This is an optimization exercise on Yosys and OpenROAD, whose aim is small area, a short achievable clock period and few clock cycles, not a production implementation.
In this exercise RTL edits were held to simulation tests only and were not proved equivalent to the original.
Not every run is shown, and edits may drop behaviour that the tests do not exercise.

[flow/config.mk]
export PLATFORM = sky130hd
export DESIGN_NAME = mips
export DESIGN_NICKNAME = mips
export VERILOG_FILES = /design/flow/design.v
export SDC_FILE = /design/flow/constraint.sdc
export NUM_CORES = 4
export LEC_CHECK = 0
export CAP_MARGIN = 20
export CORE_MARGIN = 2
export CORE_UTILIZATION = 40
export SLEW_MARGIN = 20
[flow/constraint.sdc]
create_clock -name core_clock -period 110.0 [get_ports {clk}]
set_input_delay 22.0000 -clock core_clock [delete_from_list [all_inputs] [get_ports {clk}]]
set_output_delay 22.0000 -clock core_clock [all_outputs]
set_load 0.01 [all_outputs]
[flow/design.v]
`timescale 1ns / 1ps
module ALU(
    input [31:0] inA,
    input [31:0] inB,
    input [3:0] op,
    input [4:0] shift,
    output [31:0] result,
    output aluZero
    );
assign result=(op==4'b0000) ? inA + inB :
              (op==4'b0001) ? inA - inB :
              (op==4'b0010) ? inA & inB :
              (op==4'b0011) ? inA | inB :
              (op==4'b0100) ? inA ^ inB :
              (op==4'b0101) ? ~(inA | inB) :
              (op==4'b0110) ? inB << shift :
              (op==4'b0111) ? inB >> shift :
              (op==4'b1000) ? $signed($signed(inB) >>> $signed(shift)) :
              (op==4'b1001) ? inB << 16 :
              (op==4'b1010) ? {31'b0, $signed(inA) < $signed(inB)} : 
              (op==4'b1011) ? {31'b0,inA < inB} : 
              32'b0;
assign aluZero = (result == 0) ? 1 : 0;
endmodule
`timescale 1ns / 1ps
module BC(
    input [5:0] op,
    input [4:0] rt,
    input [31:0] rd1,
    input [31:0] rd2,
    output if_branch
    );
wire _beq = op==6'b000100;
wire _bne = op==6'b000101;
wire _bgez = op==6'b000001 & rt==5'b00001;
wire _bgtz = op==6'b000111;
wire _blez = op==6'b000110;
wire _bltz = op==6'b000001 & rt==5'b00000;
assign if_branch = (_beq & rd1==rd2) |
                  (_bne & rd1!=rd2) |
                  (_bgez & ($signed(rd1)>=$signed(0))) |
                  (_bgtz & ($signed(rd1)>$signed(0))) |
                  (_blez & ($signed(rd1)<=$signed(0))) |
                  (_bltz & ($signed(rd1)<$signed(0)));
endmodule
`timescale 1ns / 1ps
module DM(
    input [31:0] memData,
    input [31:0] address,
    input [31:0] memIn,
    input WE,
    input if_byte,
    input if_half,
    input load_extend,
    output [31:0] memDataRead,
    output [31:0] memTowrite,
    output [3:0] byteen
    );
wire [4:0] shift = {address[1:0],3'b000};
wire [31:0] rdTmp = memData >> shift;
assign memTowrite = memIn << shift;
assign memDataRead = (if_byte == 1) ? (load_extend) ? {{24{rdTmp[7]}},rdTmp[7:0]} : {24'b0,rdTmp[7:0]} :
                      (if_half == 1) ? (load_extend) ? {{16{rdTmp[15]}},rdTmp[15:0]} : {16'b0,rdTmp[15:0]} : 
                      memData;
assign byteen = (WE==0) ? 4'b0000 :
                (if_byte) ? 4'b0001 << address[1:0] :
                (if_half) ? 4'b0011 << address[1:0] :
                4'b1111;
endmodule
`timescale 1ns / 1ps
module Dreg(
  input clk,
  input reset,
  input flush,
  input clear,
  input [31:0] inStr,
  input [31:0] PC,
  output reg [31:0] inStr_out,
  output reg [31:0] PC_out
    );
always @(posedge clk) begin
  if(reset==1) begin
    PC_out<=0;
    inStr_out<=0;
  end
  else if(flush==1) begin
    PC_out<=PC_out;
    inStr_out<=inStr_out;
  end
  else if(clear==1) begin
    PC_out<=0;
    inStr_out<=0;
  end
  else begin
    PC_out<=PC;
    inStr_out<=inStr;
  end
end
endmodule
`timescale 1ns / 1ps
module Ereg(
  input clk,
  input reset,
  input flush,
  input [31:0] PC,
  input [31:0] inStr,
  input [31:0] regOut1,
  input [31:0] regOut2,
  input [31:0] extend,
  input [4:0] shamt,
  output reg [31:0] PC_out,
  output reg [31:0] inStr_out,
  output reg [31:0] regOut1_out,
  output reg [31:0] regOut2_out,
  output reg [31:0] extend_out,
  output reg [4:0] shamt_out
    );
always @(posedge clk) begin
  if(flush==1 || reset==1) begin
    PC_out<=0;
    inStr_out<=0;
    regOut1_out<=0;
    regOut2_out<=0;
    extend_out<=0;
    shamt_out<=0;
  end
  else begin
    PC_out<=PC;
    inStr_out<=inStr;
    regOut1_out<=regOut1;
    regOut2_out<=regOut2;
    extend_out<=extend;
    shamt_out<=shamt;
  end
end
endmodule
`timescale 1ns / 1ps
module GRF(
    input clk,
    input reset,
    input WE,
    input [4:0] A1,
    input [4:0] A2,
    input [4:0] A3,
    input [31:0] WD,
    input [31:0] PC,
    output [31:0] RD1,
    output [31:0] RD2
    );
reg [31:0] grf [0:31];
assign RD1 = (A3!=0 & A1==A3 & WE) ? WD : grf[A1];
assign RD2 = (A3!=0 & A2==A3 & WE) ? WD : grf[A2];
integer i;
always @(posedge clk) begin
  if(reset==1) begin
    for(i=0;i<32;i=i+1) begin
      grf[i]<=32'b0000_0000;
    end
  end
  else begin
    if(WE && A3!=0) begin
      grf[A3] <= WD;
    end
    else begin
      grf[A3] <= grf[A3];
    end
  end
end
endmodule
`timescale 1ns / 1ps
module HLU(
  input clk,
  input reset,
  input [31:0] inA,
  input [31:0] inB,
  input dst,
  input write,
  input [3:0] hluType,
  input unSigned,
  output reg busy,
  output [31:0] result
    );
reg [31:0] HI, LO;
reg [31:0] tmpHI, tmpLO;
reg [9:0] count;
reg [3:0] hl_type;
assign result = dst ? HI : LO;
always @(posedge clk) begin
  if(reset==1) begin
    HI<=0;
    LO<=0;
    busy<=0;
    count<=0;
    hl_type<=0;
    tmpHI<=0;
    tmpLO<=0;
  end
  else if(write==1) begin
    if(dst==1)  HI<=inA;
    else LO<=inA;
  end
  else begin
    if(busy==0) begin
      if(hluType==4'b0001) begin
        hl_type<=hluType;
        busy<=1;
        count<=0;
        if(unSigned) {tmpHI, tmpLO} <= inA * inB;
        else  {tmpHI, tmpLO} <= $signed(inA) * $signed(inB);
      end
      else if(hluType==4'b0010) begin
        hl_type<=hluType;
        busy<=1;
        count<=0;
        if(inB!=0) begin
          if(unSigned) begin
              tmpLO <= inA / inB;
              tmpHI <= inA % inB;
          end
          else begin
              tmpLO <= $signed(inA) / $signed(inB);
              tmpHI <= $signed(inA) % $signed(inB);
          end
        end
        else begin
          tmpLO<=tmpLO;
          tmpHI<=tmpHI;
        end
      end
      else begin
        hl_type<=0;
        busy<=0;
        count<=0;
      end
    end
    else begin
      if(hl_type==4'b0001) begin
        if(count==5) begin
          LO<=tmpLO;
          HI<=tmpHI;
          busy<=0;
          count<=0;
          hl_type<=0;
        end
        else begin
          busy<=1;
          count<=count+1;
        end
      end
      else if(hl_type==4'b0010) begin
        if(count==10) begin
          LO<=tmpLO;
          HI<=tmpHI;
          busy<=0;
          count<=0;
          hl_type<=0;
        end
        else begin
          busy<=1;
          count<=count+1;
        end
      end
      else begin
        hl_type<=0;
        busy<=0;
        count<=0;
      end
    end
  end
end
endmodule
`timescale 1ns / 1ps
module IFU(
    input clk,
    input reset,
    input flush,
    input [31:0] PCnext,
    output reg [31:0] PC
    );
always @(posedge clk) begin
  if(reset==1) begin
    PC <=32'h0000_3000;
  end
  else if(flush==1) begin
    PC <= PC;
  end
  else begin
    PC <= PCnext;
  end
end
endmodule
`timescale 1ns / 1ps
module Mreg(
  input clk,
  input reset,
  input [31:0] PC,
  input [31:0] inStr,
  input [31:0] aluResult,
  input [31:0] hluResult,
  input [31:0] regOut1,
  input [31:0] regOut2,
  output reg [31:0] PC_out,
  output reg [31:0] inStr_out,
  output reg [31:0] aluResult_out,
  output reg [31:0] hluResult_out,
  output reg [31:0] regOut1_out,
  output reg [31:0] regOut2_out
    );
always @(posedge clk) begin
  if(reset==1) begin
    PC_out<=0;
    inStr_out<=0;
    aluResult_out<=0;
    hluResult_out<=0;
    regOut1_out<=0;
    regOut2_out<=0;
  end
  else begin
    PC_out<=PC;
    inStr_out<=inStr;
    aluResult_out<=aluResult;
    hluResult_out<=hluResult;
    regOut1_out<=regOut1;
    regOut2_out<=regOut2;
  end
end
endmodule
`timescale 1ns / 1ps
module NPC(
    input [31:0] D_PC,
    input [31:0] F_PC,
    input [25:0] imm,
    input [15:0] offest,
    input if_branch,
    input if_jump,
    input [31:0] rs,
    input jumpSrc,
    output [31:0] PCnext
    );
wire [31:0] PCadd4 = F_PC + 32'h0000_0004;
wire [31:0] PC_branch = D_PC + 32'h0000_0004 + {{14{offest[15]}},offest,2'b00};
wire [31:0] PC_jump = (jumpSrc==1) ? rs : {D_PC[31:28],imm,2'b00};
assign PCnext = (if_jump == 1) ? PC_jump :
                (if_branch == 1) ? PC_branch : 
                PCadd4;
endmodule
`timescale 1ns / 1ps
module SU(
  input [31:0] D_inStr,
  input [31:0] E_inStr,
  input [31:0] M_inStr,
  input hl_busy,
  output stall
    );
wire [3:0] D_T_use_rt, D_T_use_rs;
wire D_calr, D_cali, D_store, D_load, D_jump_imm, D_jump_reg, D_branch_r, D_branch_i, D_shift_reg, D_shift_shamt;
wire D_cal_hl, D_read_hl, D_write_hl;
wire [4:0] D_rs_addr,D_rt_addr;
wire [4:0] D_rs,D_rt;
ctrl D_classifyer(
  .inStr(D_inStr),
  .rs(D_rs),
  .rt(D_rt),
  .calr(D_calr),
  .cali(D_cali),
  .store(D_store),
  .load(D_load),
  .jump_imm(D_jump_imm),
  .jump_reg(D_jump_reg),
  .branch_r(D_branch_r),
  .branch_i(D_branch_i),
  .shift_reg(D_shift_reg),
  .shift_shamt(D_shift_shamt),
  .cal_hl(D_cal_hl),
  .read_hl(D_read_hl),
  .write_hl(D_write_hl)
);
assign D_T_use_rt = (D_branch_r) ? 4'd0 :
                    (D_calr | D_shift_reg | D_shift_shamt | D_cal_hl) ? 4'd1 :
                    (D_store) ? 4'd2 :
                    4'd3;
assign D_T_use_rs = (D_branch_r | D_branch_i | D_jump_reg) ? 4'd0 :
                    (D_calr | D_cali | D_store | D_load | D_shift_reg | D_cal_hl |D_write_hl) ? 4'd1 :
                    4'd3;
wire [3:0] E_T_new;
wire E_calr, E_cali, E_store, E_load, E_jump_imm, E_jump_reg, E_branch_r, E_branch_i, E_shift_reg, E_shift_shamt;
wire E_cal_hl, E_read_hl, E_write_hl;
wire [4:0] E_rs_addr,E_rt_addr;
wire [4:0] E_dst;
ctrl E_classifyer(
  .inStr(E_inStr),
  .dst(E_dst),
  .calr(E_calr),
  .cali(E_cali),
  .store(E_store),
  .load(E_load),
  .jump_imm(E_jump_imm),
  .jump_reg(E_jump_reg),
  .branch_r(E_branch_r),
  .branch_i(E_branch_i),
  .shift_reg(E_shift_reg),
  .shift_shamt(E_shift_shamt),
  .cal_hl(E_cal_hl),
  .read_hl(E_read_hl),
  .write_hl(E_write_hl)
);
assign E_T_new = (E_calr | E_cali | E_shift_reg | E_shift_shamt | E_read_hl) ? 4'd1 :
                  (E_load) ? 4'd2 :
                  4'd0;
wire [3:0] M_T_new;
wire M_calr, M_cali, M_store, M_load, M_jump_imm, M_jump_reg, M_branch_r, M_branch_i, M_shift_reg, M_shift_shamt;
wire [4:0] M_rs_addr,M_rt_addr;
wire [4:0] M_dst;
ctrl M_classifyer(
  .inStr(M_inStr),
  .dst(M_dst),
  .calr(M_calr),
  .cali(M_cali),
  .store(M_store),
  .load(M_load),
  .jump_imm(M_jump_imm),
  .jump_reg(M_jump_reg),
  .branch_r(M_branch_r),
  .branch_i(M_branch_i),
  .shift_reg(M_shift_reg),
  .shift_shamt(M_shift_shamt)
);
assign M_T_new = (M_load) ? 4'd1 :
                  4'd0;
wire E_stall_rs = (E_dst==D_rs & D_rs!=0) & (E_T_new>D_T_use_rs);
wire E_stall_rt = (E_dst==D_rt & D_rt!=0) & (E_T_new>D_T_use_rt);
wire M_stall_rs = (M_dst==D_rs & D_rs!=0) & (M_T_new>D_T_use_rs);
wire M_stall_rt = (M_dst==D_rt & D_rt!=0) & (M_T_new>D_T_use_rt);
wire E_hl_busy = (D_write_hl | D_read_hl | D_cal_hl) & (E_cal_hl | hl_busy);
assign stall = E_stall_rs | E_stall_rt | M_stall_rs | M_stall_rt | E_hl_busy;
endmodule
`timescale 1ns / 1ps
module Wreg(
  input clk,
  input reset,
  input [31:0] PC,
  input [31:0] inStr,
  input [31:0] memOut,
  input [31:0] aluResult,
  input [31:0] hluResult,
  input [31:0] regOut1,
  input [31:0] regOut2,
  output reg [31:0] PC_out,
  output reg [31:0] inStr_out,
  output reg [31:0] memOut_out,
  output reg [31:0] aluResult_out,
  output reg [31:0] hluResult_out,
  output reg [31:0] regOut1_out,
  output reg [31:0] regOut2_out
    );
always @(posedge clk) begin
  if(reset==1) begin
    PC_out<=0;
    inStr_out<=0;
    memOut_out<=0;
    aluResult_out<=0;
    hluResult_out<=0;
    regOut1_out<=0;
    regOut2_out<=0;
  end
  else begin
    PC_out<=PC;
    inStr_out<=inStr;
    memOut_out<=memOut;
    aluResult_out<=aluResult;
    hluResult_out<=hluResult;
    regOut1_out<=regOut1;
    regOut2_out<=regOut2;
  end
end
endmodule
`timescale 1ns / 1ps
module ctrl(
    input [31:0] inStr,
    output regWrite,
    output regDst,
    output regRa,
    output regSrc,
    output regPc,
    output aluSrc,
    output extendType,
    output shiftSrc,
    output memWrite,
    output jump,
    output jumpSrc,
    output [3:0] aluControl,
    output if_byte,
    output if_half,
    output load_extend,
    output resultSrc,
    output hluDst,
    output hluWrite,
    output hluUnsigned,
    output [3:0] hluControl,
    output [4:0] rs,
    output [4:0] rt,
    output [4:0] rd,
    output [4:0] dst,
    output calr,
    output cali,
    output store,
    output load,
    output jump_imm,
    output jump_reg,
    output branch_r,
    output branch_i,
    output shift_reg,
    output shift_shamt,
    output cal_hl,
    output read_hl,
    output write_hl
    );
wire [5:0] op = inStr[31:26];
wire [5:0] func = inStr[5:0];
assign rd = inStr[15:11];
assign rt = inStr[20:16];
assign rs = inStr[25:21];
wire _add = (op==6'b000000) & (func==6'b100000);
wire _addu = (op==6'b000000) & (func==6'b100001);
wire _sub = (op==6'b000000) & (func==6'b100010);
wire _subu = (op==6'b000000) & (func==6'b100011);
wire _and = (op==6'b000000) & (func==6'b100100);
wire _or = (op==6'b000000) & (func==6'b100101);
wire _xor = (op==6'b000000) & (func==6'b100110);
wire _nor = (op==6'b000000) & (func==6'b100111);
wire _sll = (op==6'b000000) & (func==6'b000000);
wire _sllv = (op==6'b000000) & (func==6'b000100);
wire _srl = (op==6'b000000) & (func==6'b000010);
wire _srlv = (op==6'b000000) & (func==6'b000110);
wire _sra = (op==6'b000000) & (func==6'b000011);
wire _srav = (op==6'b000000) & (func==6'b000111);
wire _slt = (op==6'b000000) & (func==6'b101010);
wire _sltu = (op==6'b000000) & (func==6'b101011);
wire _jr = (op==6'b000000) & (func==6'b001000);
wire _jalr = (op==6'b000000) & (func==6'b001001);
wire _addi = op==6'b001000;
wire _addiu = op==6'b001001;
wire _slti = op==6'b001010;
wire _sltiu = op==6'b001011;
wire _andi = op==6'b001100;
wire _ori = op==6'b001101;
wire _xori = op==6'b001110;
wire _lui = op==6'b001111;
wire _beq = op==6'b000100;
wire _bne = op==6'b000101;
wire _bgez = op==6'b000001;
wire _bgtz = op==6'b000111;
wire _blez = op==6'b000110;
wire _bltz = op==6'b000001;
wire _j = op==6'b000010;
wire _jal = op==6'b000011;
wire _sw = op==6'b101011;
wire _sh = op==6'b101001;
wire _sb = op==6'b101000;
wire _lw = op==6'b100011;
wire _lh = op==6'b100001;
wire _lb = op==6'b100000;
wire _lbu = op==6'b100100;
wire _lhu = op==6'b100101;
wire _mfhi = (op==6'b000000) & (func==6'b010000);
wire _mflo = (op==6'b000000) & (func==6'b010010);
wire _mthi = (op==6'b000000) & (func==6'b010001);
wire _mtlo = (op==6'b000000) & (func==6'b010011);
wire _mult = (op==6'b000000) & (func==6'b011000);
wire _multu = (op==6'b000000) & (func==6'b011001);
wire _div = (op==6'b000000) & (func==6'b011010);
wire _divu = (op==6'b000000) & (func==6'b011011);
assign regWrite = _add | _addu | _sub | _or | _sll |
                  _sllv | _slt | _ori | _lui | _sltu |
                  _jal | _jalr | _lw | _lh | _lb | _subu |
                  _and | _srl | _srlv | _addi | _addiu |
                  _slti | _andi | _xor | _xori | _nor |
                  _sltiu | _sra | _srav | _lbu | _lhu |
                  _mfhi | _mflo;
assign regDst = _add | _addu | _sub | _or | _sll |
                _sllv | _slt | _sltu | _jal | _jalr |
                _subu | _and | _srl | _srlv | _xor |
                _nor | _sra | _srav | _mfhi | _mflo;
assign regRa = _jal;
assign regSrc = _lw | _lh | _lb | _lhu | _lbu;
assign regPc = _jal | _jalr;
assign aluSrc = _ori | _lui | _sw | _sh | _sb |
                _lw | _lh | _lb | _addi | _addiu |
                _slti | _andi | _xori | _sltiu |
                _lhu | _lbu;
assign extendType = _ori | _xori | _andi;
assign shiftSrc = _sll | _srl | _sra;
assign memWrite = _sw | _sh | _sb;
assign jump = _j | _jr | _jal | _jalr;
assign jumpSrc = _jr | _jalr;
assign if_byte = _sb | _lb | _lbu;
assign if_half = _sh | _lh | _lhu;
assign load_extend = _lb | _lh;
assign aluControl = (_add | _addu | _addi | _addiu |
                          _sw | _sh | _sb |
                          _lw | _lh | _lb | _lhu | _lbu) ? 4'b0000 :
                    (_sub | _subu | _beq | _bne) ? 4'b0001 :
                    (_and | _andi) ? 4'b0010 :
                    (_ori | _or) ? 4'b0011 :
                    (_xor | _xori) ? 4'b0100 :
                    (_nor) ? 4'b0101 :
                    (_sll | _sllv) ? 4'b0110 :
                    (_srl | _srlv) ? 4'b0111 :
                    (_sra | _srav) ? 4'b1000 :
                    (_lui) ? 4'b1001 :
                    (_slt | _slti) ? 4'b1010 :
                    (_sltu | _sltiu) ? 4'b1011 :
                    4'b0000;
assign resultSrc = _mfhi | _mflo;
assign hluDst = _mfhi | _mthi;
assign hluWrite = _mthi | _mtlo;
assign hluUnsigned = _multu | _divu;
assign hluControl = (_mult | _multu) ? 4'b0001 :
                    (_div | _divu) ? 4'b0010 :
                    4'b0000;
assign calr = _add | _addu | _sub | _subu | _and |
              _or | _xor | _nor | _slt | _sltu;
assign cali = _addi | _addiu | _slti | _sltiu | _andi |
              _ori | _xori | _lui;
assign store = _sw | _sh | _sb;
assign load = _lw | _lh | _lb | _lhu | _lbu;
assign jump_imm = _j | _jal;
assign jump_reg = _jr | _jalr;
assign branch_r = _beq | _bne;
assign branch_i = _bgez | _bgtz | _blez | _bltz;
assign shift_shamt = _sll | _srl | _sra;
assign shift_reg = _sllv | _srlv | _srav;
assign dst = regRa==1 ? 5'b11111 :
              regDst==1 ? rd :
              regWrite==1 ? rt  :
              5'b00000 ;
assign cal_hl = _mult | _multu | _div | _divu;
assign read_hl = _mfhi | _mflo;
assign write_hl = _mthi | _mtlo;
endmodule
`timescale 1ns / 1ps
module mips(
    input clk,
    input reset,
    input [31:0] i_inst_rdata,
    input [31:0] m_data_rdata,
    output [31:0] i_inst_addr,
    output [31:0] m_data_addr,
    output [31:0] m_data_wdata,
    output [3 :0] m_data_byteen,
    output [31:0] m_inst_addr,
    output w_grf_we,
    output [4:0] w_grf_addr,
    output [31:0] w_grf_wdata,
    output [31:0] w_inst_addr
    );
wire flush;
wire [4:0] E_for_addr, M_for_addr, W_for_addr;
wire [31:0] E_for_data, M_for_data, W_for_data;
wire [31:0] F_PC;
wire [31:0] F_inStr;
wire [31:0] F_PCnext;
assign i_inst_addr = F_PC;
assign F_inStr = i_inst_rdata;
wire [31:0] D_PC;
wire [31:0] D_inStr;
wire [5:0] D_func = D_inStr[5:0];
wire [4:0] D_shamt = D_inStr[10:6];
wire [4:0] D_rd = D_inStr[15:11];
wire [4:0] D_rt = D_inStr[20:16];
wire [4:0] D_rs = D_inStr[25:21];
wire [5:0] D_op = D_inStr[31:26];
wire [15:0] D_offest = D_inStr[15:0];
wire [25:0] D_imm = D_inStr[25:0];
wire [31:0] D_for_data_rs;
wire [31:0] D_for_data_rt;
wire [31:0] D_nextPc;
wire [4:0] D_regAddr1;
wire [4:0] D_regAddr2;
wire [31:0] D_regOut1;
wire [31:0] D_regOut2;
wire D_if_branch;
wire D_if_jump;
wire D_jumpSrc;
wire [31:0] D_PCnext;
wire [31:0] D_extend;
wire D_extendType;
wire [31:0] D_aluIn1;
wire [31:0] D_aluIn2;
wire [31:0] E_for_data_rs;
wire [31:0] E_for_data_rt;
wire [4:0] E_for_addr_rs;
wire [4:0] E_for_addr_rt;
wire [31:0] E_inStr;
wire [31:0] E_PC;
wire [31:0] E_regOut1;
wire [31:0] E_regOut2;
wire [31:0] E_extend;
wire [4:0] E_shamt;
wire [4:0] E_shiftIn;
wire [31:0] E_aluIn1;
wire [31:0] E_aluIn2;
wire [3:0] E_aluOp;
wire [31:0] E_aluResult;
wire E_aluSrc, E_regPc, E_shiftSrc;
wire E_resultSrc;
wire E_hluDst, E_hluWrite, E_hluUsigned;
wire E_hluBusy;
wire [3:0] E_hluControl;
wire [31:0] E_hluIn1;
wire [31:0] E_hluIn2;
wire [31:0] E_hluResult;
wire [31:0] M_for_data_rs;
wire [31:0] M_for_data_rt;
wire [4:0] M_for_addr_rs;
wire [4:0] M_for_addr_rt;
wire [31:0] M_inStr;
wire [31:0] M_PC;
wire [31:0] M_regOut1;
wire [31:0] M_regOut2;
wire [31:0] M_aluResult;
wire [31:0] M_hluResult;
wire M_resultSrc;
wire [31:0] M_memIn;
wire [31:0] M_memTowrite;
wire [31:0] M_memAddr;
wire [31:0] M_memOut;
wire [3:0] M_memByteen;
wire [31:0] M_memRead = m_data_rdata;
wire M_regPc, M_regSrc, M_memWrite;
wire M_if_byte, M_if_half, M_load_extend;
assign m_data_addr = M_memAddr;
assign m_data_wdata = M_memTowrite;
assign m_data_byteen = M_memByteen;
assign m_inst_addr = M_PC;
wire [31:0] W_inStr;
wire [31:0] W_PC;
wire [4:0] W_regAddr;
wire [31:0] W_regData;
wire [31:0] W_memOut;
wire [31:0] W_aluResult;
wire [31:0] W_hluResult;
wire [31:0] W_regOut1;
wire [31:0] W_regOut2;
wire W_resultSrc;
wire W_regWrite, W_regSrc, W_regPc;
assign w_grf_we = W_regWrite;
assign w_grf_addr = W_regAddr;
assign w_grf_wdata = W_regData;
assign w_inst_addr = W_PC;
SU su(
  .D_inStr(D_inStr),
  .E_inStr(E_inStr),
  .M_inStr(M_inStr),
  .hl_busy(E_hluBusy),
  .stall(flush)
);
assign F_PCnext = D_PCnext;
IFU F_IFU(
  .clk(clk),
  .reset(reset),
  .flush(flush),
  .PCnext(F_PCnext),
  .PC(F_PC)
);
Dreg Dreg(
  .clk(clk),
  .reset(reset),
  .flush(flush),
  .clear(1'b0),
  .inStr(F_inStr),
  .PC(F_PC),
  .inStr_out(D_inStr),
  .PC_out(D_PC)
);
ctrl D_ctrl(
  .inStr(D_inStr),
  .extendType(D_extendType),
  .jump(D_if_jump),
  .jumpSrc(D_jumpSrc)
);
assign D_extend = (D_extendType==1) ? {16'b000000,D_offest} : 
                {{16{D_offest[15]}},D_offest};
GRF D_GRF(
  .clk(clk),
  .reset(reset),
  .WE(W_regWrite),
  .A1(D_rs),
  .A2(D_rt),
  .A3(W_regAddr),
  .WD(W_regData),
  .PC(W_PC),
  .RD1(D_regOut1),
  .RD2(D_regOut2)
);
NPC D_NPC(
  .D_PC(D_PC),
  .F_PC(F_PC),
  .imm(D_imm),
  .offest(D_offest),
  .if_branch(D_if_branch),
  .if_jump(D_if_jump),
  .rs(D_for_data_rs),
  .jumpSrc(D_jumpSrc),
  .PCnext(D_PCnext)
);
BC D_BC(
  .op(D_op),
  .rt(D_rt),
  .rd1(D_for_data_rs),
  .rd2(D_for_data_rt),
  .if_branch(D_if_branch)
);
Ereg Ereg(
  .clk(clk),
  .reset(reset),
  .flush(flush),
  .PC(D_PC),
  .inStr(D_inStr),
  .regOut1(D_for_data_rs),
  .regOut2(D_for_data_rt),
  .extend(D_extend),
  .shamt(D_shamt),
  .PC_out(E_PC),
  .inStr_out(E_inStr),
  .regOut1_out(E_regOut1),
  .regOut2_out(E_regOut2),
  .extend_out(E_extend),
  .shamt_out(E_shamt)
);
assign D_for_data_rs = (D_rs==0) ? 32'b0 :
                        (D_rs==E_for_addr) ? E_for_data :
                        (D_rs==M_for_addr) ? M_for_data :
                        D_regOut1;
assign D_for_data_rt = (D_rt==0) ? 32'b0 :
                        (D_rt==E_for_addr) ? E_for_data :
                        (D_rt==M_for_addr) ? M_for_data :
                        D_regOut2;
ctrl E_ctrl(
  .inStr(E_inStr),
  .aluSrc(E_aluSrc),
  .aluControl(E_aluOp),
  .regPc(E_regPc),
  .shiftSrc(E_shiftSrc),
  .resultSrc(E_resultSrc),
  .hluDst(E_hluDst),
  .hluWrite(E_hluWrite),
  .hluUnsigned(E_hluUsigned),
  .hluControl(E_hluControl),
  .dst(E_for_addr),
  .rs(E_for_addr_rs),
  .rt(E_for_addr_rt)
);
ALU E_ALU(
  .inA(E_aluIn1),
  .inB(E_aluIn2),
  .op(E_aluOp),
  .shift(E_shiftIn),
  .result(E_aluResult),
  .aluZero(E_aluZero)
);
HLU E_HLU(
  .clk(clk),
  .reset(reset),
  .inA(E_hluIn1),
  .inB(E_hluIn2),
  .dst(E_hluDst),
  .write(E_hluWrite),
  .hluType(E_hluControl),
  .unSigned(E_hluUsigned),
  .busy(E_hluBusy),
  .result(E_hluResult)
);
Mreg Mreg(
  .clk(clk),
  .reset(reset),
  .PC(E_PC),
  .inStr(E_inStr),
  .aluResult(E_aluResult),
  .hluResult(E_hluResult),
  .regOut1(E_for_data_rs),
  .regOut2(E_for_data_rt),
  .PC_out(M_PC),
  .inStr_out(M_inStr),
  .aluResult_out(M_aluResult),
  .hluResult_out(M_hluResult),
  .regOut1_out(M_regOut1),
  .regOut2_out(M_regOut2)
);
assign E_for_data_rs = (E_for_addr_rs==0) ? 0 :
                        (E_for_addr_rs==M_for_addr) ? M_for_data :
                        (E_for_addr_rs==W_for_addr) ? W_for_data :
                        E_regOut1;
assign E_for_data_rt = (E_for_addr_rt==0) ? 0 :
                        (E_for_addr_rt==M_for_addr) ? M_for_data :
                        (E_for_addr_rt==W_for_addr) ? W_for_data :
                        E_regOut2;
assign E_for_data = E_regPc ? E_PC + 8 :
                    32'b0;
assign E_aluIn1 = E_for_data_rs;
assign E_aluIn2 = (E_aluSrc) ? E_extend : E_for_data_rt;
assign E_shiftIn = (E_shiftSrc==1) ? E_shamt : E_for_data_rs[4:0];
assign E_hluIn1 = E_for_data_rs;
assign E_hluIn2 = E_for_data_rt;
ctrl M_ctrl(
  .inStr(M_inStr),
  .regSrc(M_regSrc),
  .regPc(M_regPc),
  .memWrite(M_memWrite),
  .if_byte(M_if_byte),
  .if_half(M_if_half),
  .load_extend(M_load_extend),
  .resultSrc(M_resultSrc),
  .rs(M_for_addr_rs),
  .rt(M_for_addr_rt),
  .dst(M_for_addr)
);
DM M_DM(
  .memData(M_memRead),
  .address(M_memAddr),
  .memIn(M_memIn),
  .WE(M_memWrite),
  .if_byte(M_if_byte),
  .if_half(M_if_half),
  .load_extend(M_load_extend),
  .memDataRead(M_memOut),
  .memTowrite(M_memTowrite),
  .byteen(M_memByteen)
);
Wreg Wreg(
  .clk(clk),
  .reset(reset),
  .PC(M_PC),
  .inStr(M_inStr),
  .memOut(M_memOut),
  .aluResult(M_aluResult),
  .hluResult(M_hluResult),
  .regOut1(M_for_data_rs),
  .regOut2(M_for_data_rt),
  .PC_out(W_PC),
  .inStr_out(W_inStr),
  .memOut_out(W_memOut),
  .aluResult_out(W_aluResult),
  .hluResult_out(W_hluResult),
  .regOut1_out(W_regOut1),
  .regOut2_out(W_regOut2)
);
assign M_memAddr = M_aluResult;
assign M_memIn = M_for_data_rt;
assign M_for_data_rs = (M_for_addr_rs==0) ? 0 :
                        (M_for_addr_rs==W_for_addr) ? W_for_data :
                        M_regOut1;
assign M_for_data_rt = (M_for_addr_rt==0) ? 0 :
                        (M_for_addr_rt==W_for_addr) ? W_for_data :
                        M_regOut2;
assign M_for_data = M_regPc ? M_PC + 8 :
                    M_resultSrc ? M_hluResult :
                    M_aluResult;
ctrl W_ctrl(
  .inStr(W_inStr),
  .regWrite(W_regWrite),
  .regSrc(W_regSrc),
  .regPc(W_regPc),
  .resultSrc(W_resultSrc),
  .dst(W_for_addr)
);
assign W_regAddr = W_for_addr;
assign W_for_data = W_regData;
assign W_regData = (W_regPc==1) ? W_PC+8 :
                    (W_regSrc==1) ? W_memOut :
                    (W_resultSrc) ? W_hluResult :
                    W_aluResult;
endmodule
[flow/run.sh]
#!/bin/bash
# synth_recipe.tcl (not shown) runs the flow's synth.tcl, then flattens the netlist and writes it again
# the make line also repeats each setting of config.mk as NAME=value (left out here)
make -C /OpenROAD-flow-scripts/flow DESIGN_CONFIG=/design/flow/config.mk WORK_HOME=/design/flow/orfs CLKGATE_MAP_FILE= SYNTH_SCRIPT=/design/flow/synth_recipe.tcl finish
==> impl_metrics.yaml, run 1 <==
cells_and_area:
  mostFrequentLayoutCell: "sky130_fd_sc_hd__nor2_1"
  footprint_of_the_multi_input_gates_um2: 150200
  largest_cell_class: "multi-input gates"
  multi_input_area_share_pct: 62.83
  final-clk-cell-share_pct: 2.829
  register_area_um2: 44320
  finish.net_count: 28440
  commonest_cells_after_routing_fill_and_taps_aside: "sky130_fd_sc_hd__nor2_1 (3146), sky130_fd_sc_hd__nand2_1 (2540), sky130_fd_sc_hd__buf_4 (2385), sky130_fd_sc_hd__inv_1 (1956), sky130_fd_sc_hd__ha_1 (1625)"
  buffers: 2704
  multiInputCombCellCount: 18660
  nFlopsAndLatches: 1700
  layout.filler_cells: 49410
  seq_area_share_pct: 18.54
  area_growth_syn_to_layout_pct: 16.73
setup_path:
  worst_setup_path_start_kind: "register"
  setup.reg_to_reg.worst_slack_ns: 6.08
  cp_data_required_time_ns: 110.81
  wp_depth: 518
  cp_max_fo: 34
  endpoint_kind: "register"
  critPathBufInv: 66
  worst_setup_path_startpoint: "Wreg.inStr_out[30]"
  crit_slowest_cell: "sky130_fd_sc_hd__a211oi_1"
  critPathArrivalTime_ns: 104.73
  crit_path_kind: "reg2reg"
yosys:
  largest_family_of_logic_cells_by_synthesized_area: "adder cells"
  synth_fa_ha_area_share_pct: 24.37
  yosys_register_bits: 1700
  yosys.area_share.simple_pct: 18.19
  synth.area.mux_share_pct: 9.384
  synth.yosys.seq_area_share_pct: 21.62
  synth_top_area_share_pct: 15.01
  synth.top_cells.by_area: "sky130_fd_sc_hd__edfxtp_1 (15%), sky130_fd_sc_hd__fa_1 (14%), sky130_fd_sc_hd__ha_1 (9.9%), sky130_fd_sc_hd__mux4_2 (7.2%), sky130_fd_sc_hd__dfxtp_1 (6.6%)"
  yosys.area.top_type: "sky130_fd_sc_hd__edfxtp_1"
  number_of_synthesized_flops_with_an_enable_pin: 1024
  synthesis.area_um2: 204800
  syn_area_per_cell_um2: 8.647
  most_frequent_cell_after_synthesis: "sky130_fd_sc_hd__nor2_1"
  syn_inst: 23690
timing:
  hold_viol: 0
  clock_skew_ns: 0.1072
  clock.fmax_mhz: 9.623
  finalMaxSlewViolations: 0
  period_share_pct: 94.48
  slew_limit_headroom_pct: 5.145
  finalSetupViolCount: 0
  worst_pin_slew_ns: 1.423
min_path:
  worstHoldPathType: "reg2reg"
  hold_path.startpoint: "E_HLU.tmpLO[4]"
  worst_hold_path.endpoint: "E_HLU.tmpLO[4]"
  min_delay_path_depth: 2
routing:
  drt_iter0_markers: 27570
  drc_errors: 0
  vias_per_cell: 6.275
die:
  die_h_um: 719.6
  design.die.area_um2: 517800
  core_region_area_um2: 509400
  initial_core_util_pct: 40.21
  die-width_um: 719.6
clock_network:
  cts-root-buf: "sky130_fd_sc_hd__clkbuf_16"
  insertion_delay_ns: 0.97
  clkSlewWorstSetupHoldPaths_ns: 0.06
  cts.sink_count: 1700
global_route:
  use_met3_pct: 13.55
  gr-total-overflow: 0
  grt_start_max_net_pins: 132
  grt_antenna_before_repair: 148
  grt_pass1_wl_mm: 1483
place:
  post_dp_cell_area_um2: 230800
  place.gp.congestion: 1.113
run_status:
  run_status: "timing/DRC/antenna clean"
run:
  timing.max_cap.violations: 0
Testbench counts for the RTL of run 1, summed over its fixed seeds: cycles 72,456.
==> run 1: how the worst min path moves through the flow <==
stage                                      end              startpoint  slack, ns  cells past startpoint
after global routing    Wreg.hluResult_out[21]  Mreg.hluResult_out[21]       0.46                      1
after global placement          E_HLU.tmpLO[4]          E_HLU.tmpLO[4]       0.45                      2
after floorplan                E_HLU.tmpHI[26]         E_HLU.tmpHI[26]       0.42                      2
==> run 1: per-stage QoR <==
step | cells | setup slack (ns) | util, % | TNS [ns]
after floorplan | 23720 | 5.498 | - | 0
after global placement | 31760 | 2.543 | 45.29 | 0
after detailed placement | 31760 | 2.068 | 45.30 | 0
after CTS | 32130 | 1.420 | 46.63 | 0
after global routing | 32200 | -0.1016 | 46.88 | -0.2086
final | 32310 | 6.077 | 46.93 | 0
==> run 1: sequential cells by signal (all words and copies together) (netlist names), 10 cells and up, named ones only <==
signal	cells
D_GRF.grf	1024
Dreg.PC_out	32
Dreg.inStr_out	32
E_HLU.HI	32
E_HLU.LO	32
E_HLU.tmpHI	32
E_HLU.tmpLO	32
Ereg.PC_out	32
Ereg.regOut1_out	32
Ereg.regOut2_out	32
F_IFU.PC	32
Mreg.PC_out	32
Mreg.aluResult_out	32
Mreg.hluResult_out	32
Mreg.regOut2_out	32
Wreg.PC_out	32
Wreg.aluResult_out	32
Wreg.hluResult_out	32
Wreg.memOut_out	32
Ereg.inStr_out	28
Mreg.inStr_out	22
Wreg.inStr_out	22
E_HLU.count	10
==> run 1: layer usage <==
| metal | vias up | part of all wire [%] |
|---|---|---|
| li1 | 86100 | - |
| met1 | 99910 | 38 |
| met2 | 13420 | 41 |
| met3 | 3253 | 13 |
| met4 | 70 | 8.6 |
| met5 | - | 0.040 |
==> run 1: what timing repair did <==
item,CTS,global route
buffers inserted,0,30
endpoints found under the setup margin,0,64
hold buffers,0,0
resized for setup,0,191
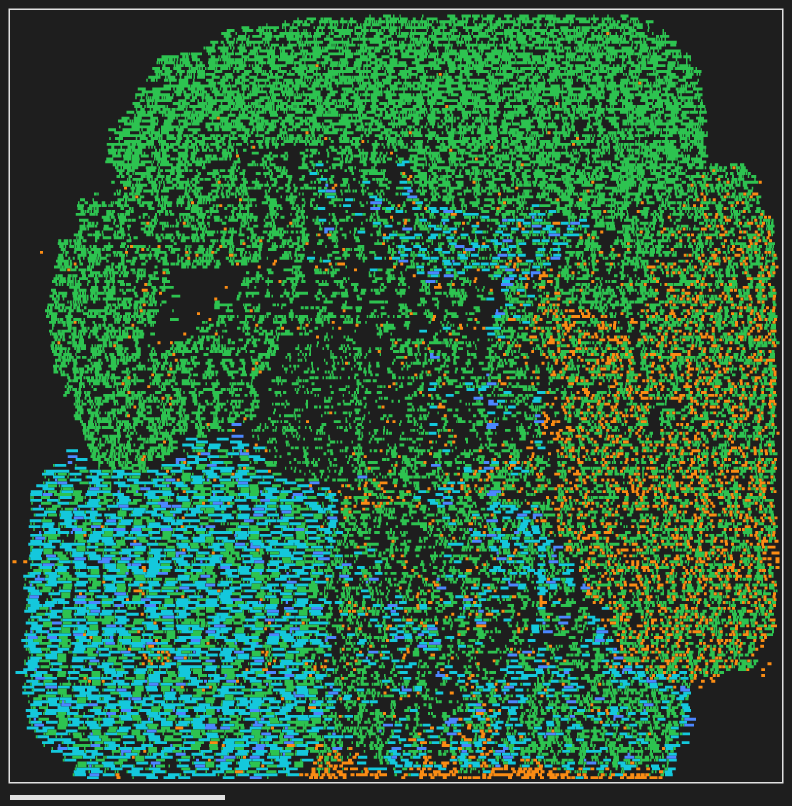
run_1/placement_by_type.png
Bar = 200 um.
Key: sequential cells = cyan [cells 1700, share of their area 19%]; combinational and other logic = green [cells 20667, share of their area 69%]; clock drivers and dummy loads = blue [cells 368, share of their area 2.9%]; remaining buffers and delay cells = orange [cells 2704, share of their area 9.3%]
num rows: 262
finished layout cell area: 239100 um^2

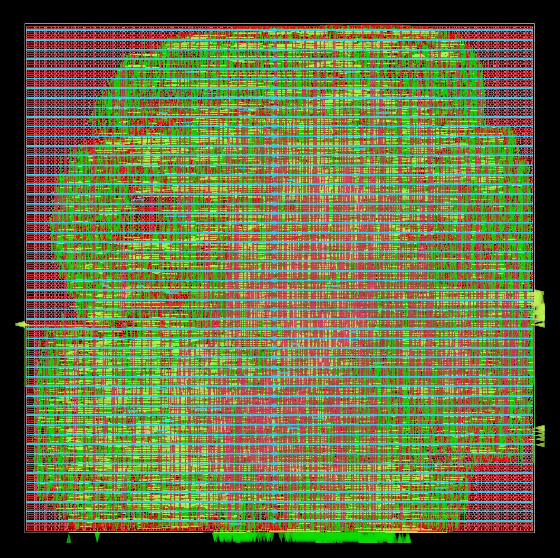
run_1/chip.png
Post-Route WL: 1079 mm
# IOs: 268
fin util: 46.93%

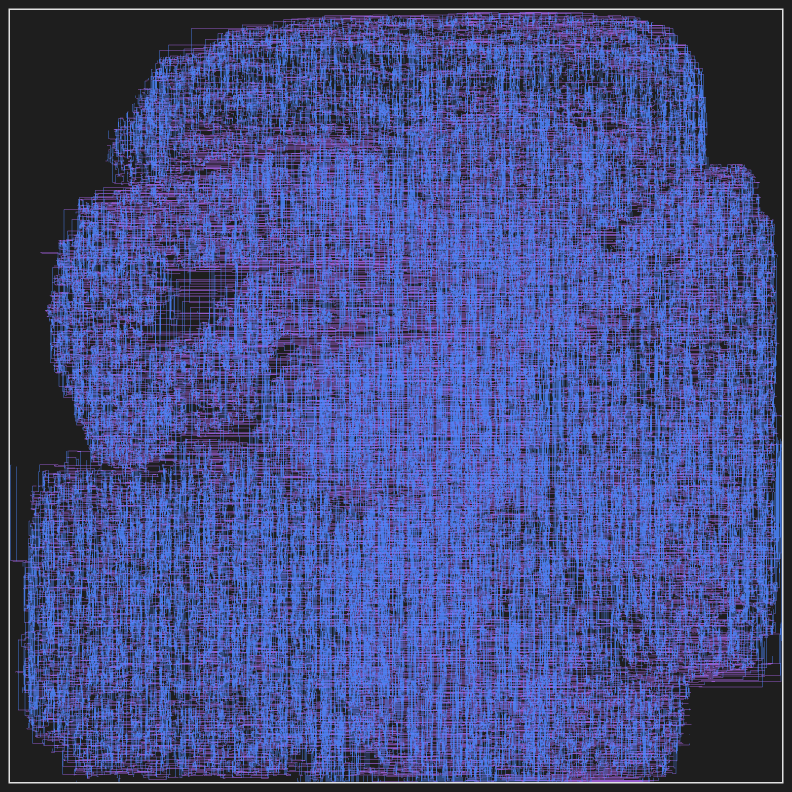
run_1/wires.png
Only two layers are drawn.
Key: metal 1 = purple [wire length 405 mm]; metal 2 = blue [wire length 443 mm]
post-detailed-route wirelength per cell: 33.39 um
combined global-route utilization of all metal layers: 40.35%
total number of vias: 202700

==> run 2: a larger rewrite; changed files in full <==
==> flow/design.v <==
`timescale 1ns / 1ps
module ALU(
    input  [31:0] a,
    input  [31:0] b,
    input         sub,        
    input  [1:0]  lop,        
    input         lui,
    input  [4:0]  shamt,
    input         sh_left,
    input         sh_arith,
    input  [31:0] link,
    input  [31:0] hilo,
    input  [6:0]  sel,
    output [31:0] sum,
    output [31:0] result
    );
wire [31:0] bx = b ^ {32{sub}};
wire [32:0] s = {1'b0, a} + {1'b0, bx} + {32'b0, sub};
assign sum = s[31:0];
wire lt_s = (a[31] ^ b[31]) ? a[31] : s[31];
wire lt_u = ~s[32];
reg [31:0] lg;
always @(*) begin
  case (lop)
    2'd0: lg = a & b;
    2'd1: lg = a | b;
    2'd2: lg = a ^ b;
    default: lg = lui ? b : ~(a | b);
  endcase
end
function [31:0] rev32(input [31:0] x);
  integer k;
  for (k = 0; k < 32; k = k + 1) rev32[k] = x[31-k];
endfunction
wire [31:0] sin = sh_left ? rev32(b) : b;
wire [63:0] sx = {{32{sh_arith & b[31]}}, sin} >> shamt;
wire [31:0] sr = sx[31:0];
wire [31:0] shres = sh_left ? rev32(sr) : sr;
assign result = ({32{sel[0]}} & s[31:0])
              | {31'b0, (sel[1] & lt_s) | (sel[2] & lt_u)}
              | ({32{sel[3]}} & lg)
              | ({32{sel[4]}} & shres)
              | ({32{sel[5]}} & link)
              | ({32{sel[6]}} & hilo);
endmodule
`timescale 1ns / 1ps
module GRF(
    input clk,
    input reset,
    input WE,
    input [4:0] A1,
    input [4:0] A2,
    input [4:0] A3,
    input [31:0] WD,
    output [31:0] RD1,
    output [31:0] RD2
    );
reg [31:0] grf [1:31];
reg [31:1] valid;
wire [31:0] vld = {valid, 1'b0};
always @(posedge clk) begin
  if (reset)
    valid <= 31'b0;
  else if (WE && A3 != 5'd0)
    valid[A3] <= 1'b1;
end
always @(posedge clk) begin
  if (WE && A3 != 5'd0)
    grf[A3] <= WD;
end
assign RD1 = grf[A1] & {32{vld[A1]}};
assign RD2 = grf[A2] & {32{vld[A2]}};
endmodule
`timescale 1ns / 1ps
module HLU(
  input clk,
  input reset,
  input start,
  input isdiv,
  input uns,
  input wr_hi,
  input wr_lo,
  input [31:0] a,
  input [31:0] b,
  output busy,
  output reg [31:0] hi,
  output reg [31:0] lo
);
localparam IDLE = 2'd0, MUL = 2'd1, DNORM = 2'd2, DSTEP = 2'd3;
reg [1:0]  st;
reg [5:0]  cnt;
reg [32:0] m;         
reg        hx;        
reg        sg;        
reg        nq, nr;    
assign busy = st != IDLE;
function [5:0] nbits(input [31:0] x);
  integer k;
  begin
    nbits = 6'd0;
    for (k = 0; k < 32; k = k + 1)
      if (x[k]) nbits = k + 1;
  end
endfunction
function [31:0] negc(input [31:0] x, input n);
  integer k;
  reg seen;
  begin
    seen = 1'b0;
    for (k = 0; k < 32; k = k + 1) begin
      negc[k] = x[k] ^ (n & seen);
      seen = seen | x[k];
    end
  end
endfunction
wire        lastm = cnt[1:0] == 2'd1;
wire [8:0]  chunk = {sg & lastm & lo[7], lo[7:0]};
wire [41:0] mt = $signed({hx, hi}) + $signed(m) * $signed(chunk);
wire [31:0] aa = negc(lo, sg & lo[31]);
wire [31:0] ab = negc(m[31:0], sg & m[31]);
wire [6:0]  nqm = {1'b0, nbits(aa)} - {1'b0, nbits(ab)} + 7'd1;    
wire        qzero = nqm[6] | (nqm == 7'd0);
wire [4:0]  rot = nqm[4:0];
wire [63:0] aa2 = {aa, aa} >> rot;
wire [31:0] rr = aa2[31:0];
wire [31:0] lowm = ~(32'hffffffff << (6'd32 - {1'b0, rot}));           
wire [31:0] lowmask = (nqm[5]) ? 32'b0 : lowm;
wire [32:0] rs = {hi, lo[31]};
wire [32:0] df = rs - {1'b0, m[31:0]};
wire        ge = ~df[32];
wire [31:0] rn = ge ? df[31:0] : rs[31:0];
wire [31:0] qn = {lo[30:0], ge};
wire        lastd = cnt == 6'd1;
always @(posedge clk) begin
  if (reset) begin
    st <= IDLE;
    hi <= 32'b0;
    lo <= 32'b0;
  end else begin
    case (st)
      IDLE: begin
        if (wr_hi) hi <= a;
        if (wr_lo) lo <= a;
        if (start) begin
          sg <= ~uns;
          if (isdiv) begin
            st <= DNORM;
            lo <= a;
            m  <= {1'b0, b};
            nq <= ~uns & (a[31] ^ b[31]);
            nr <= ~uns & a[31];
          end else begin
            st  <= MUL;
            m   <= {~uns & a[31], a};
            lo  <= b;
            hi  <= 32'b0;
            hx  <= 1'b0;
            cnt <= 6'd4;
          end
        end
      end
      MUL: begin
        {hx, hi} <= mt[40:8];
        lo <= {mt[7:0], lo[31:8]};
        cnt <= cnt - 6'd1;
        if (lastm) st <= IDLE;
      end
      DNORM: begin
        m <= {1'b0, ab};
        if (qzero) begin
          hi <= lo;
          lo <= 32'b0;
          st <= IDLE;
        end else begin
          hi  <= rr & lowmask;
          lo  <= rr & ~lowmask;
          cnt <= nqm[5:0];
          st  <= DSTEP;
        end
      end
      DSTEP: begin
        hi  <= negc(rn, nr & lastd);
        lo  <= negc(qn, nq & lastd);
        cnt <= cnt - 6'd1;
        if (lastd) st <= IDLE;
      end
    endcase
  end
end
endmodule
`timescale 1ns / 1ps
module mips(
    input clk,
    input reset,
    input [31:0] i_inst_rdata,
    input [31:0] m_data_rdata,
    output [31:0] i_inst_addr,
    output [31:0] m_data_addr,
    output [31:0] m_data_wdata,
    output [3 :0] m_data_byteen,
    output [31:0] m_inst_addr,
    output w_grf_we,
    output [4:0] w_grf_addr,
    output [31:0] w_grf_wdata,
    output [31:0] w_inst_addr
    );
reg [31:2] pcF;
reg [31:0] ir;
reg [31:2] pcX;
reg        vX;
reg [31:0] mRes;
reg [31:0] mSd;
reg [3:0]  mBe;
reg [31:2] pcM;
reg [4:0]  mDst;
reg        mWr;
reg        mLd;
reg        mLb;       
reg        mLh;       
reg        mLs;       
reg [31:0] wData;
reg [4:0]  wDst;
reg        wWe;
reg [31:2] pcW;
assign i_inst_addr   = {pcF, 2'b00};
assign m_data_addr   = mRes;
assign m_data_wdata  = mSd;
assign m_data_byteen = mBe;
assign m_inst_addr   = {pcM, 2'b00};
assign w_grf_we      = wWe;
assign w_grf_addr    = wDst;
assign w_grf_wdata   = wData;
assign w_inst_addr   = {pcW, 2'b00};
wire [5:0] op = ir[31:26];
wire [5:0] fn = ir[5:0];
wire [4:0] rs = ir[25:21];
wire [4:0] rt = ir[20:16];
wire [4:0] rd = ir[15:11];
wire [15:0] imm = ir[15:0];
wire rtype  = op == 6'b000000;
wire r_alu  = rtype & (fn[5:3] == 3'b100);                   
wire r_slt  = rtype & (fn[5:1] == 5'b10101);                 
wire r_sh   = rtype & (fn[5:3] == 3'b000);                   
wire r_jr   = rtype & (fn[5:1] == 5'b00100);                 
wire r_jalr = r_jr & fn[0];
wire r_mf   = rtype & (fn[5:3] == 3'b010) & ~fn[0];          
wire r_mt   = rtype & (fn[5:3] == 3'b010) & fn[0];           
wire r_md   = rtype & (fn[5:2] == 4'b0110);                  
wire i_alu  = op[5:3] == 3'b001;                             
wire i_j    = op[5:1] == 5'b00001;                           
wire i_jal  = i_j & op[0];
wire i_br2  = op[5:1] == 5'b00010;                           
wire i_br1  = (op[5:1] == 5'b00011) | (op == 6'b000001);     
wire i_ld   = (op[5:3] == 3'b100);
wire i_st   = (op[5:3] == 3'b101);
wire use_rs = ~i_j;
wire use_rt = rtype | i_br2 | i_st;
wire wr_rd  = r_alu | r_slt | r_sh | r_jalr | r_mf;
wire wr_rt  = i_alu | i_ld;
wire [4:0] dst = i_jal ? 5'd31 : wr_rd ? rd : rt;
wire writes = (wr_rd | wr_rt | i_jal) & (dst != 5'd0);
wire [31:0] rf1, rf2;
wire fm1 = mWr & (mDst == rs);
wire fm2 = mWr & (mDst == rt);
wire fw1 = wWe & (wDst == rs);
wire fw2 = wWe & (wDst == rt);
wire [31:0] rsv = fm1 ? mRes : fw1 ? wData : rf1;
wire [31:0] rtv = fm2 ? mRes : fw2 ? wData : rf2;
wire md_busy;
wire stall = vX & ((mLd & ((use_rs & fm1) | (use_rt & fm2)))
                 | ((r_md | r_mf | r_mt) & md_busy));
wire go = vX & ~stall;
wire zext = op[5:2] == 4'b0011 & ~(op[1] & op[0]);           
wire [31:0] immx = {{16{imm[15] & ~zext}}, imm};
wire lui = i_alu & (op[2:0] == 3'b111);
wire [31:0] bop = rtype ? rtv : lui ? {imm, 16'b0} : immx;
wire sub = (r_alu & fn[1]) | r_slt | (i_alu & (op[2:1] == 2'b01));
wire [1:0] lop = rtype ? fn[1:0] : op[1:0];
wire sel_as  = r_alu & ~fn[2] | i_alu & (op[2:1] == 2'b00) | i_ld | i_st;
wire sel_slt = (r_slt & ~fn[0]) | (i_alu & (op[2:0] == 3'b010));
wire sel_sltu= (r_slt &  fn[0]) | (i_alu & (op[2:0] == 3'b011));
wire sel_lg  = r_alu & fn[2] | i_alu & op[2];
wire sel_sh  = r_sh;
wire sel_lk  = r_jalr | i_jal;
wire sel_hl  = r_mf;
wire [31:2] link = pcX + 30'd2;
wire [31:0] hi, lo;
wire [31:0] sum, result;
ALU alu(
  .a(rsv),
  .b(bop),
  .sub(sub),
  .lop(lop),
  .lui(lui),
  .shamt(fn[2] ? rsv[4:0] : ir[10:6]),
  .sh_left(~fn[1]),
  .sh_arith(fn[0]),
  .link({link, 2'b00}),
  .hilo(fn[1] ? lo : hi),
  .sel({sel_hl, sel_lk, sel_sh, sel_lg, sel_sltu, sel_slt, sel_as}),
  .sum(sum),
  .result(result)
);
wire eq = rsv == rtv;
wire rs_z = rsv == 32'b0;
reg  br_c;
always @(*) begin
  case (op[2:0])
    3'b100: br_c = eq;
    3'b101: br_c = ~eq;
    3'b110: br_c = rsv[31] | rs_z;
    3'b111: br_c = ~rsv[31] & ~rs_z;
    default: br_c = rt[0] ^ rsv[31];        
  endcase
end
wire taken = (i_br2 | i_br1) & br_c;
wire [31:2] br_tgt = pcX + {{14{imm[15]}}, imm} + 30'd1;
wire [31:2] pcF1 = pcF + 30'd1;
reg [31:2] npc;
always @(*) begin
  if (vX & i_j)        npc = {pcX[31:28], ir[25:0]};
  else if (vX & r_jr)  npc = rsv[31:2];
  else if (vX & taken) npc = br_tgt;
  else                 npc = pcF1;
end
wire [1:0] al = sum[1:0];
wire st_b = ~op[1] & ~op[0];
wire st_h = ~op[1] &  op[0];
wire [31:0] sdata = st_b ? {4{rtv[7:0]}} : st_h ? {2{rtv[15:0]}} : rtv;
wire [3:0] be = st_b ? (4'b0001 << al) : st_h ? (al[1] ? 4'b1100 : 4'b0011) : 4'b1111;
HLU hlu(
  .clk(clk),
  .reset(reset),
  .start(go & r_md),
  .isdiv(fn[1]),
  .uns(fn[0]),
  .wr_hi(go & r_mt & ~fn[1]),
  .wr_lo(go & r_mt & fn[1]),
  .a(rsv),
  .b(rtv),
  .busy(md_busy),
  .hi(hi),
  .lo(lo)
);
always @(posedge clk) begin
  if (reset) begin
    pcF <= 30'h00000c00;
    vX  <= 1'b0;
  end else if (!stall) begin
    pcF <= npc;
    vX  <= 1'b1;
  end
end
always @(posedge clk) begin
  if (!stall) begin
    ir  <= i_inst_rdata;
    pcX <= pcF;
  end
end
always @(posedge clk) begin
  if (reset) begin
    mWr <= 1'b0;
    mLd <= 1'b0;
    mBe <= 4'b0;
  end else begin
    mWr <= go & writes;
    mLd <= go & i_ld;
    mBe <= (go & i_st) ? be : 4'b0;
  end
end
always @(posedge clk) begin
  mRes <= result;
  mSd  <= sdata;
  pcM  <= pcX;
  mDst <= dst;
  mLb  <= ~op[0] & ~op[1];
  mLh  <= op[0] & ~op[1];
  mLs  <= ~op[2];
end
wire [1:0] la = mRes[1:0];
wire [15:0] half = la[1] ? m_data_rdata[31:16] : m_data_rdata[15:0];
wire [7:0]  bytev = la[0] ? half[15:8] : half[7:0];
wire [31:0] ldv = mLb ? {{24{mLs & bytev[7]}}, bytev} :
                  mLh ? {{16{mLs & half[15]}}, half} :
                  m_data_rdata;
always @(posedge clk) begin
  if (reset) wWe <= 1'b0;
  else       wWe <= mWr;
end
always @(posedge clk) begin
  wData <= mLd ? ldv : mRes;
  wDst  <= mDst;
  pcW   <= pcM;
end
GRF grf(
  .clk(clk),
  .reset(reset),
  .WE(wWe),
  .A1(rs),
  .A2(rt),
  .A3(wDst),
  .WD(wData),
  .RD1(rf1),
  .RD2(rf2)
);
endmodule
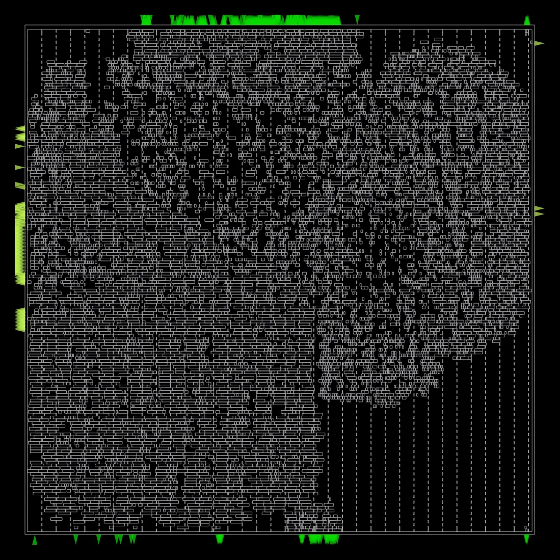
run_2/placement.png
num rows: 178
fin util: 45.55%
number of sequential cells in the layout: 1411

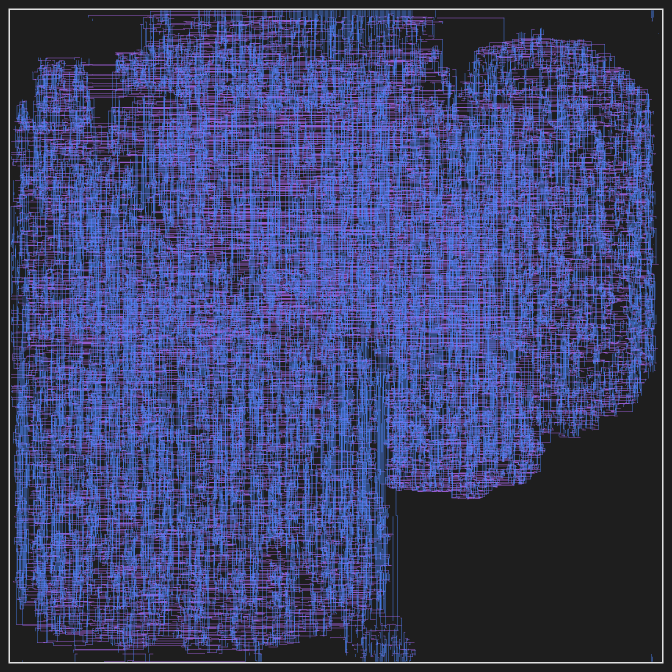
run_2/wires.png
Only two layers are drawn.
Key: metal 1 = purple [wire length 164 mm]; metal 2 = blue [wire length 191 mm]

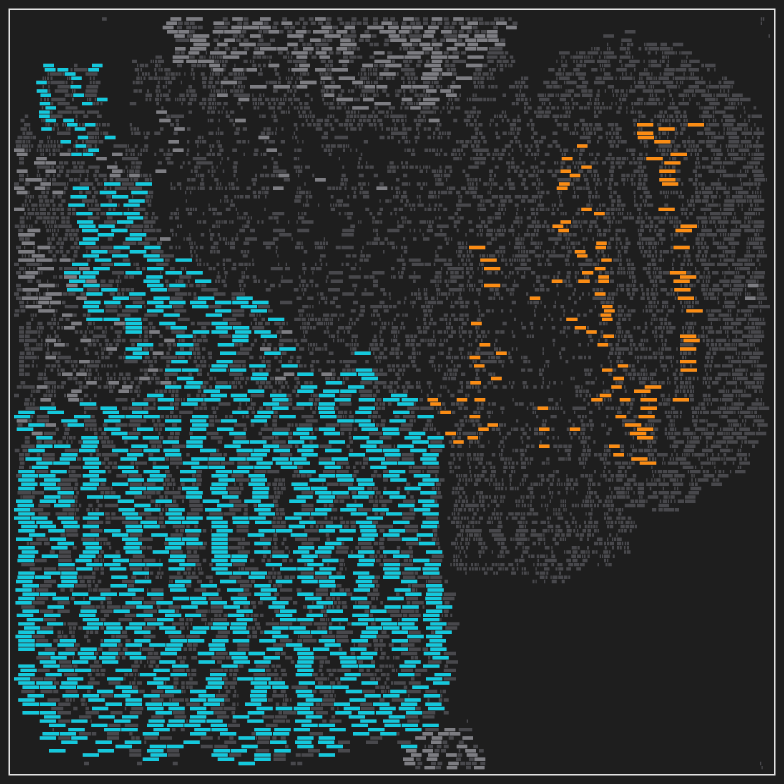
run_2/by_instance.png
Other sequential cells in the stronger gray, the rest of the logic in the fainter gray.
Key: `hlu` = orange [sequential cells 109]; `grf` = cyan [sequential cells 1023]
final std cells w/o fill: 12180
total die area: 241400 um^2

==> run 2 against run 1 <==
  * Register-to-register slack better by 94 ns
  * Synthesized area is 54% lower
  * Global-route usage is 4.6 points lower
  * First-iteration DRC count is 55% lower
  * Wire length is 59% lower
  * Utilization is 1.4 points lower
  * Hold slack worse by 0.11 ns
  * Clock skew is 0.044 ns lower
  * Synthesized cell count is 63% lower
  * Die area is 53% lower
  * Final cell count is 62% lower
  * Largest cell class unchanged
==> impl_metrics.yaml, run 2 <==
clock_network:
  post_cts_hold_buffers: 0
  clkSlewWorstSetupHoldPaths_ns: 0.07
  cts_max_path_buffers: 3
  tritoncts.num_buffers: 155
  cts.sink_count: 1411
  tritoncts_clock_tree: "done"
  cts-root-buf: "sky130_fd_sc_hd__clkbuf_16"
  cts-htree-levels: 4
  insertion_delay_ns: 0.88
  post_cts.repair.setup_buffers: 0
  cts_resized: 0
global_route:
  use_met3_pct: 10.31
  grt_start_max_net_pins: 89
  grt_pass1_wl_mm: 613.0
  globalRouteMet2Util_pct: 52.85
  gr-total-overflow: 0
  grt_antenna_before_repair: 49
  busiest_layer: "met2"
  grt_pass1_vias: 78580
  grt_util_met1_pct: 45.28
  combined_global_route_utilization_of_all_metal_layers_pct: 35.76
yosys:
  synthesis.area_um2: 95000
  yosys_register_bits: 1411
  synth_fa_ha_area_share_pct: 9.493
  synth.yosys.warnings: 4
  synth-main-ff-cell: "sky130_fd_sc_hd__edfxtp_1"
  synth.yosys.seq_area_share_pct: 41.29
  most_frequent_cell_after_synthesis: "sky130_fd_sc_hd__edfxtp_1"
  syn_inst: 8735
  number_of_synthesized_flops_with_an_enable_pin: 1097
  most_frequent_cells_after_synthesis: "sky130_fd_sc_hd__edfxtp_1 (1097), sky130_fd_sc_hd__nand2_1 (768), sky130_fd_sc_hd__nor2_1 (614), sky130_fd_sc_hd__a21oi_1 (557), sky130_fd_sc_hd__mux2i_1 (471)"
  synth-compound-area-share_pct: 15.48
  yosys.cell_types.count: 99
  synth_top_area_share_pct: 34.67
  syn_area_per_cell_um2: 10.88
  synth-xor-area-share_pct: 3.393
  largest_family_of_logic_cells_by_synthesized_area: "compound AO/OA/AOI/OAI gates"
  async_set_reset_flop_share_out_of_synthesis_pct: 0
  yosys.area_share.simple_pct: 10.38
  synth.area.mux_share_pct: 15.28
  yosys.area.top_type: "sky130_fd_sc_hd__edfxtp_1"
  synth.top_cells.by_area: "sky130_fd_sc_hd__edfxtp_1 (35%), sky130_fd_sc_hd__mux4_2 (9.7%), sky130_fd_sc_hd__dfxtp_1 (6.6%), sky130_fd_sc_hd__fa_1 (5.8%), sky130_fd_sc_hd__mux2i_1 (5.0%)"
cells_and_area:
  commonest_cells_after_routing_fill_and_taps_aside: "sky130_fd_sc_hd__edfxtp_1 (1097), sky130_fd_sc_hd__nand2_1 (767), sky130_fd_sc_hd__nor2_1 (609), sky130_fd_sc_hd__a21oi_1 (554), sky130_fd_sc_hd__mux2i_1 (469)"
  biggestRegsByFlops: "grf.grf: 992 flops, hlu.m: 33 flops"
  finish.net_count: 9472
  layout.filler_cells: 21830
  largest_register_ff_count: 992
  mostFrequentLayoutCell: "sky130_fd_sc_hd__edfxtp_1"
  drive_gt1_share_pct: 13.06
  max_flop_register: "grf.grf"
  area_growth_syn_to_layout_pct: 12.98
place:
  dp_hpwl_mm: 306.8
  io_buffers: 261
  place.gp.congestion: 1.042
run_status:
  run_status: "timing/DRC/antenna clean"
timing:
  hold_viol: 0
  finalSetupViolCount: 0
  minimum_clock_period_ns: 24.49
  period_share_pct: 22.26
  clock.fmax_mhz: 40.84
  clock_skew_ns: 0.06352
  worst_pin_slew_ns: 1.395
  finalMaxSlewViolations: 0
  setup-tns-final_ns: 0
  setup_repair_after_global_routing_missed_its_margin: "false"
  slew_limit_headroom_pct: 7.009
routing:
  drt_iter0_markers: 12480
  via_count: 81580
  drc_errors: 0
  vias_per_cell: 6.700
  route.detailed.wl_per_inst_um: 36.45
  post_route_wl_mm: 443.7
  detailedRoute.firstPassIterationCount: 8
  antenna_left: 0
setup_path:
  crit_path_kind: "reg2out"
  worst_setup_path_startpoint: "mRes[26]"
  cp_max_fo: 5
  cp_data_required_time_ns: 88.00
  critPathBufInv: 1
  crit-reg2reg-launch: "hlu.m[0]"
  endpoint_kind: "output pin"
  path_cells: "clkdlybuf4s50_1"
  worstReg2RegEnd: "hlu.hi[2]"
  wp_depth: 1
  timing.critical_path.max_delay_family: "flip-flops"
  setup.reg_to_reg.worst_slack_ns: 99.77
  worst_r2r_path_depth: 27
  endpoint: "m_data_addr[26]"
  worst_setup_path_start_kind: "register"
  crit_slowest_cell: "sky130_fd_sc_hd__dfxtp_1"
  critPathArrivalTime_ns: 2.49
min_path:
  hold_path.startpoint: "pcM[17]"
  worstHoldPathType: "reg2reg"
die:
  design.portCount: 268
  die_h_um: 491.4
  initial_core_util_pct: 40.32
  core_region_area_um2: 235600
  die-width_um: 491.4
run:
  timing.max_cap.violations: 0
Testbench counts for the RTL of run 2, summed over its fixed seeds: cycles 61,135.
==> run 2: changes by cell type after synthesis, sizes merged, moves of 647 or more <==
cell,change
o21ai,-647
nor2,-2561
fa,-1202
ha,-1346
nand2,-1845
a21oi,-920
inv,-1565
==> run 2: worst min path at each step <==
stage | end | depth (start not counted)
after floorplan | pcM[2] | 0
after global placement | pcW[19] | 0
after detailed placement | pcW[22] | 0
after CTS | pcW[22] | 0
after global routing | pcW[17] | 0
final | pcW[17] | 0
==> run 2: layer usage <==
layer	vias to the layer above	part of all wire, %
li1	33200	-
met1	41060	37
met2	5880	43
met3	1425	12
met4	10	8.0
met5	-	0.046
==> run 2: cell type report <==
cell class                 instances  area (um^2)  share of cell area [%]
inverter                         443         1665                   1.552
clock inverter                    84         1187                   1.106
timing repair buffer             614         5330                   4.966
tap                             3150         3941                   3.672
antenna                           46        115.1                  0.1072
sequential                      1411        39270                   36.58
clock buffer                     201         4134                   3.851
multi-input combinational       6226        51700                   48.16
==> run 2: kinds of logic after synthesis <==
kind of cell             Yosys count
buffers and inverters           1103
multiplexers                     928
other                              1
adder cells (fa/ha/maj)          556
AO/OA/AOI/OAI                   2207
flip-flops                      1411
AND/OR/NAND/NOR                 2161
XOR/XNOR                         368
==> run 2: worst register-to-register path, delay by kind of cell, from the launching register on <==
kind	cells	cell delay, ns
AOI/OAI and AO/OA	10	3.04
xor gates and xnor gates	1	0.17
adders and majority gates	1	0.34
buffers and inverters	2	1.41
DFF	1	0.72
muxes	2	0.62
and+or+nand+nor	11	3.82
==> run 2: stage by stage <==
step	hold WS, ns	std cells	area, um^2	setup WS, ns
after floorplan	0.3699	8740	95020	85.80
after global placement	0.3329	11840	101800	85.52
after detailed placement	0.3356	11840	101800	85.51
after CTS	0.3498	12120	107100	85.31
after global routing	0.3546	12150	107300	85.54
final	0.3492	12180	107300	85.51
--- run 3 (changed files replaced; the others as in run 2) ---
removed: flow/run.sh
==> flow/design.v <==
`timescale 1ns / 1ps
module ALU(
    input  [31:0] a,
    input  [31:0] b,
    input         sub,        
    input  [1:0]  lop,        
    input         lui,
    input  [4:0]  shamt,
    input         sh_left,
    input         sh_arith,
    input         sh_rot,     
    input  [31:0] shin,       
    output [31:0] shres,
    input  [31:0] link,
    input  [31:0] hilo,
    input  [6:0]  sel,
    output [31:0] sum,
    output [31:0] result
    );
wire [31:0] bx = b ^ {32{sub}};
wire [32:0] s;
radd #(32) add(.a(a), .b(bx), .ci(sub), .s(s[31:0]), .co(s[32]));
assign sum = s[31:0];
wire lt_s = (a[31] ^ b[31]) ? a[31] : s[31];
wire lt_u = ~s[32];
reg [31:0] lg;
always @(*) begin
  case (lop)
    2'd0: lg = a & b;
    2'd1: lg = a | b;
    2'd2: lg = a ^ b;
    default: lg = lui ? b : ~(a | b);
  endcase
end
wire [31:0] sin = sh_rot ? shin : b;
wire [4:0]  ra = sh_left ? (5'd0 - shamt) : shamt;
wire [31:0] r0 = ra[0] ? {sin[0],     sin[31:1]}  : sin;
wire [31:0] r1 = ra[1] ? {r0[1:0],    r0[31:2]}   : r0;
wire [31:0] r2 = ra[2] ? {r1[3:0],    r1[31:4]}   : r1;
wire [31:0] r3 = ra[3] ? {r2[7:0],    r2[31:8]}   : r2;
wire [31:0] r4 = ra[4] ? {r3[15:0],   r3[31:16]}  : r3;
wire [31:0] keep = sh_rot ? 32'hffffffff :
                   sh_left ? (32'hffffffff << shamt) : (32'hffffffff >> shamt);
wire        fill = sh_arith & b[31] & ~sh_left;
assign shres = (r4 & keep) | (~keep & {32{fill}});
assign result = ({32{sel[0]}} & s[31:0])
              | {31'b0, (sel[1] & lt_s) | (sel[2] & lt_u)}
              | ({32{sel[3]}} & lg)
              | ({32{sel[4]}} & shres)
              | ({32{sel[5]}} & link)
              | ({32{sel[6]}} & hilo);
endmodule
module radd #(parameter W = 32) (
    input  [W-1:0] a,
    input  [W-1:0] b,
    input          ci,
    output [W-1:0] s,
    output         co
    );
wire [W:0] c;
assign c[0] = ci;
genvar i;
generate
  for (i = 0; i < W; i = i + 1) begin : bit_
    assign s[i]   = a[i] ^ b[i] ^ c[i];
    assign c[i+1] = (a[i] & b[i]) | (c[i] & (a[i] ^ b[i]));
  end
endgenerate
assign co = c[W];
endmodule
module rinc #(parameter W = 30) (
    input  [W-1:0] a,
    input          ci,
    output [W-1:0] s
    );
wire [W:0] c;
assign c[0] = ci;
genvar i;
generate
  for (i = 0; i < W; i = i + 1) begin : bit_
    assign s[i]   = a[i] ^ c[i];
    assign c[i+1] = a[i] & c[i];
  end
endgenerate
endmodule
module cadd #(parameter W = 33, parameter K = 16) (
    input  [W-1:0] a,
    input  [W-1:0] b,
    input          ci,
    output [W-1:0] s,
    output         co
    );
wire         cl;
wire [K-1:0] sl;
radd #(K) lo_(.a(a[K-1:0]), .b(b[K-1:0]), .ci(ci), .s(sl), .co(cl));
wire [W-K-1:0] s0, s1;
wire           c0, c1;
radd #(W-K) h0_(.a(a[W-1:K]), .b(b[W-1:K]), .ci(1'b0), .s(s0), .co(c0));
radd #(W-K) h1_(.a(a[W-1:K]), .b(b[W-1:K]), .ci(1'b1), .s(s1), .co(c1));
assign s  = {cl ? s1 : s0, sl};
assign co = cl ? c1 : c0;
endmodule
`timescale 1ns / 1ps
module GRF(input clk, input reset, input WE, input [4:0] A1, input [4:0] A2, input [4:0] A3,
    input [31:0] WD, output [31:0] RD1, output [31:0] RD2);
reg [31:0] grf [1:31];
reg [31:1] valid;
wire [31:0] vld = {valid, 1'b0};
always @(posedge clk) begin
  if (reset) valid <= 31'b0;
  else if (WE && A3 != 5'd0) valid[A3] <= 1'b1;
end
always @(posedge clk) if (WE && A3 != 5'd0) grf[A3] <= WD;
wire [31:0] oh1 = 32'b1 << A1;
wire [31:0] oh2 = 32'b1 << A2;
wire [31:1] s1 = vld[31:1] & oh1[31:1];
wire [31:1] s2 = vld[31:1] & oh2[31:1];
genvar b, k;
generate for (b = 0; b < 32; b = b + 1) begin : bit_
  wire [31:1] col;
  for (k = 1; k < 32; k = k + 1) begin : r_
    assign col[k] = grf[k][b];
  end
  rsel p1(.s(s1), .d(col), .y(RD1[b]));
  rsel p2(.s(s2), .d(col), .y(RD2[b]));
end endgenerate
endmodule
module rsel(input [31:1] s, input [31:1] d, output y);
assign y = |(s & d);
endmodule
`timescale 1ns / 1ps
module HLU(
  input clk,
  input reset,
  input start,
  input isdiv,
  input uns,
  input wr_hi,
  input wr_lo,
  input [31:0] a,
  input [31:0] b,
  output [31:0] aa,         
  output [4:0]  rot,        
  input  [31:0] rr,         
  input  rdlo,              
  output [31:0] hl,         
  output busy
);
localparam IDLE = 2'd0, MUL = 2'd1, DSTEP = 2'd3;
reg [1:0]  st;
reg [5:0]  cnt;
reg [31:0] hi, lo;
reg [32:0] m;         
reg        hx;        
reg        bq;        
reg        sg;        
reg        hn, ln;    
assign busy = st != IDLE;
function [5:0] nbits(input [31:0] x);
  integer k;
  begin
    nbits = 6'd0;
    for (k = 0; k < 32; k = k + 1)
      if (x[k]) nbits = k + 1;
  end
endfunction
function [31:0] negc(input [31:0] x, input n);
  integer k;
  reg seen;
  begin
    seen = 1'b0;
    for (k = 0; k < 32; k = k + 1) begin
      negc[k] = x[k] ^ (n & seen);
      seen = seen | x[k];
    end
  end
endfunction
assign hl = rdlo ? negc(lo, ln) : negc(hi, hn);
wire        lastm = cnt[1:0] == 2'd1;
wire [35:0] acc [0:4];
wire [7:0]  mlow;
wire [8:0]  bx9 = {lo[7:0], bq};
assign acc[0] = {hx, hx, hx, hx, hi};
genvar j;
generate
  for (j = 0; j < 4; j = j + 1) begin : row_
    wire x0 = bx9[2*j];
    wire x1 = bx9[2*j+1];
    wire x2 = bx9[2*j+2];
    wire one = x1 ^ x0;
    wire two = (x2 & ~x1 & ~x0) | (~x2 & x1 & x0);
    wire [35:0] mm = {{3{m[32]}}, m};
    wire [35:0] pp;
    bsel bs[35:0] (.one(one), .two(two), .neg(x2), .m1(mm), .m2({mm[34:0], 1'b0}), .p(pp));
    wire [35:0] sm;
    wire        co;
    radd #(36) r(.a(acc[j]), .b(pp), .ci(x2), .s(sm), .co(co));
    assign mlow[2*j+1:2*j] = sm[1:0];
    assign acc[j+1] = {sm[35], sm[35], sm[35:2]};
  end
endgenerate
wire        fix = ~sg & lastm & lo[7];
wire [32:0] mf;
wire        mfc;
radd #(33) rfix(.a(acc[4][32:0]), .b({33{fix}} & m), .ci(1'b0), .s(mf), .co(mfc));
wire dv = start & isdiv;
wire sa = ~uns & dv & a[31];
wire sb = ~uns & b[31];
assign aa = negc(a, sa);
wire [31:0] bx = b ^ {32{sb}};
wire [6:0]  nqm = {1'b0, nbits(aa)} - {1'b0, nbits(bx)} + 7'd1;    
wire        qzero = nqm[6] | (nqm == 7'd0);
wire        dsteps = dv & ~qzero;
wire [5:0]  n2 = nqm[5] ? 6'd32 : nqm[5:0] + {5'b0, nqm[0]};
assign rot = dsteps ? n2[4:0] : 5'd0;
wire [31:0] lowm = ~(32'hffffffff << (6'd32 - {1'b0, n2[4:0]}));   
wire [31:0] lowmask = dsteps ? (n2[5] ? 32'b0 : lowm) :
                      (dv | wr_hi) ? 32'hffffffff : 32'b0;
wire [32:0] dn = m[32] ? m : ~m;
wire [32:0] rs1 = {hi, lo[31]};
wire [32:0] df1;
wire        ge1;
cadd #(33, 16) dsub1(.a(rs1), .b(dn), .ci(~m[32]), .s(df1), .co(ge1));
wire [31:0] r1 = ge1 ? df1[31:0] : rs1[31:0];
wire [32:0] rs2 = {r1, lo[30]};
wire [32:0] df2;
wire        ge2;
cadd #(33, 16) dsub2(.a(rs2), .b(dn), .ci(~m[32]), .s(df2), .co(ge2));
wire [31:0] rn = ge2 ? df2[31:0] : rs2[31:0];
wire [31:0] qn = {lo[29:0], ge1, ge2};
wire        lastd = cnt == 6'd1;
always @(posedge clk) begin
  if (reset) begin
    st <= IDLE;
    hi <= 32'b0;
    lo <= 32'b0;
    hn <= 1'b0;
    ln <= 1'b0;
  end else begin
    case (st)
      IDLE: begin
        if (start | wr_hi) begin hi <= rr & lowmask; hn <= sa; end
        if (start | wr_lo) begin lo <= rr & ~lowmask; ln <= dv & (sa ^ sb); end
        if (start) begin
          m   <= {sb, b};
          sg  <= ~uns;
          hx  <= 1'b0;
          bq  <= 1'b0;
          cnt <= isdiv ? {1'b0, n2[5:1]} : 6'd4;
          st  <= ~isdiv ? MUL : dsteps ? DSTEP : IDLE;
        end
      end
      MUL: begin
        {hx, hi} <= mf;
        lo <= {mlow, lo[31:8]};
        bq <= lo[7];
        cnt <= cnt - 6'd1;
        if (lastm) st <= IDLE;
      end
      default: begin
        hi  <= rn;
        lo  <= qn;
        cnt <= cnt - 6'd1;
        if (lastd) st <= IDLE;
      end
    endcase
  end
end
endmodule
module bsel(input one, input two, input neg, input m1, input m2, output p);
assign p = ((one & m1) | (two & m2)) ^ neg;
endmodule
`timescale 1ns / 1ps
module mips(
    input clk,
    input reset,
    input [31:0] i_inst_rdata,
    input [31:0] m_data_rdata,
    output [31:0] i_inst_addr,
    output [31:0] m_data_addr,
    output [31:0] m_data_wdata,
    output [3 :0] m_data_byteen,
    output [31:0] m_inst_addr,
    output w_grf_we,
    output [4:0] w_grf_addr,
    output [31:0] w_grf_wdata,
    output [31:0] w_inst_addr
    );
reg [31:2] pcF;
reg [31:0] ir;
reg [31:2] pcX;
reg        vX;
reg [31:0] mRes;
reg [31:0] mAddr;     
reg [31:0] mSd;
reg [3:0]  mBe;
reg [31:2] pcM;
reg [4:0]  mDst;
reg        mWr;
reg        mLd;
reg        mLb;       
reg        mLh;       
reg        mLs;       
reg [31:0] wData;
reg [4:0]  wDst;
reg        wWe;
reg [31:2] pcW;
reg [31:0] rfData;
reg [4:0]  rfDst;
reg        rfWe;
assign i_inst_addr   = {pcF, 2'b00};
assign m_data_addr   = mAddr;
assign m_data_wdata  = mSd;
assign m_data_byteen = mBe;
assign m_inst_addr   = {pcM, 2'b00};
assign w_grf_we      = wWe;
assign w_grf_addr    = wDst;
assign w_grf_wdata   = wData;
assign w_inst_addr   = {pcW, 2'b00};
wire [5:0] op = ir[31:26];
wire [5:0] fn = ir[5:0];
wire [4:0] rs = ir[25:21];
wire [4:0] rt = ir[20:16];
wire [4:0] rd = ir[15:11];
wire [15:0] imm = ir[15:0];
wire rtype  = op == 6'b000000;
wire r_alu  = rtype & (fn[5:3] == 3'b100);                   
wire r_slt  = rtype & (fn[5:1] == 5'b10101);                 
wire r_sh   = rtype & (fn[5:3] == 3'b000);                   
wire r_jr   = rtype & (fn[5:1] == 5'b00100);                 
wire r_jalr = r_jr & fn[0];
wire r_mf   = rtype & (fn[5:3] == 3'b010) & ~fn[0];          
wire r_mt   = rtype & (fn[5:3] == 3'b010) & fn[0];           
wire r_md   = rtype & (fn[5:2] == 4'b0110);                  
wire i_alu  = op[5:3] == 3'b001;                             
wire i_j    = op[5:1] == 5'b00001;                           
wire i_jal  = i_j & op[0];
wire i_br2  = op[5:1] == 5'b00010;                           
wire i_br1  = (op[5:1] == 5'b00011) | (op == 6'b000001);     
wire i_ld   = (op[5:3] == 3'b100);
wire i_st   = (op[5:3] == 3'b101);
wire use_rs = ~i_j;
wire use_rt = rtype | i_br2 | i_st;
wire wr_rd  = r_alu | r_slt | r_sh | r_jalr | r_mf;
wire wr_rt  = i_alu | i_ld;
wire [4:0] dst = i_jal ? 5'd31 : wr_rd ? rd : rt;
wire writes = (wr_rd | wr_rt | i_jal) & (dst != 5'd0);
wire [31:0] rf1, rf2;
wire fm1 = mWr & (mDst == rs);
wire fm2 = mWr & (mDst == rt);
wire fw1 = rfWe & (rfDst == rs);
wire fw2 = rfWe & (rfDst == rt);
wire [31:0] rsv = fm1 ? mRes : fw1 ? rfData : rf1;
wire [31:0] rtv = fm2 ? mRes : fw2 ? rfData : rf2;
wire md_busy;
wire stall = vX & ((mLd & ((use_rs & fm1) | (use_rt & fm2)))
                 | ((r_md | r_mf | r_mt) & md_busy));
wire go = vX & ~stall;
wire zext = op[5:2] == 4'b0011 & ~(op[1] & op[0]);           
wire [31:0] immx = {{16{imm[15] & ~zext}}, imm};
wire lui = i_alu & (op[2:0] == 3'b111);
wire [31:0] bop = rtype ? rtv : lui ? {imm, 16'b0} : immx;
wire sub = (r_alu & fn[1]) | r_slt | (i_alu & (op[2:1] == 2'b01));
wire [1:0] lop = rtype ? fn[1:0] : op[1:0];
wire sel_as  = r_alu & ~fn[2] | i_alu & (op[2:1] == 2'b00) | i_ld | i_st;
wire sel_slt = (r_slt & ~fn[0]) | (i_alu & (op[2:0] == 3'b010));
wire sel_sltu= (r_slt &  fn[0]) | (i_alu & (op[2:0] == 3'b011));
wire sel_lg  = r_alu & fn[2] | i_alu & op[2];
wire sel_sh  = r_sh;
wire sel_lk  = r_jalr | i_jal;
wire sel_hl  = r_mf;
wire [31:2] link;
rinc #(29) lnk(.a(pcX[31:3]), .ci(1'b1), .s(link[31:3]));
assign link[2] = pcX[2];
wire [31:0] hl;
wire [31:0] sum, result, shres;
wire [31:0] d_aa;
wire [4:0]  d_rot;
ALU alu(
  .a(rsv),
  .b(bop),
  .sub(sub),
  .lop(lop),
  .lui(lui),
  .shamt((r_md | r_mt) ? d_rot : fn[2] ? rsv[4:0] : ir[10:6]),
  .sh_left(~fn[1]),
  .sh_arith(fn[0]),
  .sh_rot(r_md | r_mt),
  .shin(d_aa),
  .shres(shres),
  .link({link, 2'b00}),
  .hilo(hl),
  .sel({sel_hl, sel_lk, sel_sh, sel_lg, sel_sltu, sel_slt, sel_as}),
  .sum(sum),
  .result(result)
);
wire eq = rsv == rtv;
wire rs_z = rsv == 32'b0;
reg  br_c;
always @(*) begin
  case (op[2:0])
    3'b100: br_c = eq;
    3'b101: br_c = ~eq;
    3'b110: br_c = rsv[31] | rs_z;
    3'b111: br_c = ~rsv[31] & ~rs_z;
    default: br_c = rt[0] ^ rsv[31];        
  endcase
end
wire taken = (i_br2 | i_br1) & br_c;
wire [31:2] br_tgt, pcF1;
wire        br_co;
radd #(30) bta(.a(pcX), .b({{14{imm[15]}}, imm}), .ci(1'b1), .s(br_tgt), .co(br_co));
rinc #(30) pci(.a(pcF), .ci(1'b1), .s(pcF1));
reg [31:2] npc;
always @(*) begin
  if (vX & i_j)        npc = {pcX[31:28], ir[25:0]};
  else if (vX & r_jr)  npc = rsv[31:2];
  else if (vX & taken) npc = br_tgt;
  else                 npc = pcF1;
end
wire [1:0] al = sum[1:0];
wire st_b = ~op[1] & ~op[0];
wire st_h = ~op[1] &  op[0];
wire [31:0] sdata = st_b ? {4{rtv[7:0]}} : st_h ? {2{rtv[15:0]}} : rtv;
wire [3:0] be = st_b ? (4'b0001 << al) : st_h ? (al[1] ? 4'b1100 : 4'b0011) : 4'b1111;
HLU hlu(
  .clk(clk),
  .reset(reset),
  .start(go & r_md),
  .isdiv(fn[1]),
  .uns(fn[0]),
  .wr_hi(go & r_mt & ~fn[1]),
  .wr_lo(go & r_mt & fn[1]),
  .a(rsv),
  .b(rtv),
  .aa(d_aa),
  .rot(d_rot),
  .rr(shres),
  .rdlo(fn[1]),
  .hl(hl),
  .busy(md_busy)
);
always @(posedge clk) begin
  if (reset) begin
    pcF <= 30'h00000c00;
    vX  <= 1'b0;
  end else if (!stall) begin
    pcF <= npc;
    vX  <= 1'b1;
  end
end
always @(posedge clk) begin
  if (!stall) begin
    ir  <= i_inst_rdata;
    pcX <= pcF;
  end
end
always @(posedge clk) begin
  if (reset) begin
    mWr <= 1'b0;
    mLd <= 1'b0;
    mBe <= 4'b0;
  end else begin
    mWr <= go & writes;
    mLd <= go & i_ld;
    mBe <= (go & i_st) ? be : 4'b0;
  end
end
always @(posedge clk) begin
  if (go & (i_ld | i_st)) mAddr <= sum;
end
always @(posedge clk) begin
  mRes <= result;
  mSd  <= sdata;
  pcM  <= pcX;
  mDst <= dst;
  mLb  <= ~op[0] & ~op[1];
  mLh  <= op[0] & ~op[1];
  mLs  <= ~op[2];
end
wire [1:0] la = mRes[1:0];
wire [15:0] half = la[1] ? m_data_rdata[31:16] : m_data_rdata[15:0];
wire [7:0]  bytev = la[0] ? half[15:8] : half[7:0];
wire [31:0] ldv = mLb ? {{24{mLs & bytev[7]}}, bytev} :
                  mLh ? {{16{mLs & half[15]}}, half} :
                  m_data_rdata;
wire [31:0] wd = mLd ? ldv : mRes;
always @(posedge clk) begin
  if (reset) wWe <= 1'b0;
  else       wWe <= mWr;
end
always @(posedge clk) begin
  if (mWr) begin
    wData <= wd;
    wDst  <= mDst;
    pcW   <= pcM;
  end
end
always @(posedge clk) begin
  rfWe   <= mWr;
  rfData <= wd;
  rfDst  <= mDst;
end
GRF grf(
  .clk(clk),
  .reset(reset),
  .WE(rfWe),
  .A1(rs),
  .A2(rt),
  .A3(rfDst),
  .WD(rfData),
  .RD1(rf1),
  .RD2(rf2)
);
endmodule
==> flow/flow/run.sh <==
#!/bin/bash
# The standard layout (standard.sh: ORFS with the standard flow's synthesis script and
# steps) with two changes:
#  - Yosys's abc maps the logic for area (flow/abc_area.script: strash, dch, amap,
#    then downsizing) in place of ORFS's delay-driven abc_speed.script. The
#    registers come from dfflibmap before abc and are the standard ones.
#  - the port buffers that global placement inserts are buf_2 cells instead of
#    the default delay-buffer cell.
# ORFS's scripts are copied here with only abc_speed.script replaced. make's full
# output goes to standard.log here; ORFS keeps each step's log under orfs/logs.
set -euo pipefail
here=$(pwd)
rm -rf "$here/scripts"
cp -r "$FLOW_HOME/scripts" "$here/scripts"
cp "$here/flow/abc_area.script" "$here/scripts/abc_speed.script"
export SCRIPTS_DIR="$here/scripts"
export BUFFER_PORTS_ARGS="-buffer_cell sky130_fd_sc_hd__buf_2"
bash standard.sh > standard.log 2>&1
==> flow/flow/abc_area.script <==
strash
dch
amap
topo
stime -c
dnsize -c
==> flow/standard.sh <==
#!/bin/bash
# synth_recipe.tcl (not shown) runs the flow's synth.tcl, then flattens the netlist and writes it again
# the make line also repeats each setting of config.mk as NAME=value (left out here)
make -C /OpenROAD-flow-scripts/flow DESIGN_CONFIG=/design/flow/config.mk WORK_HOME=/design/flow/orfs CLKGATE_MAP_FILE= SYNTH_SCRIPT=/design/flow/synth_recipe.tcl "${@:-finish}"
==> flow/config.mk <==
export PLATFORM = sky130hd
export DESIGN_NAME = mips
export DESIGN_NICKNAME = mips
export VERILOG_FILES = /design/flow/design.v
export SDC_FILE = /design/flow/constraint.sdc
export NUM_CORES = 4
export LEC_CHECK = 0
export CAP_MARGIN = 20
export CORE_MARGIN = 2
export CORE_UTILIZATION = 50
export SLEW_MARGIN = 20
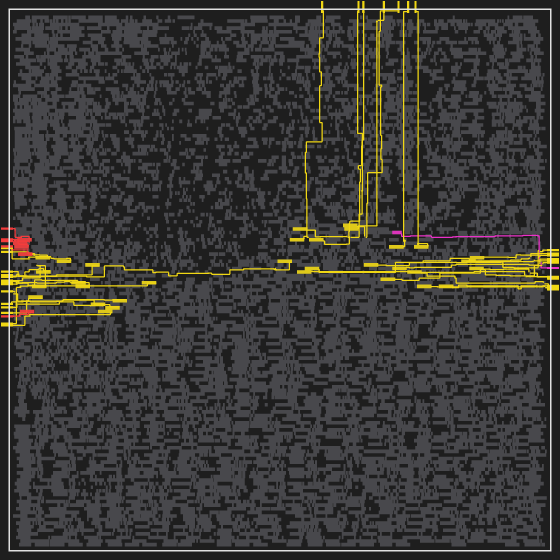
run_3/io_fan.png
Key: `w_grf_addr` = red [bits 5, direction output, edge left, end cells 5, buffers 5, wire 103 um]; `w_grf_we` = magenta [bits 1, direction output, edge right, end cells 1, buffers 1, wire 140 um]; `w_grf_wdata` = yellow [bits 32, direction output, edge 14 left, 11 right, 7 top, end cells 32, buffers 32, wire 3830 um]

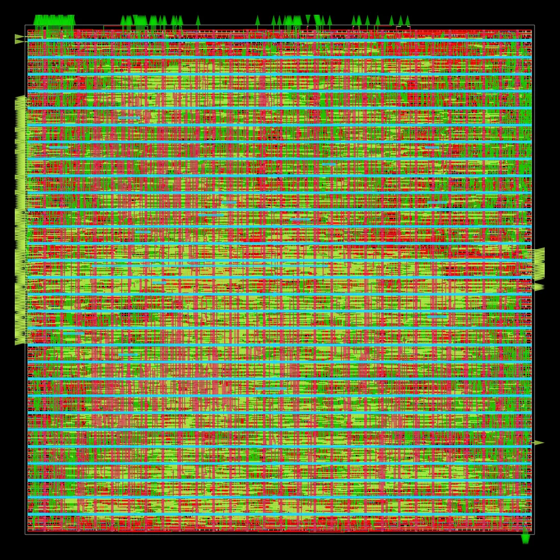
run_3/chip.png
Post-Route WL: 403.3 mm
final std cells w/o fill: 11300
die outline height: 409.5 um
fin util: 58.33%

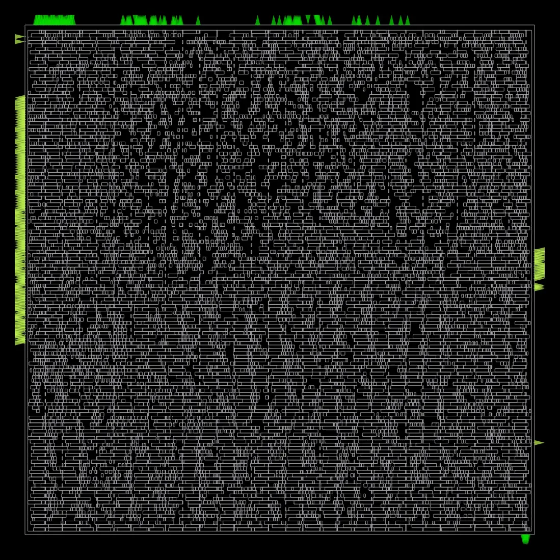
run_3/placement.png
core outline area: 163000 um^2
Seq area share: 43.60%
num rows: 148
Filler Cells Inserted: 14130
number of sequential cells in the layout: 1472

==> run 3 against run 2 <==
  * Global-route usage is 11 points higher
  * Non-clock buffer count stayed put
==> impl_metrics.yaml, run 3 <==
clock_network:
  post_cts.repair.setup_buffers: 0
  clkSlewWorstSetupHoldPaths_ns: 0.06
  cts.sink_count: 1472
  post_cts_hold_buffers: 0
  tritoncts_clock_tree: "done"
  cts_max_path_buffers: 3
global_route:
  combined_global_route_utilization_of_all_metal_layers_pct: 46.98
  grt_util_met1_pct: 64.77
  grt_start_max_net_pins: 72
  grt_pass1_wl_mm: 553.9
  grt_pass1_vias: 72790
  globalRouteMet2Util_pct: 61.45
  grt_antenna_before_repair: 41
  gr-total-overflow: 0
setup_path:
  crit_slowest_cell: "sky130_fd_sc_hd__clkinv_1"
  cp_max_fo: 52
  worst_setup_path_start_kind: "register"
  crit_path_kind: "reg2reg"
  critPathArrivalTime_ns: 29.12
  endpoint_kind: "register"
  cp_data_required_time_ns: 110.70
place:
  place.gp.congestion: 1.062
  io_buffers: 261
  post_dp_cell_area_um2: 89670
routing:
  vias_per_cell: 7.008
  via_count: 79220
  dr_wl_met2_mm: 154.7
  top_layer: "met5"
  drc_errors: 0
  routed-wl-met3_mm: 73.09
  antenna_left: 0
  route.detailed.wl_per_inst_um: 35.67
run_status:
  run_status: "timing/DRC/antenna clean"
yosys:
  yosys.area.top_type: "sky130_fd_sc_hd__edfxtp_1"
  syn_inst: 8207
  synthesis.area_um2: 82220
  number_of_synthesized_flops_with_an_enable_pin: 1195
  synth.yosys.warnings: 4
  async_set_reset_flop_share_out_of_synthesis_pct: 0
  yosys.cell_types.count: 55
  yosys_register_bits: 1472
  syn_area_per_cell_um2: 10.02
  synth_top_area_share_pct: 43.65
  most_frequent_cell_after_synthesis: "sky130_fd_sc_hd__clkinv_1"
cells_and_area:
  finish.net_count: 9490
  area_growth_syn_to_layout_pct: 15.61
  max_flop_register: "grf.grf"
  commonest_cells_after_routing_fill_and_taps_aside: "sky130_fd_sc_hd__clkinv_1 (1576), sky130_fd_sc_hd__nor2_1 (1228), sky130_fd_sc_hd__edfxtp_1 (1195), sky130_fd_sc_hd__o22ai_1 (909), sky130_fd_sc_hd__a21oi_1 (355)"
  largest_register_ff_count: 992
  footprint_of_the_multi_input_gates_um2: 35730
  mostFrequentLayoutCell: "sky130_fd_sc_hd__clkinv_1"
die:
  design.portCount: 268
  initial_core_util_pct: 50.45
  die-width_um: 409.5
timing:
  period_share_pct: 25.83
  setup-tns-final_ns: 0
  setup_repair_after_global_routing_missed_its_margin: "false"
  hold_viol: 0
  finalMaxSlewViolations: 0
  clock.fmax_mhz: 35.19
  clock_skew_ns: 0.07042
min_path:
  worstHoldPathType: "reg2reg"
run:
  timing.max_cap.violations: 0
Testbench counts for the RTL of run 3, summed over its fixed seeds: cycles 57,956.
==> run 3: changes by cell type in the layout (fill, tap and decap cells not counted), moves of 260 or more <==
cell                              before   now
sky130_fd_sc_hd__mux4_2              408     0
sky130_fd_sc_hd__buf_2                 0   261
sky130_fd_sc_hd__clkinv_1             29  1576
sky130_fd_sc_hd__nand2_1             767   243
sky130_fd_sc_hd__o22ai_1              60   909
sky130_fd_sc_hd__inv_1               428     0
sky130_fd_sc_hd__clkdlybuf4s50_1     260     0
sky130_fd_sc_hd__mux2i_1             469     0
sky130_fd_sc_hd__nor2_1              609  1228
==> run 3: layout make-up <==
| type | instances | share of cell area [%] |
|---|---|---|
| flip-flops and latches | 1472 | 43.60 |
| multi-input cells | 5172 | 37.59 |
| inverters | 1559 | 6.158 |
| clock buffers | 203 | 4.566 |
| repair buffers | 614 | 4.223 |
| well taps | 2175 | 2.863 |
| clock inverters | 87 | 0.9346 |
| diodes | 22 | 0.05792 |
==> run 3: cells by family after synthesis <==
logic type | Yosys count | synth area share, %
AO/OA/AOI/OAI | 2520 | 20.92
AND/OR/NAND/NOR | 2197 | 12.04
buffers and inverters | 1568 | 7.186
flip-flops | 1472 | 50.39
adder cells (fa/ha/maj) | 448 | 9.447
XOR/XNOR | 1 | 0.01065
other | 1 | 0.004561
==> run 3: per-stage QoR <==
stage	instances	hold slack, ns	utilization [%]	worst slack [ns]
after floorplan	8212	0.3628	-	80.40
after global placement	10990	0.4110	55.02	81.36
after detailed placement	10990	0.4156	55.03	81.33
after CTS	11280	0.4371	58.23	81.29
after global routing	11290	0.4507	58.30	80.49
final	11300	0.4338	58.33	81.58
==> run 3: critical path: cells and delay by family, from the launching register on <==
family / cells / cell delay [ns]
buf+inv: 17 / 3.37
compound gates: 10 / 1.71
simple gates: 2 / 0.20
flops: 1 / 0.37
fa+ha+maj: 59 / 22.64
==> run 3: final timing paths <==
path,from,to,slack [ns],cells past startpoint
hold reg to reg,pcM[6],pcW[6],0.43,0
setup reg to reg,hlu.m[32],hlu.hi[26],81.58,88
hold / removal,pcM[6],pcW[6],0.43,0
setup / recovery,hlu.m[32],hlu.hi[26],81.58,88
--- run 4 (diff from run 3) ---
--- a/flow/design.v
+++ b/flow/design.v
@@ -156,19 +156,30 @@
 reg        sg;        
 reg        hn, ln;    
+reg        hv, lv;    
 assign busy = st != IDLE;
 function [5:0] nbits(input [31:0] x);
-  integer k;
+  reg [15:0] y1;
+  reg [7:0]  y2;
+  reg [3:0]  y3;
+  reg [1:0]  y4;
+  reg b4, b3, b2, b1;
   begin
-    nbits = 6'd0;
-    for (k = 0; k < 32; k = k + 1)
-      if (x[k]) nbits = k + 1;
+    b4 = |x[31:16];  y1 = b4 ? x[31:16] : x[15:0];
+    b3 = |y1[15:8];  y2 = b3 ? y1[15:8] : y1[7:0];
+    b2 = |y2[7:4];   y3 = b2 ? y2[7:4]  : y2[3:0];
+    b1 = |y3[3:2];   y4 = b1 ? y3[3:2]  : y3[1:0];
+    nbits = (x == 32'b0) ? 6'd0 : {1'b0, b4, b3, b2, b1, y4[1]} + 6'd1;
   end
 endfunction
 function [31:0] negc(input [31:0] x, input n);
   integer k;
+  reg [8:0] blk;      
   reg seen;
   begin
-    seen = 1'b0;
+    blk[0] = 1'b0;
+    for (k = 0; k < 8; k = k + 1)
+      blk[k+1] = blk[k] | (|x[4*k +: 4]);
     for (k = 0; k < 32; k = k + 1) begin
+      if (k % 4 == 0) seen = blk[k/4];
       negc[k] = x[k] ^ (n & seen);
       seen = seen | x[k];
@@ -176,10 +187,10 @@
   end
 endfunction
-assign hl = rdlo ? negc(lo, ln) : negc(hi, hn);
+assign hl = rdlo ? (negc(lo, ln) & {32{lv}}) : (negc(hi, hn) & {32{hv}});
 wire        lastm = cnt[1:0] == 2'd1;
-wire [35:0] acc [0:4];
-wire [7:0]  mlow;
 wire [8:0]  bx9 = {lo[7:0], bq};
-assign acc[0] = {hx, hx, hx, hx, hi};
+wire [35:0] mm = {{3{m[32]}}, m};
+wire [35:0] pp [0:3];
+wire [3:0]  ng;
 genvar j;
 generate
@@ -190,18 +201,26 @@
     wire one = x1 ^ x0;
     wire two = (x2 & ~x1 & ~x0) | (~x2 & x1 & x0);
-    wire [35:0] mm = {{3{m[32]}}, m};
-    wire [35:0] pp;
-    bsel bs[35:0] (.one(one), .two(two), .neg(x2), .m1(mm), .m2({mm[34:0], 1'b0}), .p(pp));
-    wire [35:0] sm;
-    wire        co;
-    radd #(36) r(.a(acc[j]), .b(pp), .ci(x2), .s(sm), .co(co));
-    assign mlow[2*j+1:2*j] = sm[1:0];
-    assign acc[j+1] = {sm[35], sm[35], sm[35:2]};
+    wire [35:0] p;
+    bsel bs[35:0] (.one(one), .two(two), .neg(x2), .m1(mm), .m2({mm[34:0], 1'b0}), .p(p));
+    assign pp[j] = p;
+    assign ng[j] = x2;
   end
 endgenerate
 wire        fix = ~sg & lastm & lo[7];
-wire [32:0] mf;
-wire        mfc;
-radd #(33) rfix(.a(acc[4][32:0]), .b({33{fix}} & m), .ci(1'b0), .s(mf), .co(mfc));
+wire [32:0] fm = {33{fix}} & m;
+wire [41:0] t0 = {{9{hx}}, hx, hi};
+wire [41:0] t1 = {{6{pp[0][35]}}, pp[0]};
+wire [41:0] t2 = {{4{pp[1][35]}}, pp[1], 1'b0, ng[0]};
+wire [41:0] t3 = {{2{pp[2][35]}}, pp[2], 4'b0};
+wire [41:0] t4 = {pp[3], 1'b0, ng[2], 1'b0, ng[1], 2'b0};
+wire [41:0] t5 = {fm[32], fm, 1'b0, ng[3], 6'b0};
+wire [41:0] s1, c1, s2, c2, s3, c3, s4, c4;
+csa #(42) ca(.a(t0), .b(t1), .c(t2), .s(s1), .co(c1));
+csa #(42) cb(.a(t3), .b(t4), .c(t5), .s(s2), .co(c2));
+csa #(42) cc(.a(s1), .b({c1[40:0], 1'b0}), .c(s2), .s(s3), .co(c3));
+csa #(42) cd(.a(s3), .b({c3[40:0], 1'b0}), .c({c2[40:0], 1'b0}), .s(s4), .co(c4));
+wire [41:0] mt;
+wire        mtc;
+cadd #(42, 21) mfin(.a(s4), .b({c4[40:0], 1'b0}), .ci(1'b0), .s(mt), .co(mtc));
 wire dv = start & isdiv;
 wire sa = ~uns & dv & a[31];
@@ -233,42 +252,58 @@
   if (reset) begin
     st <= IDLE;
-    hi <= 32'b0;
-    lo <= 32'b0;
-    hn <= 1'b0;
-    ln <= 1'b0;
+    hv <= 1'b0;
+    lv <= 1'b0;
   end else begin
     case (st)
       IDLE: begin
-        if (start | wr_hi) begin hi <= rr & lowmask; hn <= sa; end
-        if (start | wr_lo) begin lo <= rr & ~lowmask; ln <= dv & (sa ^ sb); end
-        if (start) begin
-          m   <= {sb, b};
-          sg  <= ~uns;
-          hx  <= 1'b0;
-          bq  <= 1'b0;
-          cnt <= isdiv ? {1'b0, n2[5:1]} : 6'd4;
-          st  <= ~isdiv ? MUL : dsteps ? DSTEP : IDLE;
-        end
-      end
-      MUL: begin
-        {hx, hi} <= mf;
-        lo <= {mlow, lo[31:8]};
-        bq <= lo[7];
-        cnt <= cnt - 6'd1;
-        if (lastm) st <= IDLE;
-      end
-      default: begin
-        hi  <= rn;
-        lo  <= qn;
-        cnt <= cnt - 6'd1;
-        if (lastd) st <= IDLE;
+        if (start | wr_hi) hv <= 1'b1;
+        if (start | wr_lo) lv <= 1'b1;
+        if (start) st <= ~isdiv ? MUL : dsteps ? DSTEP : IDLE;
       end
+      MUL:     if (lastm) st <= IDLE;
+      default: if (lastd) st <= IDLE;
     endcase
   end
 end
+always @(posedge clk) begin
+  case (st)
+    IDLE: begin
+      if (start | wr_hi) begin hi <= rr & lowmask; hn <= sa; end
+      if (start | wr_lo) begin lo <= rr & ~lowmask; ln <= dv & (sa ^ sb); end
+      if (start) begin
+        m   <= {sb, b};
+        sg  <= ~uns;
+        hx  <= 1'b0;
+        bq  <= 1'b0;
+        cnt <= isdiv ? {1'b0, n2[5:1]} : 6'd4;
+      end
+    end
+    MUL: begin
+      {hx, hi} <= mt[40:8];
+      lo  <= {mt[7:0], lo[31:8]};
+      bq  <= lo[7];
+      cnt <= cnt - 6'd1;
+    end
+    default: begin
+      hi  <= rn;
+      lo  <= qn;
+      cnt <= cnt - 6'd1;
+    end
+  endcase
+end
 endmodule
 module bsel(input one, input two, input neg, input m1, input m2, output p);
 assign p = ((one & m1) | (two & m2)) ^ neg;
 endmodule
+module csa #(parameter W = 42) (
+    input  [W-1:0] a,
+    input  [W-1:0] b,
+    input  [W-1:0] c,
+    output [W-1:0] s,
+    output [W-1:0] co
+    );
+assign s  = a ^ b ^ c;
+assign co = (a & b) | (c & (a ^ b));
+endmodule
 `timescale 1ns / 1ps
 module mips(
@@ -457,16 +492,10 @@
 end
 always @(posedge clk) begin
-  if (reset) begin
-    mWr <= 1'b0;
-    mLd <= 1'b0;
-    mBe <= 4'b0;
-  end else begin
-    mWr <= go & writes;
-    mLd <= go & i_ld;
-    mBe <= (go & i_st) ? be : 4'b0;
-  end
+  mWr <= go & writes;
+  mLd <= go & i_ld;
+  mBe <= (go & i_st) ? be : 4'b0;
 end
 always @(posedge clk) begin
-  if (go & (i_ld | i_st)) mAddr <= sum;
+  mAddr <= sum;
 end
 always @(posedge clk) begin
@@ -479,11 +508,27 @@
   mLs  <= ~op[2];
 end
-wire [1:0] la = mRes[1:0];
-wire [15:0] half = la[1] ? m_data_rdata[31:16] : m_data_rdata[15:0];
-wire [7:0]  bytev = la[0] ? half[15:8] : half[7:0];
-wire [31:0] ldv = mLb ? {{24{mLs & bytev[7]}}, bytev} :
-                  mLh ? {{16{mLs & half[15]}}, half} :
-                  m_data_rdata;
-wire [31:0] wd = mLd ? ldv : mRes;
+wire [1:0]  la = mRes[1:0];
+wire [31:0] dr = m_data_rdata;
+wire ld_w  = mLd & ~mLb & ~mLh;
+wire ld_h0 = mLd & mLh & ~la[1];
+wire ld_h1 = mLd & mLh &  la[1];
+wire [3:0] ld_b = {4{mLd & mLb}} & (4'b0001 << la);
+wire b0_0 = ld_w | ld_h0 | ld_b[0];
+wire b0_1 = ld_b[1];
+wire b0_2 = ld_h1 | ld_b[2];
+wire b0_3 = ld_b[3];
+wire b1_1 = ld_w | ld_h0;
+wire b1_3 = ld_h1;
+wire sx_b = mLs & mLb;
+wire sx_h = mLs & mLh;
+wire sgn = (sx_b & ld_b[0] & dr[7]) | (sx_h & ld_h0 & dr[15]) | (sx_b & ld_b[1] & dr[15]) |
+           (sx_b & ld_b[2] & dr[23]) | (sx_h & ld_h1 & dr[31]) | (sx_b & ld_b[3] & dr[31]);
+wire nold = ~mLd;
+wire [31:0] wd;
+assign wd[7:0]   = ({8{b0_0}} & dr[7:0]) | ({8{b0_1}} & dr[15:8]) | ({8{b0_2}} & dr[23:16]) |
+                   ({8{b0_3}} & dr[31:24]) | ({8{nold}} & mRes[7:0]);
+assign wd[15:8]  = ({8{b1_1}} & dr[15:8]) | ({8{b1_3}} & dr[31:24]) | {8{sgn & mLb}} |
+                   ({8{nold}} & mRes[15:8]);
+assign wd[31:16] = ({16{ld_w}} & dr[31:16]) | {16{sgn}} | ({16{nold}} & mRes[31:16]);
 always @(posedge clk) begin
   if (reset) wWe <= 1'b0;
@@ -491,9 +536,7 @@
 end
 always @(posedge clk) begin
-  if (mWr) begin
-    wData <= wd;
-    wDst  <= mDst;
-    pcW   <= pcM;
-  end
+  wData <= wd & {32{mWr}};
+  wDst  <= mDst & {5{mWr}};
+  pcW   <= pcM;
 end
 always @(posedge clk) begin
--- a/flow/flow/run.sh
+++ b/flow/flow/run.sh
@@ -1,5 +1,5 @@
 #!/bin/bash
 # The standard layout (standard.sh: ORFS with the standard flow's synthesis script and
-# steps) with two changes:
+# steps) with these changes:
 #  - Yosys's abc maps the logic for area (flow/abc_area.script: strash, dch, amap,
 #    then downsizing) in place of ORFS's delay-driven abc_speed.script. The
@@ -7,4 +7,6 @@
 #  - the port buffers that global placement inserts are buf_2 cells instead of
 #    the default delay-buffer cell.
+#  - clock tree synthesis uses clkbuf_8 buffers and no dummy loads (a balanced
+#    tree as before, of smaller buffers).
 # ORFS's scripts are copied here with only abc_speed.script replaced. make's full
 # output goes to standard.log here; ORFS keeps each step's log under orfs/logs.
@@ -16,3 +18,4 @@
 export SCRIPTS_DIR="$here/scripts"
 export BUFFER_PORTS_ARGS="-buffer_cell sky130_fd_sc_hd__buf_2"
+export CTS_ARGS="-sink_clustering_enable -repair_clock_nets -buf_list sky130_fd_sc_hd__clkbuf_8 -dont_use_dummy_load"
 bash standard.sh > standard.log 2>&1
--- a/flow/config.mk
+++ b/flow/config.mk
@@ -8,4 +8,5 @@
 export CAP_MARGIN = 20
 export CORE_MARGIN = 2
-export CORE_UTILIZATION = 50
+export CORE_UTILIZATION = 40
 export SLEW_MARGIN = 20
+export SYNTH_HIERARCHICAL = 1
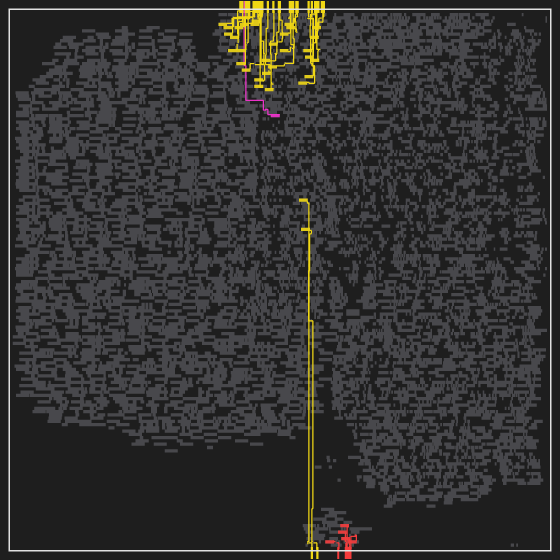
run_4/io_fan.png
Key: `w_grf_wdata` = yellow [bits 32, direction output, edge 30 top, 2 bottom, end cells 32, buffers 32, wire 1750 um]; `w_grf_we` = magenta [bits 1, direction output, edge top, end cells 1, buffers 1, wire 120 um]; `w_grf_addr` = red [bits 5, direction output, edge bottom, end cells 5, buffers 5, wire 76.7 um]

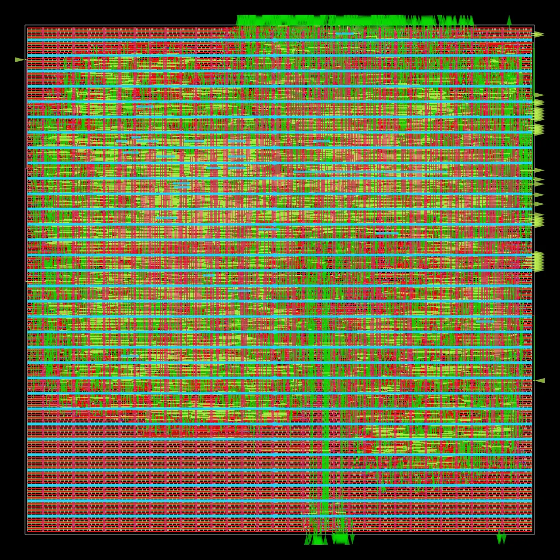
run_4/chip.png
Horiz. Die Dim: 451.4 um
num rows: 164

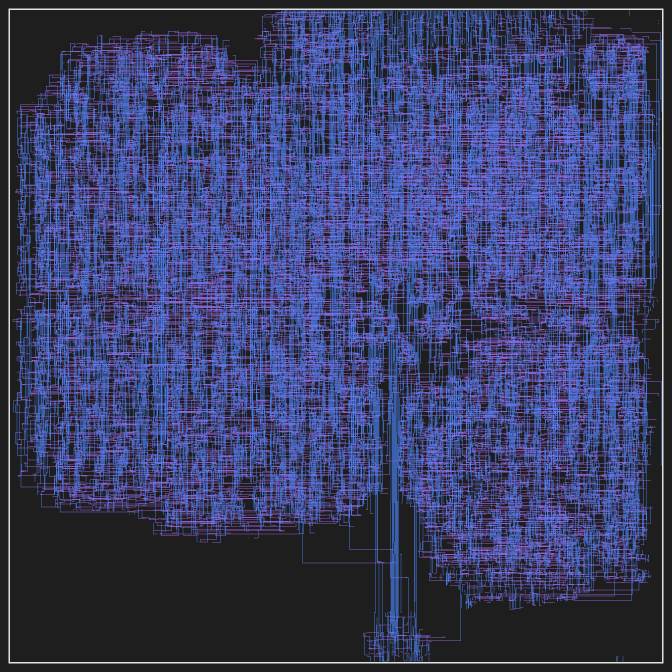
run_4/wires.png
Only two layers are drawn.
Key: metal 1 = purple [wire length 128 mm]; metal 2 = blue [wire length 160 mm]
Post-Route WL: 373.5 mm
post-detailed-route wirelength per cell: 35.46 um
combined global-route utilization of all metal layers: 35.61%

==> run 4 against run 3 <==
  * Count of clock-buffer cells in the layout increased by 38
  * Still clean on timing, DRC and antenna
  * Sequential share of layout area increased by 1.2 points
==> impl_metrics.yaml, run 4 <==
timing:
  period_share_pct: 21.64
  finalSetupViolCount: 0
  hold_slack_ns: 0.3268
  minimum_clock_period_ns: 23.81
  setup-tns-final_ns: 0
  clock.fmax_mhz: 42.01
  hold_viol: 0
  clock_skew_ns: 0.1471
  finalMaxSlewViolations: 0
  slew_limit_headroom_pct: 7.278
  setup_repair_after_global_routing_missed_its_margin: "false"
  worst_pin_slew_ns: 1.373
cells_and_area:
  finish.net_count: 8432
  largest_register_ff_count: 992
  mostFrequentLayoutCell: "sky130_fd_sc_hd__edfxtp_1"
  drive_gt1_share_pct: 13.01
  postLayoutCoreUtil_pct: 46.11
  finish.instance_area_um2: 91870
  max_flop_register: "grf.grf"
  commonest_cells_after_routing_fill_and_taps_aside: "sky130_fd_sc_hd__edfxtp_1 (1162), sky130_fd_sc_hd__a22oi_1 (930), sky130_fd_sc_hd__clkinv_1 (645), sky130_fd_sc_hd__nor2_1 (522), sky130_fd_sc_hd__o21ai_0 (406)"
  area_growth_syn_to_layout_pct: 14.74
  biggestRegsByFlops: "grf.grf: 992 flops, hlu.m: 33 flops"
yosys:
  syn_area_per_cell_um2: 11.57
  synthesis.area_um2: 80060
  synth.yosys.warnings: 10
  syn_inst: 6921
clock_network:
  cts.sink_count: 1474
  cts-htree-levels: 4
  tritoncts.num_buffers: 241
  insertion_delay_ns: 1.04
  tritoncts_clock_tree: "done"
  post_cts.repair.setup_buffers: 0
  cts_resized: 0
  cts-root-buf: "sky130_fd_sc_hd__clkbuf_8"
  cts_max_path_buffers: 3
  clkSlewWorstSetupHoldPaths_ns: 0.05
  post_cts_hold_buffers: 0
place:
  dp_hpwl_mm: 260.1
  io_buffers: 261
  place.gp.congestion: 1.075
  post_dp_cell_area_um2: 88360
run_status:
  run_status: "timing/DRC/antenna clean"
die:
  design.portCount: 268
  core_region_area_um2: 199200
  design.die.area_um2: 203700
  initial_core_util_pct: 40.18
routing:
  vias_per_cell: 6.859
  detailedRoute.firstPassIterationCount: 14
  via_count: 72250
  drc_errors: 0
  antenna_left: 0
  drt_iter0_markers: 12670
setup_path:
  path_cells: "buf_2"
  endpoint_kind: "output pin"
  crit_slowest_cell: "sky130_fd_sc_hd__dfxtp_1"
  crit-reg2reg-launch: "ir[24]"
  critPathBufInv: 1
  cp_max_fo: 2
  crit_path_max_cell_delay_ns: 0.62
  crit_path_kind: "reg2out"
  critPathArrivalTime_ns: 1.81
  worst_setup_path_start_kind: "register"
  worst_setup_path_startpoint: "wData[6]"
  cp_data_required_time_ns: 88.00
  timing.critical_path.max_delay_family: "flip-flops"
global_route:
  grt_pass1_wl_mm: 516.1
  grt_start_max_net_pins: 84
  grt_antenna_before_repair: 71
  gr-total-overflow: 0
  grt_pass1_vias: 67280
min_path:
  worstHoldPathType: "reg2reg"
  hold_path.startpoint: "pcM[16]"
run:
  timing.max_cap.violations: 0
Testbench counts for the RTL of run 4, summed over its fixed seeds: cycles 57,956.
## run 4: path summary, 6_finish.rpt
kind / endpoint / slack [ns] / cells after the start
max reg2reg: hlu.hi[8] / 88.52 / 73
min reg2reg: pcW[16] / 0.33 / 0
min: pcW[16] / 0.33 / 0
max: w_grf_wdata[6] / 86.19 / 1
## run 4: cell type report
type	instances	area, um^2
Sequential cell	1474	41140
Clock buffer	241	3317
Fill cell	18430	107400
Tap cell	2656	3323
Antenna cell	58	145.1
Multi-Input combinational cell	4824	37390
Timing Repair Buffer	634	4119
Inverter	647	2431
## run 4: stage by stage
step                worst slack, ns  cells
CTS                           86.14  10480
global placement              85.46  10230
global route                  86.22  10500
finish                        86.19  10530
floorplan                     85.47   6958
detailed placement            85.40  10230
## run 4: routing by layer
metal / part of all wire, % / track usage (%)
met3: 13 / 11.61
met2: 43 / 52.01
met1: 34 / 43.28
met5: 0.11 / 0.4897
met4: 9.3 / 28.14
--- run 5 (diff from run 4) ---
--- a/flow/design.v
+++ b/flow/design.v
@@ -188,7 +188,9 @@
 endfunction
 assign hl = rdlo ? (negc(lo, ln) & {32{lv}}) : (negc(hi, hn) & {32{hv}});
-wire        lastm = cnt[1:0] == 2'd1;
-wire [8:0]  bx9 = {lo[7:0], bq};
-wire [35:0] mm = {{3{m[32]}}, m};
+wire        mst = start & ~isdiv;
+wire [32:0] mop = mst ? {~uns & b[31], b} : m;
+wire        lastm = ~mst & (cnt[1:0] == 2'd1);
+wire [8:0]  bx9 = mst ? {a[7:0], 1'b0} : {lo[7:0], bq};
+wire [35:0] mm = {{3{mop[32]}}, mop};
 wire [35:0] pp [0:3];
 wire [3:0]  ng;
@@ -209,5 +211,6 @@
 wire        fix = ~sg & lastm & lo[7];
 wire [32:0] fm = {33{fix}} & m;
-wire [41:0] t0 = {{9{hx}}, hx, hi};
+wire [32:0] acc0 = {33{~mst}} & {hx, hi};
+wire [41:0] t0 = {{9{acc0[32]}}, acc0};
 wire [41:0] t1 = {{6{pp[0][35]}}, pp[0]};
 wire [41:0] t2 = {{4{pp[1][35]}}, pp[1], 1'b0, ng[0]};
@@ -269,12 +272,18 @@
   case (st)
     IDLE: begin
-      if (start | wr_hi) begin hi <= rr & lowmask; hn <= sa; end
-      if (start | wr_lo) begin lo <= rr & ~lowmask; ln <= dv & (sa ^ sb); end
+      if (mst) begin
+        {hx, hi} <= mt[40:8];
+        lo  <= {mt[7:0], a[31:8]};
+        bq  <= a[7];
+      end else begin
+        if (start | wr_hi) hi <= rr & lowmask;
+        if (start | wr_lo) lo <= rr & ~lowmask;
+      end
+      if (start | wr_hi) hn <= sa;
+      if (start | wr_lo) ln <= dv & (sa ^ sb);
       if (start) begin
         m   <= {sb, b};
         sg  <= ~uns;
-        hx  <= 1'b0;
-        bq  <= 1'b0;
-        cnt <= isdiv ? {1'b0, n2[5:1]} : 6'd4;
+        cnt <= isdiv ? {1'b0, n2[5:1]} : 6'd3;
       end
     end
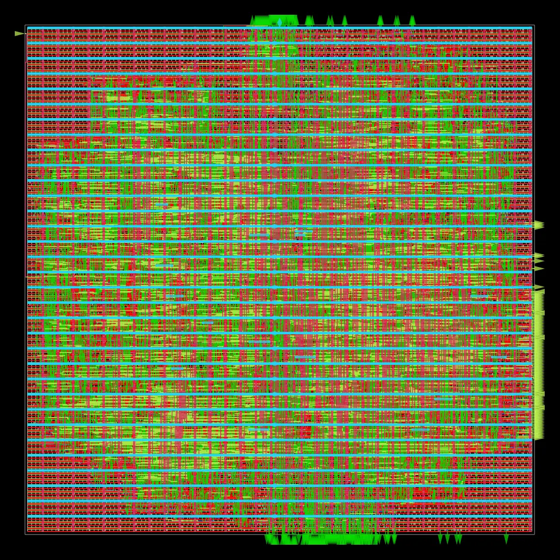
run_5/chip.png
Horiz. Die Dim: 454.1 um
final std cells w/o fill: 10700
Post-Route WL: 376.0 mm
finished layout cell area: 92830 um^2
total die area: 206200 um^2

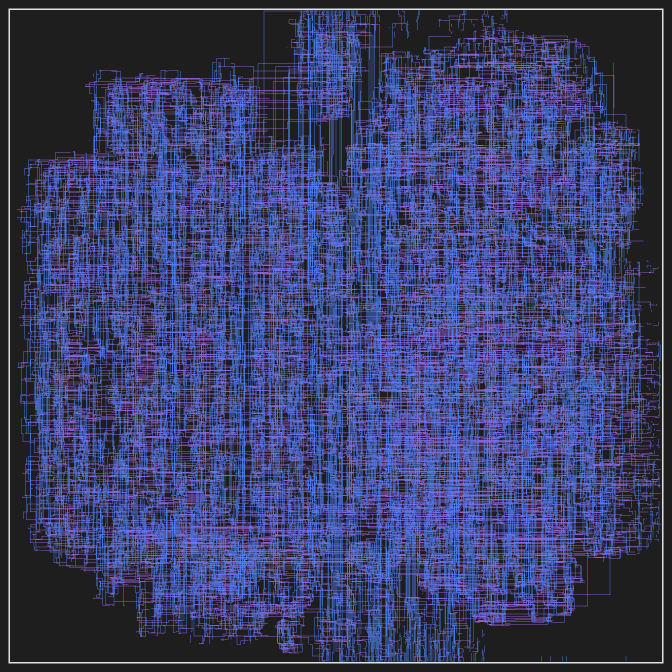
run_5/wires.png
Only two layers are drawn.
Key: metal 2 = blue [wire length 163 mm]; metal 1 = purple [wire length 134 mm]
total number of vias: 73160
post-detailed-route wirelength per cell: 35.14 um
combined global-route utilization of all metal layers: 35.73%

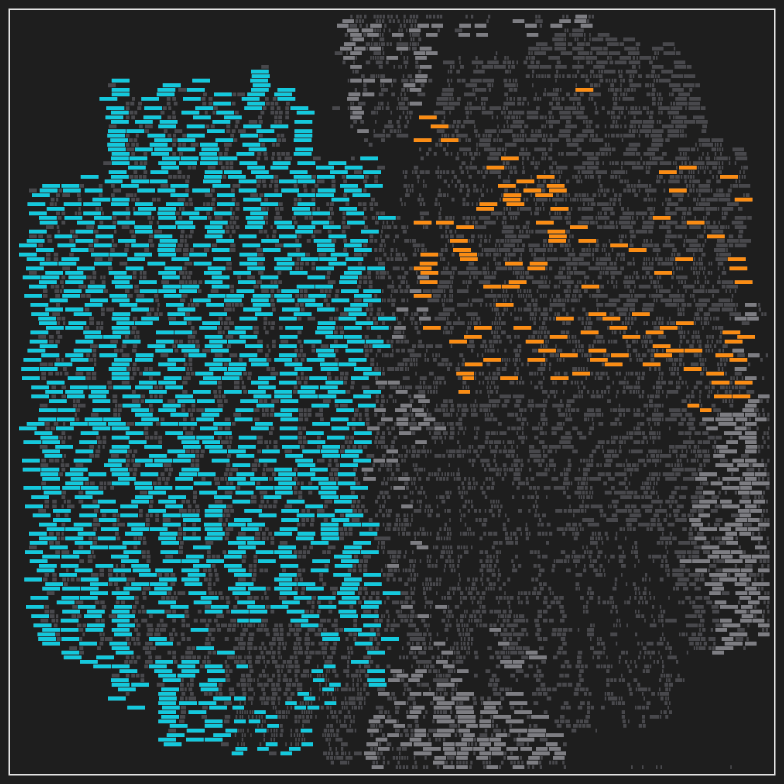
run_5/by_instance.png
Other sequential cells in the stronger gray, the rest of the logic in the fainter gray.
Key: `grf` = cyan [sequential cells 1023]; `hlu` = orange [sequential cells 112]
Another 339 sequential cells are not colored.
fin util: 46.02%

==> run 5 against run 4 <==
  * Critical endpoint is now w_grf_wdata[24]
  * Sequential cell count stayed put
  * Final cell count up 1.6%
  * Sequential share of layout area is 0.46 points lower
  * Still clean
  * Wire length increased by 0.68%
  * Critical path depth unchanged
  * First-iteration DRC count shrank 7.7%
  * Clock skew decreased by 0.016 ns
==> impl_metrics.yaml, run 5 <==
cells_and_area:
  area_growth_syn_to_layout_pct: 14.56
  largest_register_ff_count: 992
  layout.filler_cells: 18510
  mostFrequentLayoutCell: "sky130_fd_sc_hd__edfxtp_1"
  commonest_cells_after_routing_fill_and_taps_aside: "sky130_fd_sc_hd__edfxtp_1 (1162), sky130_fd_sc_hd__a22oi_1 (960), sky130_fd_sc_hd__clkinv_1 (623), sky130_fd_sc_hd__nor2_1 (600), sky130_fd_sc_hd__o21ai_0 (397)"
  biggestRegsByFlops: "grf.grf: 992 flops, hlu.m: 33 flops"
  finish.net_count: 8621
  drive_gt1_share_pct: 12.79
  max_flop_register: "grf.grf"
clock_network:
  cts_max_path_buffers: 3
  post_cts_hold_buffers: 0
  cts.sink_count: 1474
  cts-htree-levels: 4
  tritoncts.num_buffers: 237
  cts_resized: 0
  insertion_delay_ns: 1.04
  cts-root-buf: "sky130_fd_sc_hd__clkbuf_8"
  post_cts.repair.setup_buffers: 0
  tritoncts_clock_tree: "done"
  clkSlewWorstSetupHoldPaths_ns: 0.06
setup_path:
  crit_slowest_cell: "sky130_fd_sc_hd__dfxtp_1"
  cp_max_fo: 2
  crit_path_kind: "reg2out"
  crit-reg2reg-launch: "ir[23]"
  setup.reg_to_reg.worst_slack_ns: 89.91
  worst_setup_path_start_kind: "register"
  crit_path_max_cell_delay_ns: 0.53
  worstReg2RegEnd: "hlu.hi[7]"
  path_cells: "buf_2"
  critPathBufInv: 1
  critPathArrivalTime_ns: 1.74
  worst_r2r_path_depth: 75
  timing.critical_path.max_delay_family: "flip-flops"
  cp_data_required_time_ns: 88.00
  endpoint_kind: "output pin"
die:
  core_region_area_um2: 201700
  initial_core_util_pct: 40.17
  design.portCount: 268
  placement_rows: 165
timing:
  worst_pin_slew_ns: 1.373
  minimum_clock_period_ns: 23.74
  period_share_pct: 21.58
  hold_viol: 0
  clock.fmax_mhz: 42.12
  finalSetupViolCount: 0
  slew_limit_headroom_pct: 7.284
  clock_skew_ns: 0.1308
  finalMaxSlewViolations: 0
  setup-tns-final_ns: 0
  setup_repair_after_global_routing_missed_its_margin: "false"
global_route:
  grt_pass1_vias: 69390
  grt_antenna_before_repair: 48
  grt_start_max_net_pins: 139
  gr-total-overflow: 0
  grt_pass1_wl_mm: 525.8
place:
  dp_hpwl_mm: 262.0
  place.gp.congestion: 1.066
  io_buffers: 261
  post_dp_cell_area_um2: 89450
  place_inst: 10440
run_status:
  run_status: "timing/DRC/antenna clean"
routing:
  detailedRoute.firstPassIterationCount: 10
  vias_per_cell: 6.837
  drc_errors: 0
  drt_iter0_markers: 11700
  antenna_left: 0
yosys:
  synthesis.area_um2: 81030
  synth.yosys.warnings: 10
  syn_area_per_cell_um2: 11.37
  syn_inst: 7128
min_path:
  worst_hold_path.endpoint: "pcW[18]"
  min_delay_path_depth: 0
  worstHoldPathType: "reg2reg"
  hold_path.startpoint: "pcM[18]"
run:
  timing.max_cap.violations: 0
Testbench counts for the RTL of run 5, summed over its fixed seeds: cycles 56,579.
-- run 5: per-layer routing --
metal / part of all wire (%) / GRT usage (%)
met1: 36 / 44.18
met2: 43 / 54.05
met3: 12 / 10.13
met4: 8.6 / 24.71
met5: 0.052 / 0
-- run 5: cell type report --
cell class,count,area [um^2],share of cell area [%]
multi-input cells,5049,38630,41.62
repair buffers,620,4034,4.346
well taps,2672,3343,3.602
clock buffers,237,3262,3.514
inverters,629,2364,2.546
diodes,19,47.55,0.05122
flip-flops and latches,1474,41150,44.32
-- run 5: stage by stage --
step	worst slack (ns)	hold WS (ns)
floorplan	83.39	0.3380
global placement	85.84	0.3307
detailed placement	85.83	0.3315
CTS	86.22	0.3117
global route	86.15	0.3176
finish	86.26	0.3022
-- run 5: worst max-delay path by stage --
| stage | start | depth (start not counted) | end |
|---|---|---|---|
| 2_1_floorplan | ir[24] | 40 | hlu.hi[31] |
| 3_3_place_gp | reset | 5 | pcF[5] |
| 3_5_place_dp | reset | 5 | pcF[10] |
| 4_1_cts | wData[24] | 1 | w_grf_wdata[24] |
| 5_1_grt | wData[24] | 1 | w_grf_wdata[24] |
| 6_report | wData[24] | 1 | w_grf_wdata[24] |
--- run 6 (diff from run 5) ---
--- a/flow/flow/run.sh
+++ b/flow/flow/run.sh
@@ -7,5 +7,5 @@
 #  - the port buffers that global placement inserts are buf_2 cells instead of
 #    the default delay-buffer cell.
-#  - clock tree synthesis uses clkbuf_8 buffers and no dummy loads (a balanced
+#  - clock tree synthesis uses clkbuf_4 buffers and no dummy loads (a balanced
 #    tree as before, of smaller buffers).
 # ORFS's scripts are copied here with only abc_speed.script replaced. make's full
@@ -18,4 +18,4 @@
 export SCRIPTS_DIR="$here/scripts"
 export BUFFER_PORTS_ARGS="-buffer_cell sky130_fd_sc_hd__buf_2"
-export CTS_ARGS="-sink_clustering_enable -repair_clock_nets -buf_list sky130_fd_sc_hd__clkbuf_8 -dont_use_dummy_load"
+export CTS_ARGS="-sink_clustering_enable -repair_clock_nets -buf_list sky130_fd_sc_hd__clkbuf_4 -dont_use_dummy_load"
 bash standard.sh > standard.log 2>&1
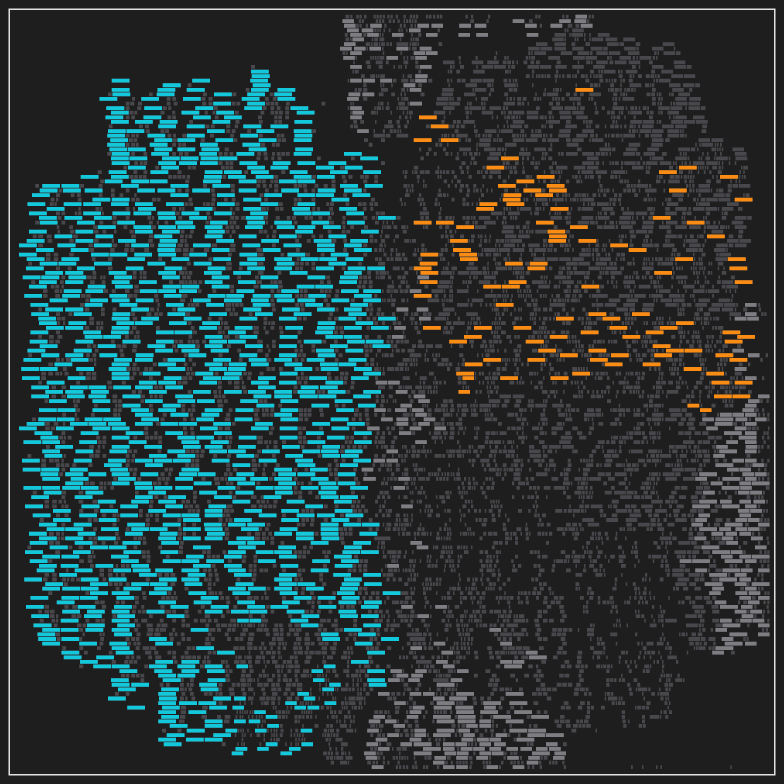
run_6/by_instance.png
Other sequential cells in the stronger gray, the rest of the logic in the fainter gray.
Key: `grf` = cyan [sequential cells 1023]; `hlu` = orange [sequential cells 112]

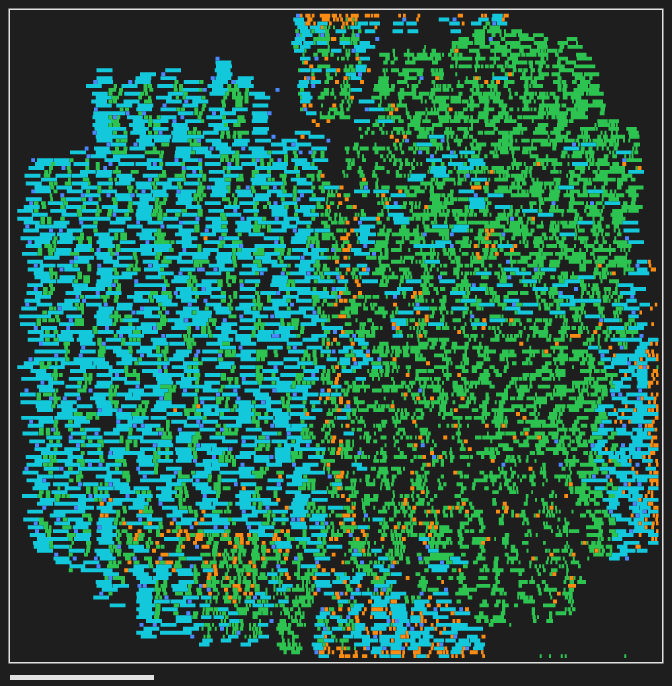
run_6/placement_by_type.png
Bar = 100 um.
Key: combinational and other logic = green [cells 5678, share of their area 46%]; sequential cells = cyan [cells 1474, share of their area 46%]; clock drivers = blue [cells 398, share of their area 3.4%]; remaining buffers and delay cells = orange [cells 620, share of their area 4.5%]
finished layout cell area: 92570 um^2
fin util: 45.89%
Seq area share: 44.45%
core outline area: 201700 um^2
num rows: 165

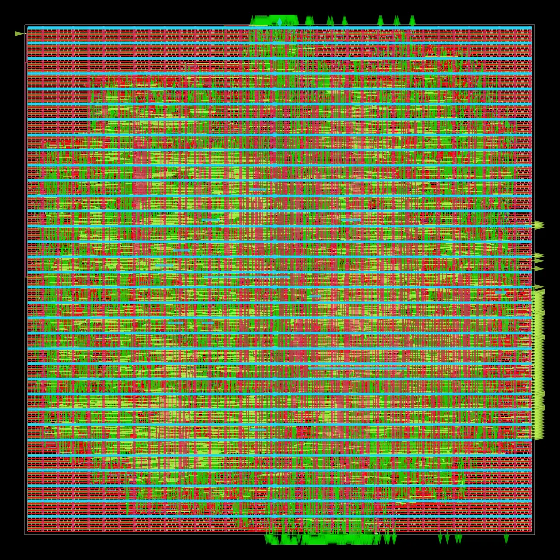
run_6/chip.png
Post-Route WL: 376.7 mm
die outline height: 454.1 um

==> run 6 against run 5 <==
  * Still clean
  * Maximum frequency is 2.2% lower
  * First-iteration DRC count increased by 1.0%
  * Global-route usage up 0.14 points
  * Sequential share of layout area grew 0.12 points
  * Wire length up 0.18%
  * Count of clock-buffer cells in the layout rose by 161
  * Setup slack got worse by 0.53 ns
  * Via count increased by 1.2%
  * Critical path type unchanged
==> impl_metrics.yaml, run 6 <==
run_status:
  run_status: "timing/DRC/antenna clean"
min_path:
  worstHoldPathType: "reg2reg"
yosys:
  synthesis.area_um2: 81030
  syn_area_per_cell_um2: 11.37
  synth.yosys.warnings: 10
  syn_inst: 7128
cells_and_area:
  mostFrequentLayoutCell: "sky130_fd_sc_hd__edfxtp_1"
  max_flop_register: "grf.grf"
  biggestRegsByFlops: "grf.grf: 992 flops, hlu.m: 33 flops"
  layout.filler_cells: 18650
  drive_gt1_share_pct: 14.52
die:
  design.die.area_um2: 206200
  design.portCount: 268
global_route:
  gr-total-overflow: 0
  grt_antenna_before_repair: 45
  combined_global_route_utilization_of_all_metal_layers_pct: 35.87
  grt_start_max_net_pins: 139
routing:
  detailedRoute.firstPassIterationCount: 10
  antenna_left: 0
  vias_per_cell: 6.813
  drc_errors: 0
  via_count: 74040
  route.detailed.wl_per_inst_um: 34.67
clock_network:
  cts-htree-levels: 5
  tritoncts_clock_tree: "done"
  cts-root-buf: "sky130_fd_sc_hd__clkbuf_4"
  cts_resized: 0
  cts.sink_count: 1474
  clkSlewWorstSetupHoldPaths_ns: 0.07
  post_cts.repair.setup_buffers: 0
setup_path:
  crit_path_max_cell_delay_ns: 0.60
  crit_path_kind: "reg2out"
  setup.reg_to_reg.worst_slack_ns: 89.87
  cp_max_fo: 1
  critPathBufInv: 1
  critPathArrivalTime_ns: 2.27
  crit-reg2reg-launch: "ir[23]"
  worst_setup_path_start_kind: "register"
  endpoint_kind: "output pin"
  worst_r2r_path_depth: 75
  crit_slowest_cell: "sky130_fd_sc_hd__dfxtp_1"
timing:
  hold_slack_ns: 0.3306
  finalSetupViolCount: 0
  period_share_pct: 22.07
  slew_limit_headroom_pct: 12.92
  worst_pin_slew_ns: 1.302
place:
  place_inst: 10440
  place.gp.congestion: 1.066
  dp_hpwl_mm: 262.0
-- run 6: through the flow --
stage | setup WS (ns)
floorplan | 83.39
finish | 85.73
CTS | 85.77
detailed placement | 85.83
global placement | 85.84
global route | 85.74
-- run 6: layout make-up --
type,instances,area (um^2),share of cell area [%]
Sequential cell,1474,41150,44.45
Multi-Input combinational cell,5049,38640,41.74
Timing Repair Buffer,620,4026,4.350
Tap cell,2672,3343,3.612
Clock buffer,398,2988,3.228
Inverter,629,2364,2.553
Antenna cell,25,62.56,0.06758
-- run 6: layer usage --
metal,part of all wire (%),global-route usage [%],vias up
li1,-,-,30840
met1,35,43.83,36250
met2,43,53.81,5760
met3,13,10.97,1165
met4,8.6,25.64,24
met5,0.074,0.5597,-
-- run 6: worst max path at each step --
stage	from	to	slack [ns]	cells after the start
final	wData[24]	w_grf_wdata[24]	85.73	1
after global routing	wData[24]	w_grf_wdata[24]	85.74	1
after CTS	wData[24]	w_grf_wdata[24]	85.77	1
after detailed placement	reset	pcF[10]	85.83	5
after global placement	reset	pcF[5]	85.84	5
after floorplan	ir[24]	hlu.hi[31]	83.39	40

==> separate check: timing with driven ports <==
Ports are ideal in the flow. The routed layouts listed here were re-timed in OpenROAD. Step 1 sets driving cells, clkbuf_16 on the clock port and buf_2 on the other inputs (assumed; they add their load-dependent delay and slew). Step 2 moves the port delays by t, midway between the first and last clock arrival at a register: inputs arrive t later, outputs are due t later. That takes back most of the time a late clock gives input paths. Slacks: ideal / step 1 / step 2; pairs: ideal / step 1.
run	shift t [ns]	slack for setup (ns)	pins driven straight from the clock port
run 1	1.026	6.077 / 6.077 / 6.077	1
run 2	0.941	85.515 / 85.421 / 85.372	1
run 3	0.921	81.584 / 81.584 / 81.584	1
run 4	1.050	86.194 / 86.109 / 85.262	1
run 5	1.056	86.258 / 86.176 / 85.669	1
run 6	1.446	85.725 / 85.646 / 85.723	1
After both steps every run listed still meets setup and hold. The setup slack of run 4, which loses most, moves by -0.085 ns with the drivers and by -0.932 ns with both steps.
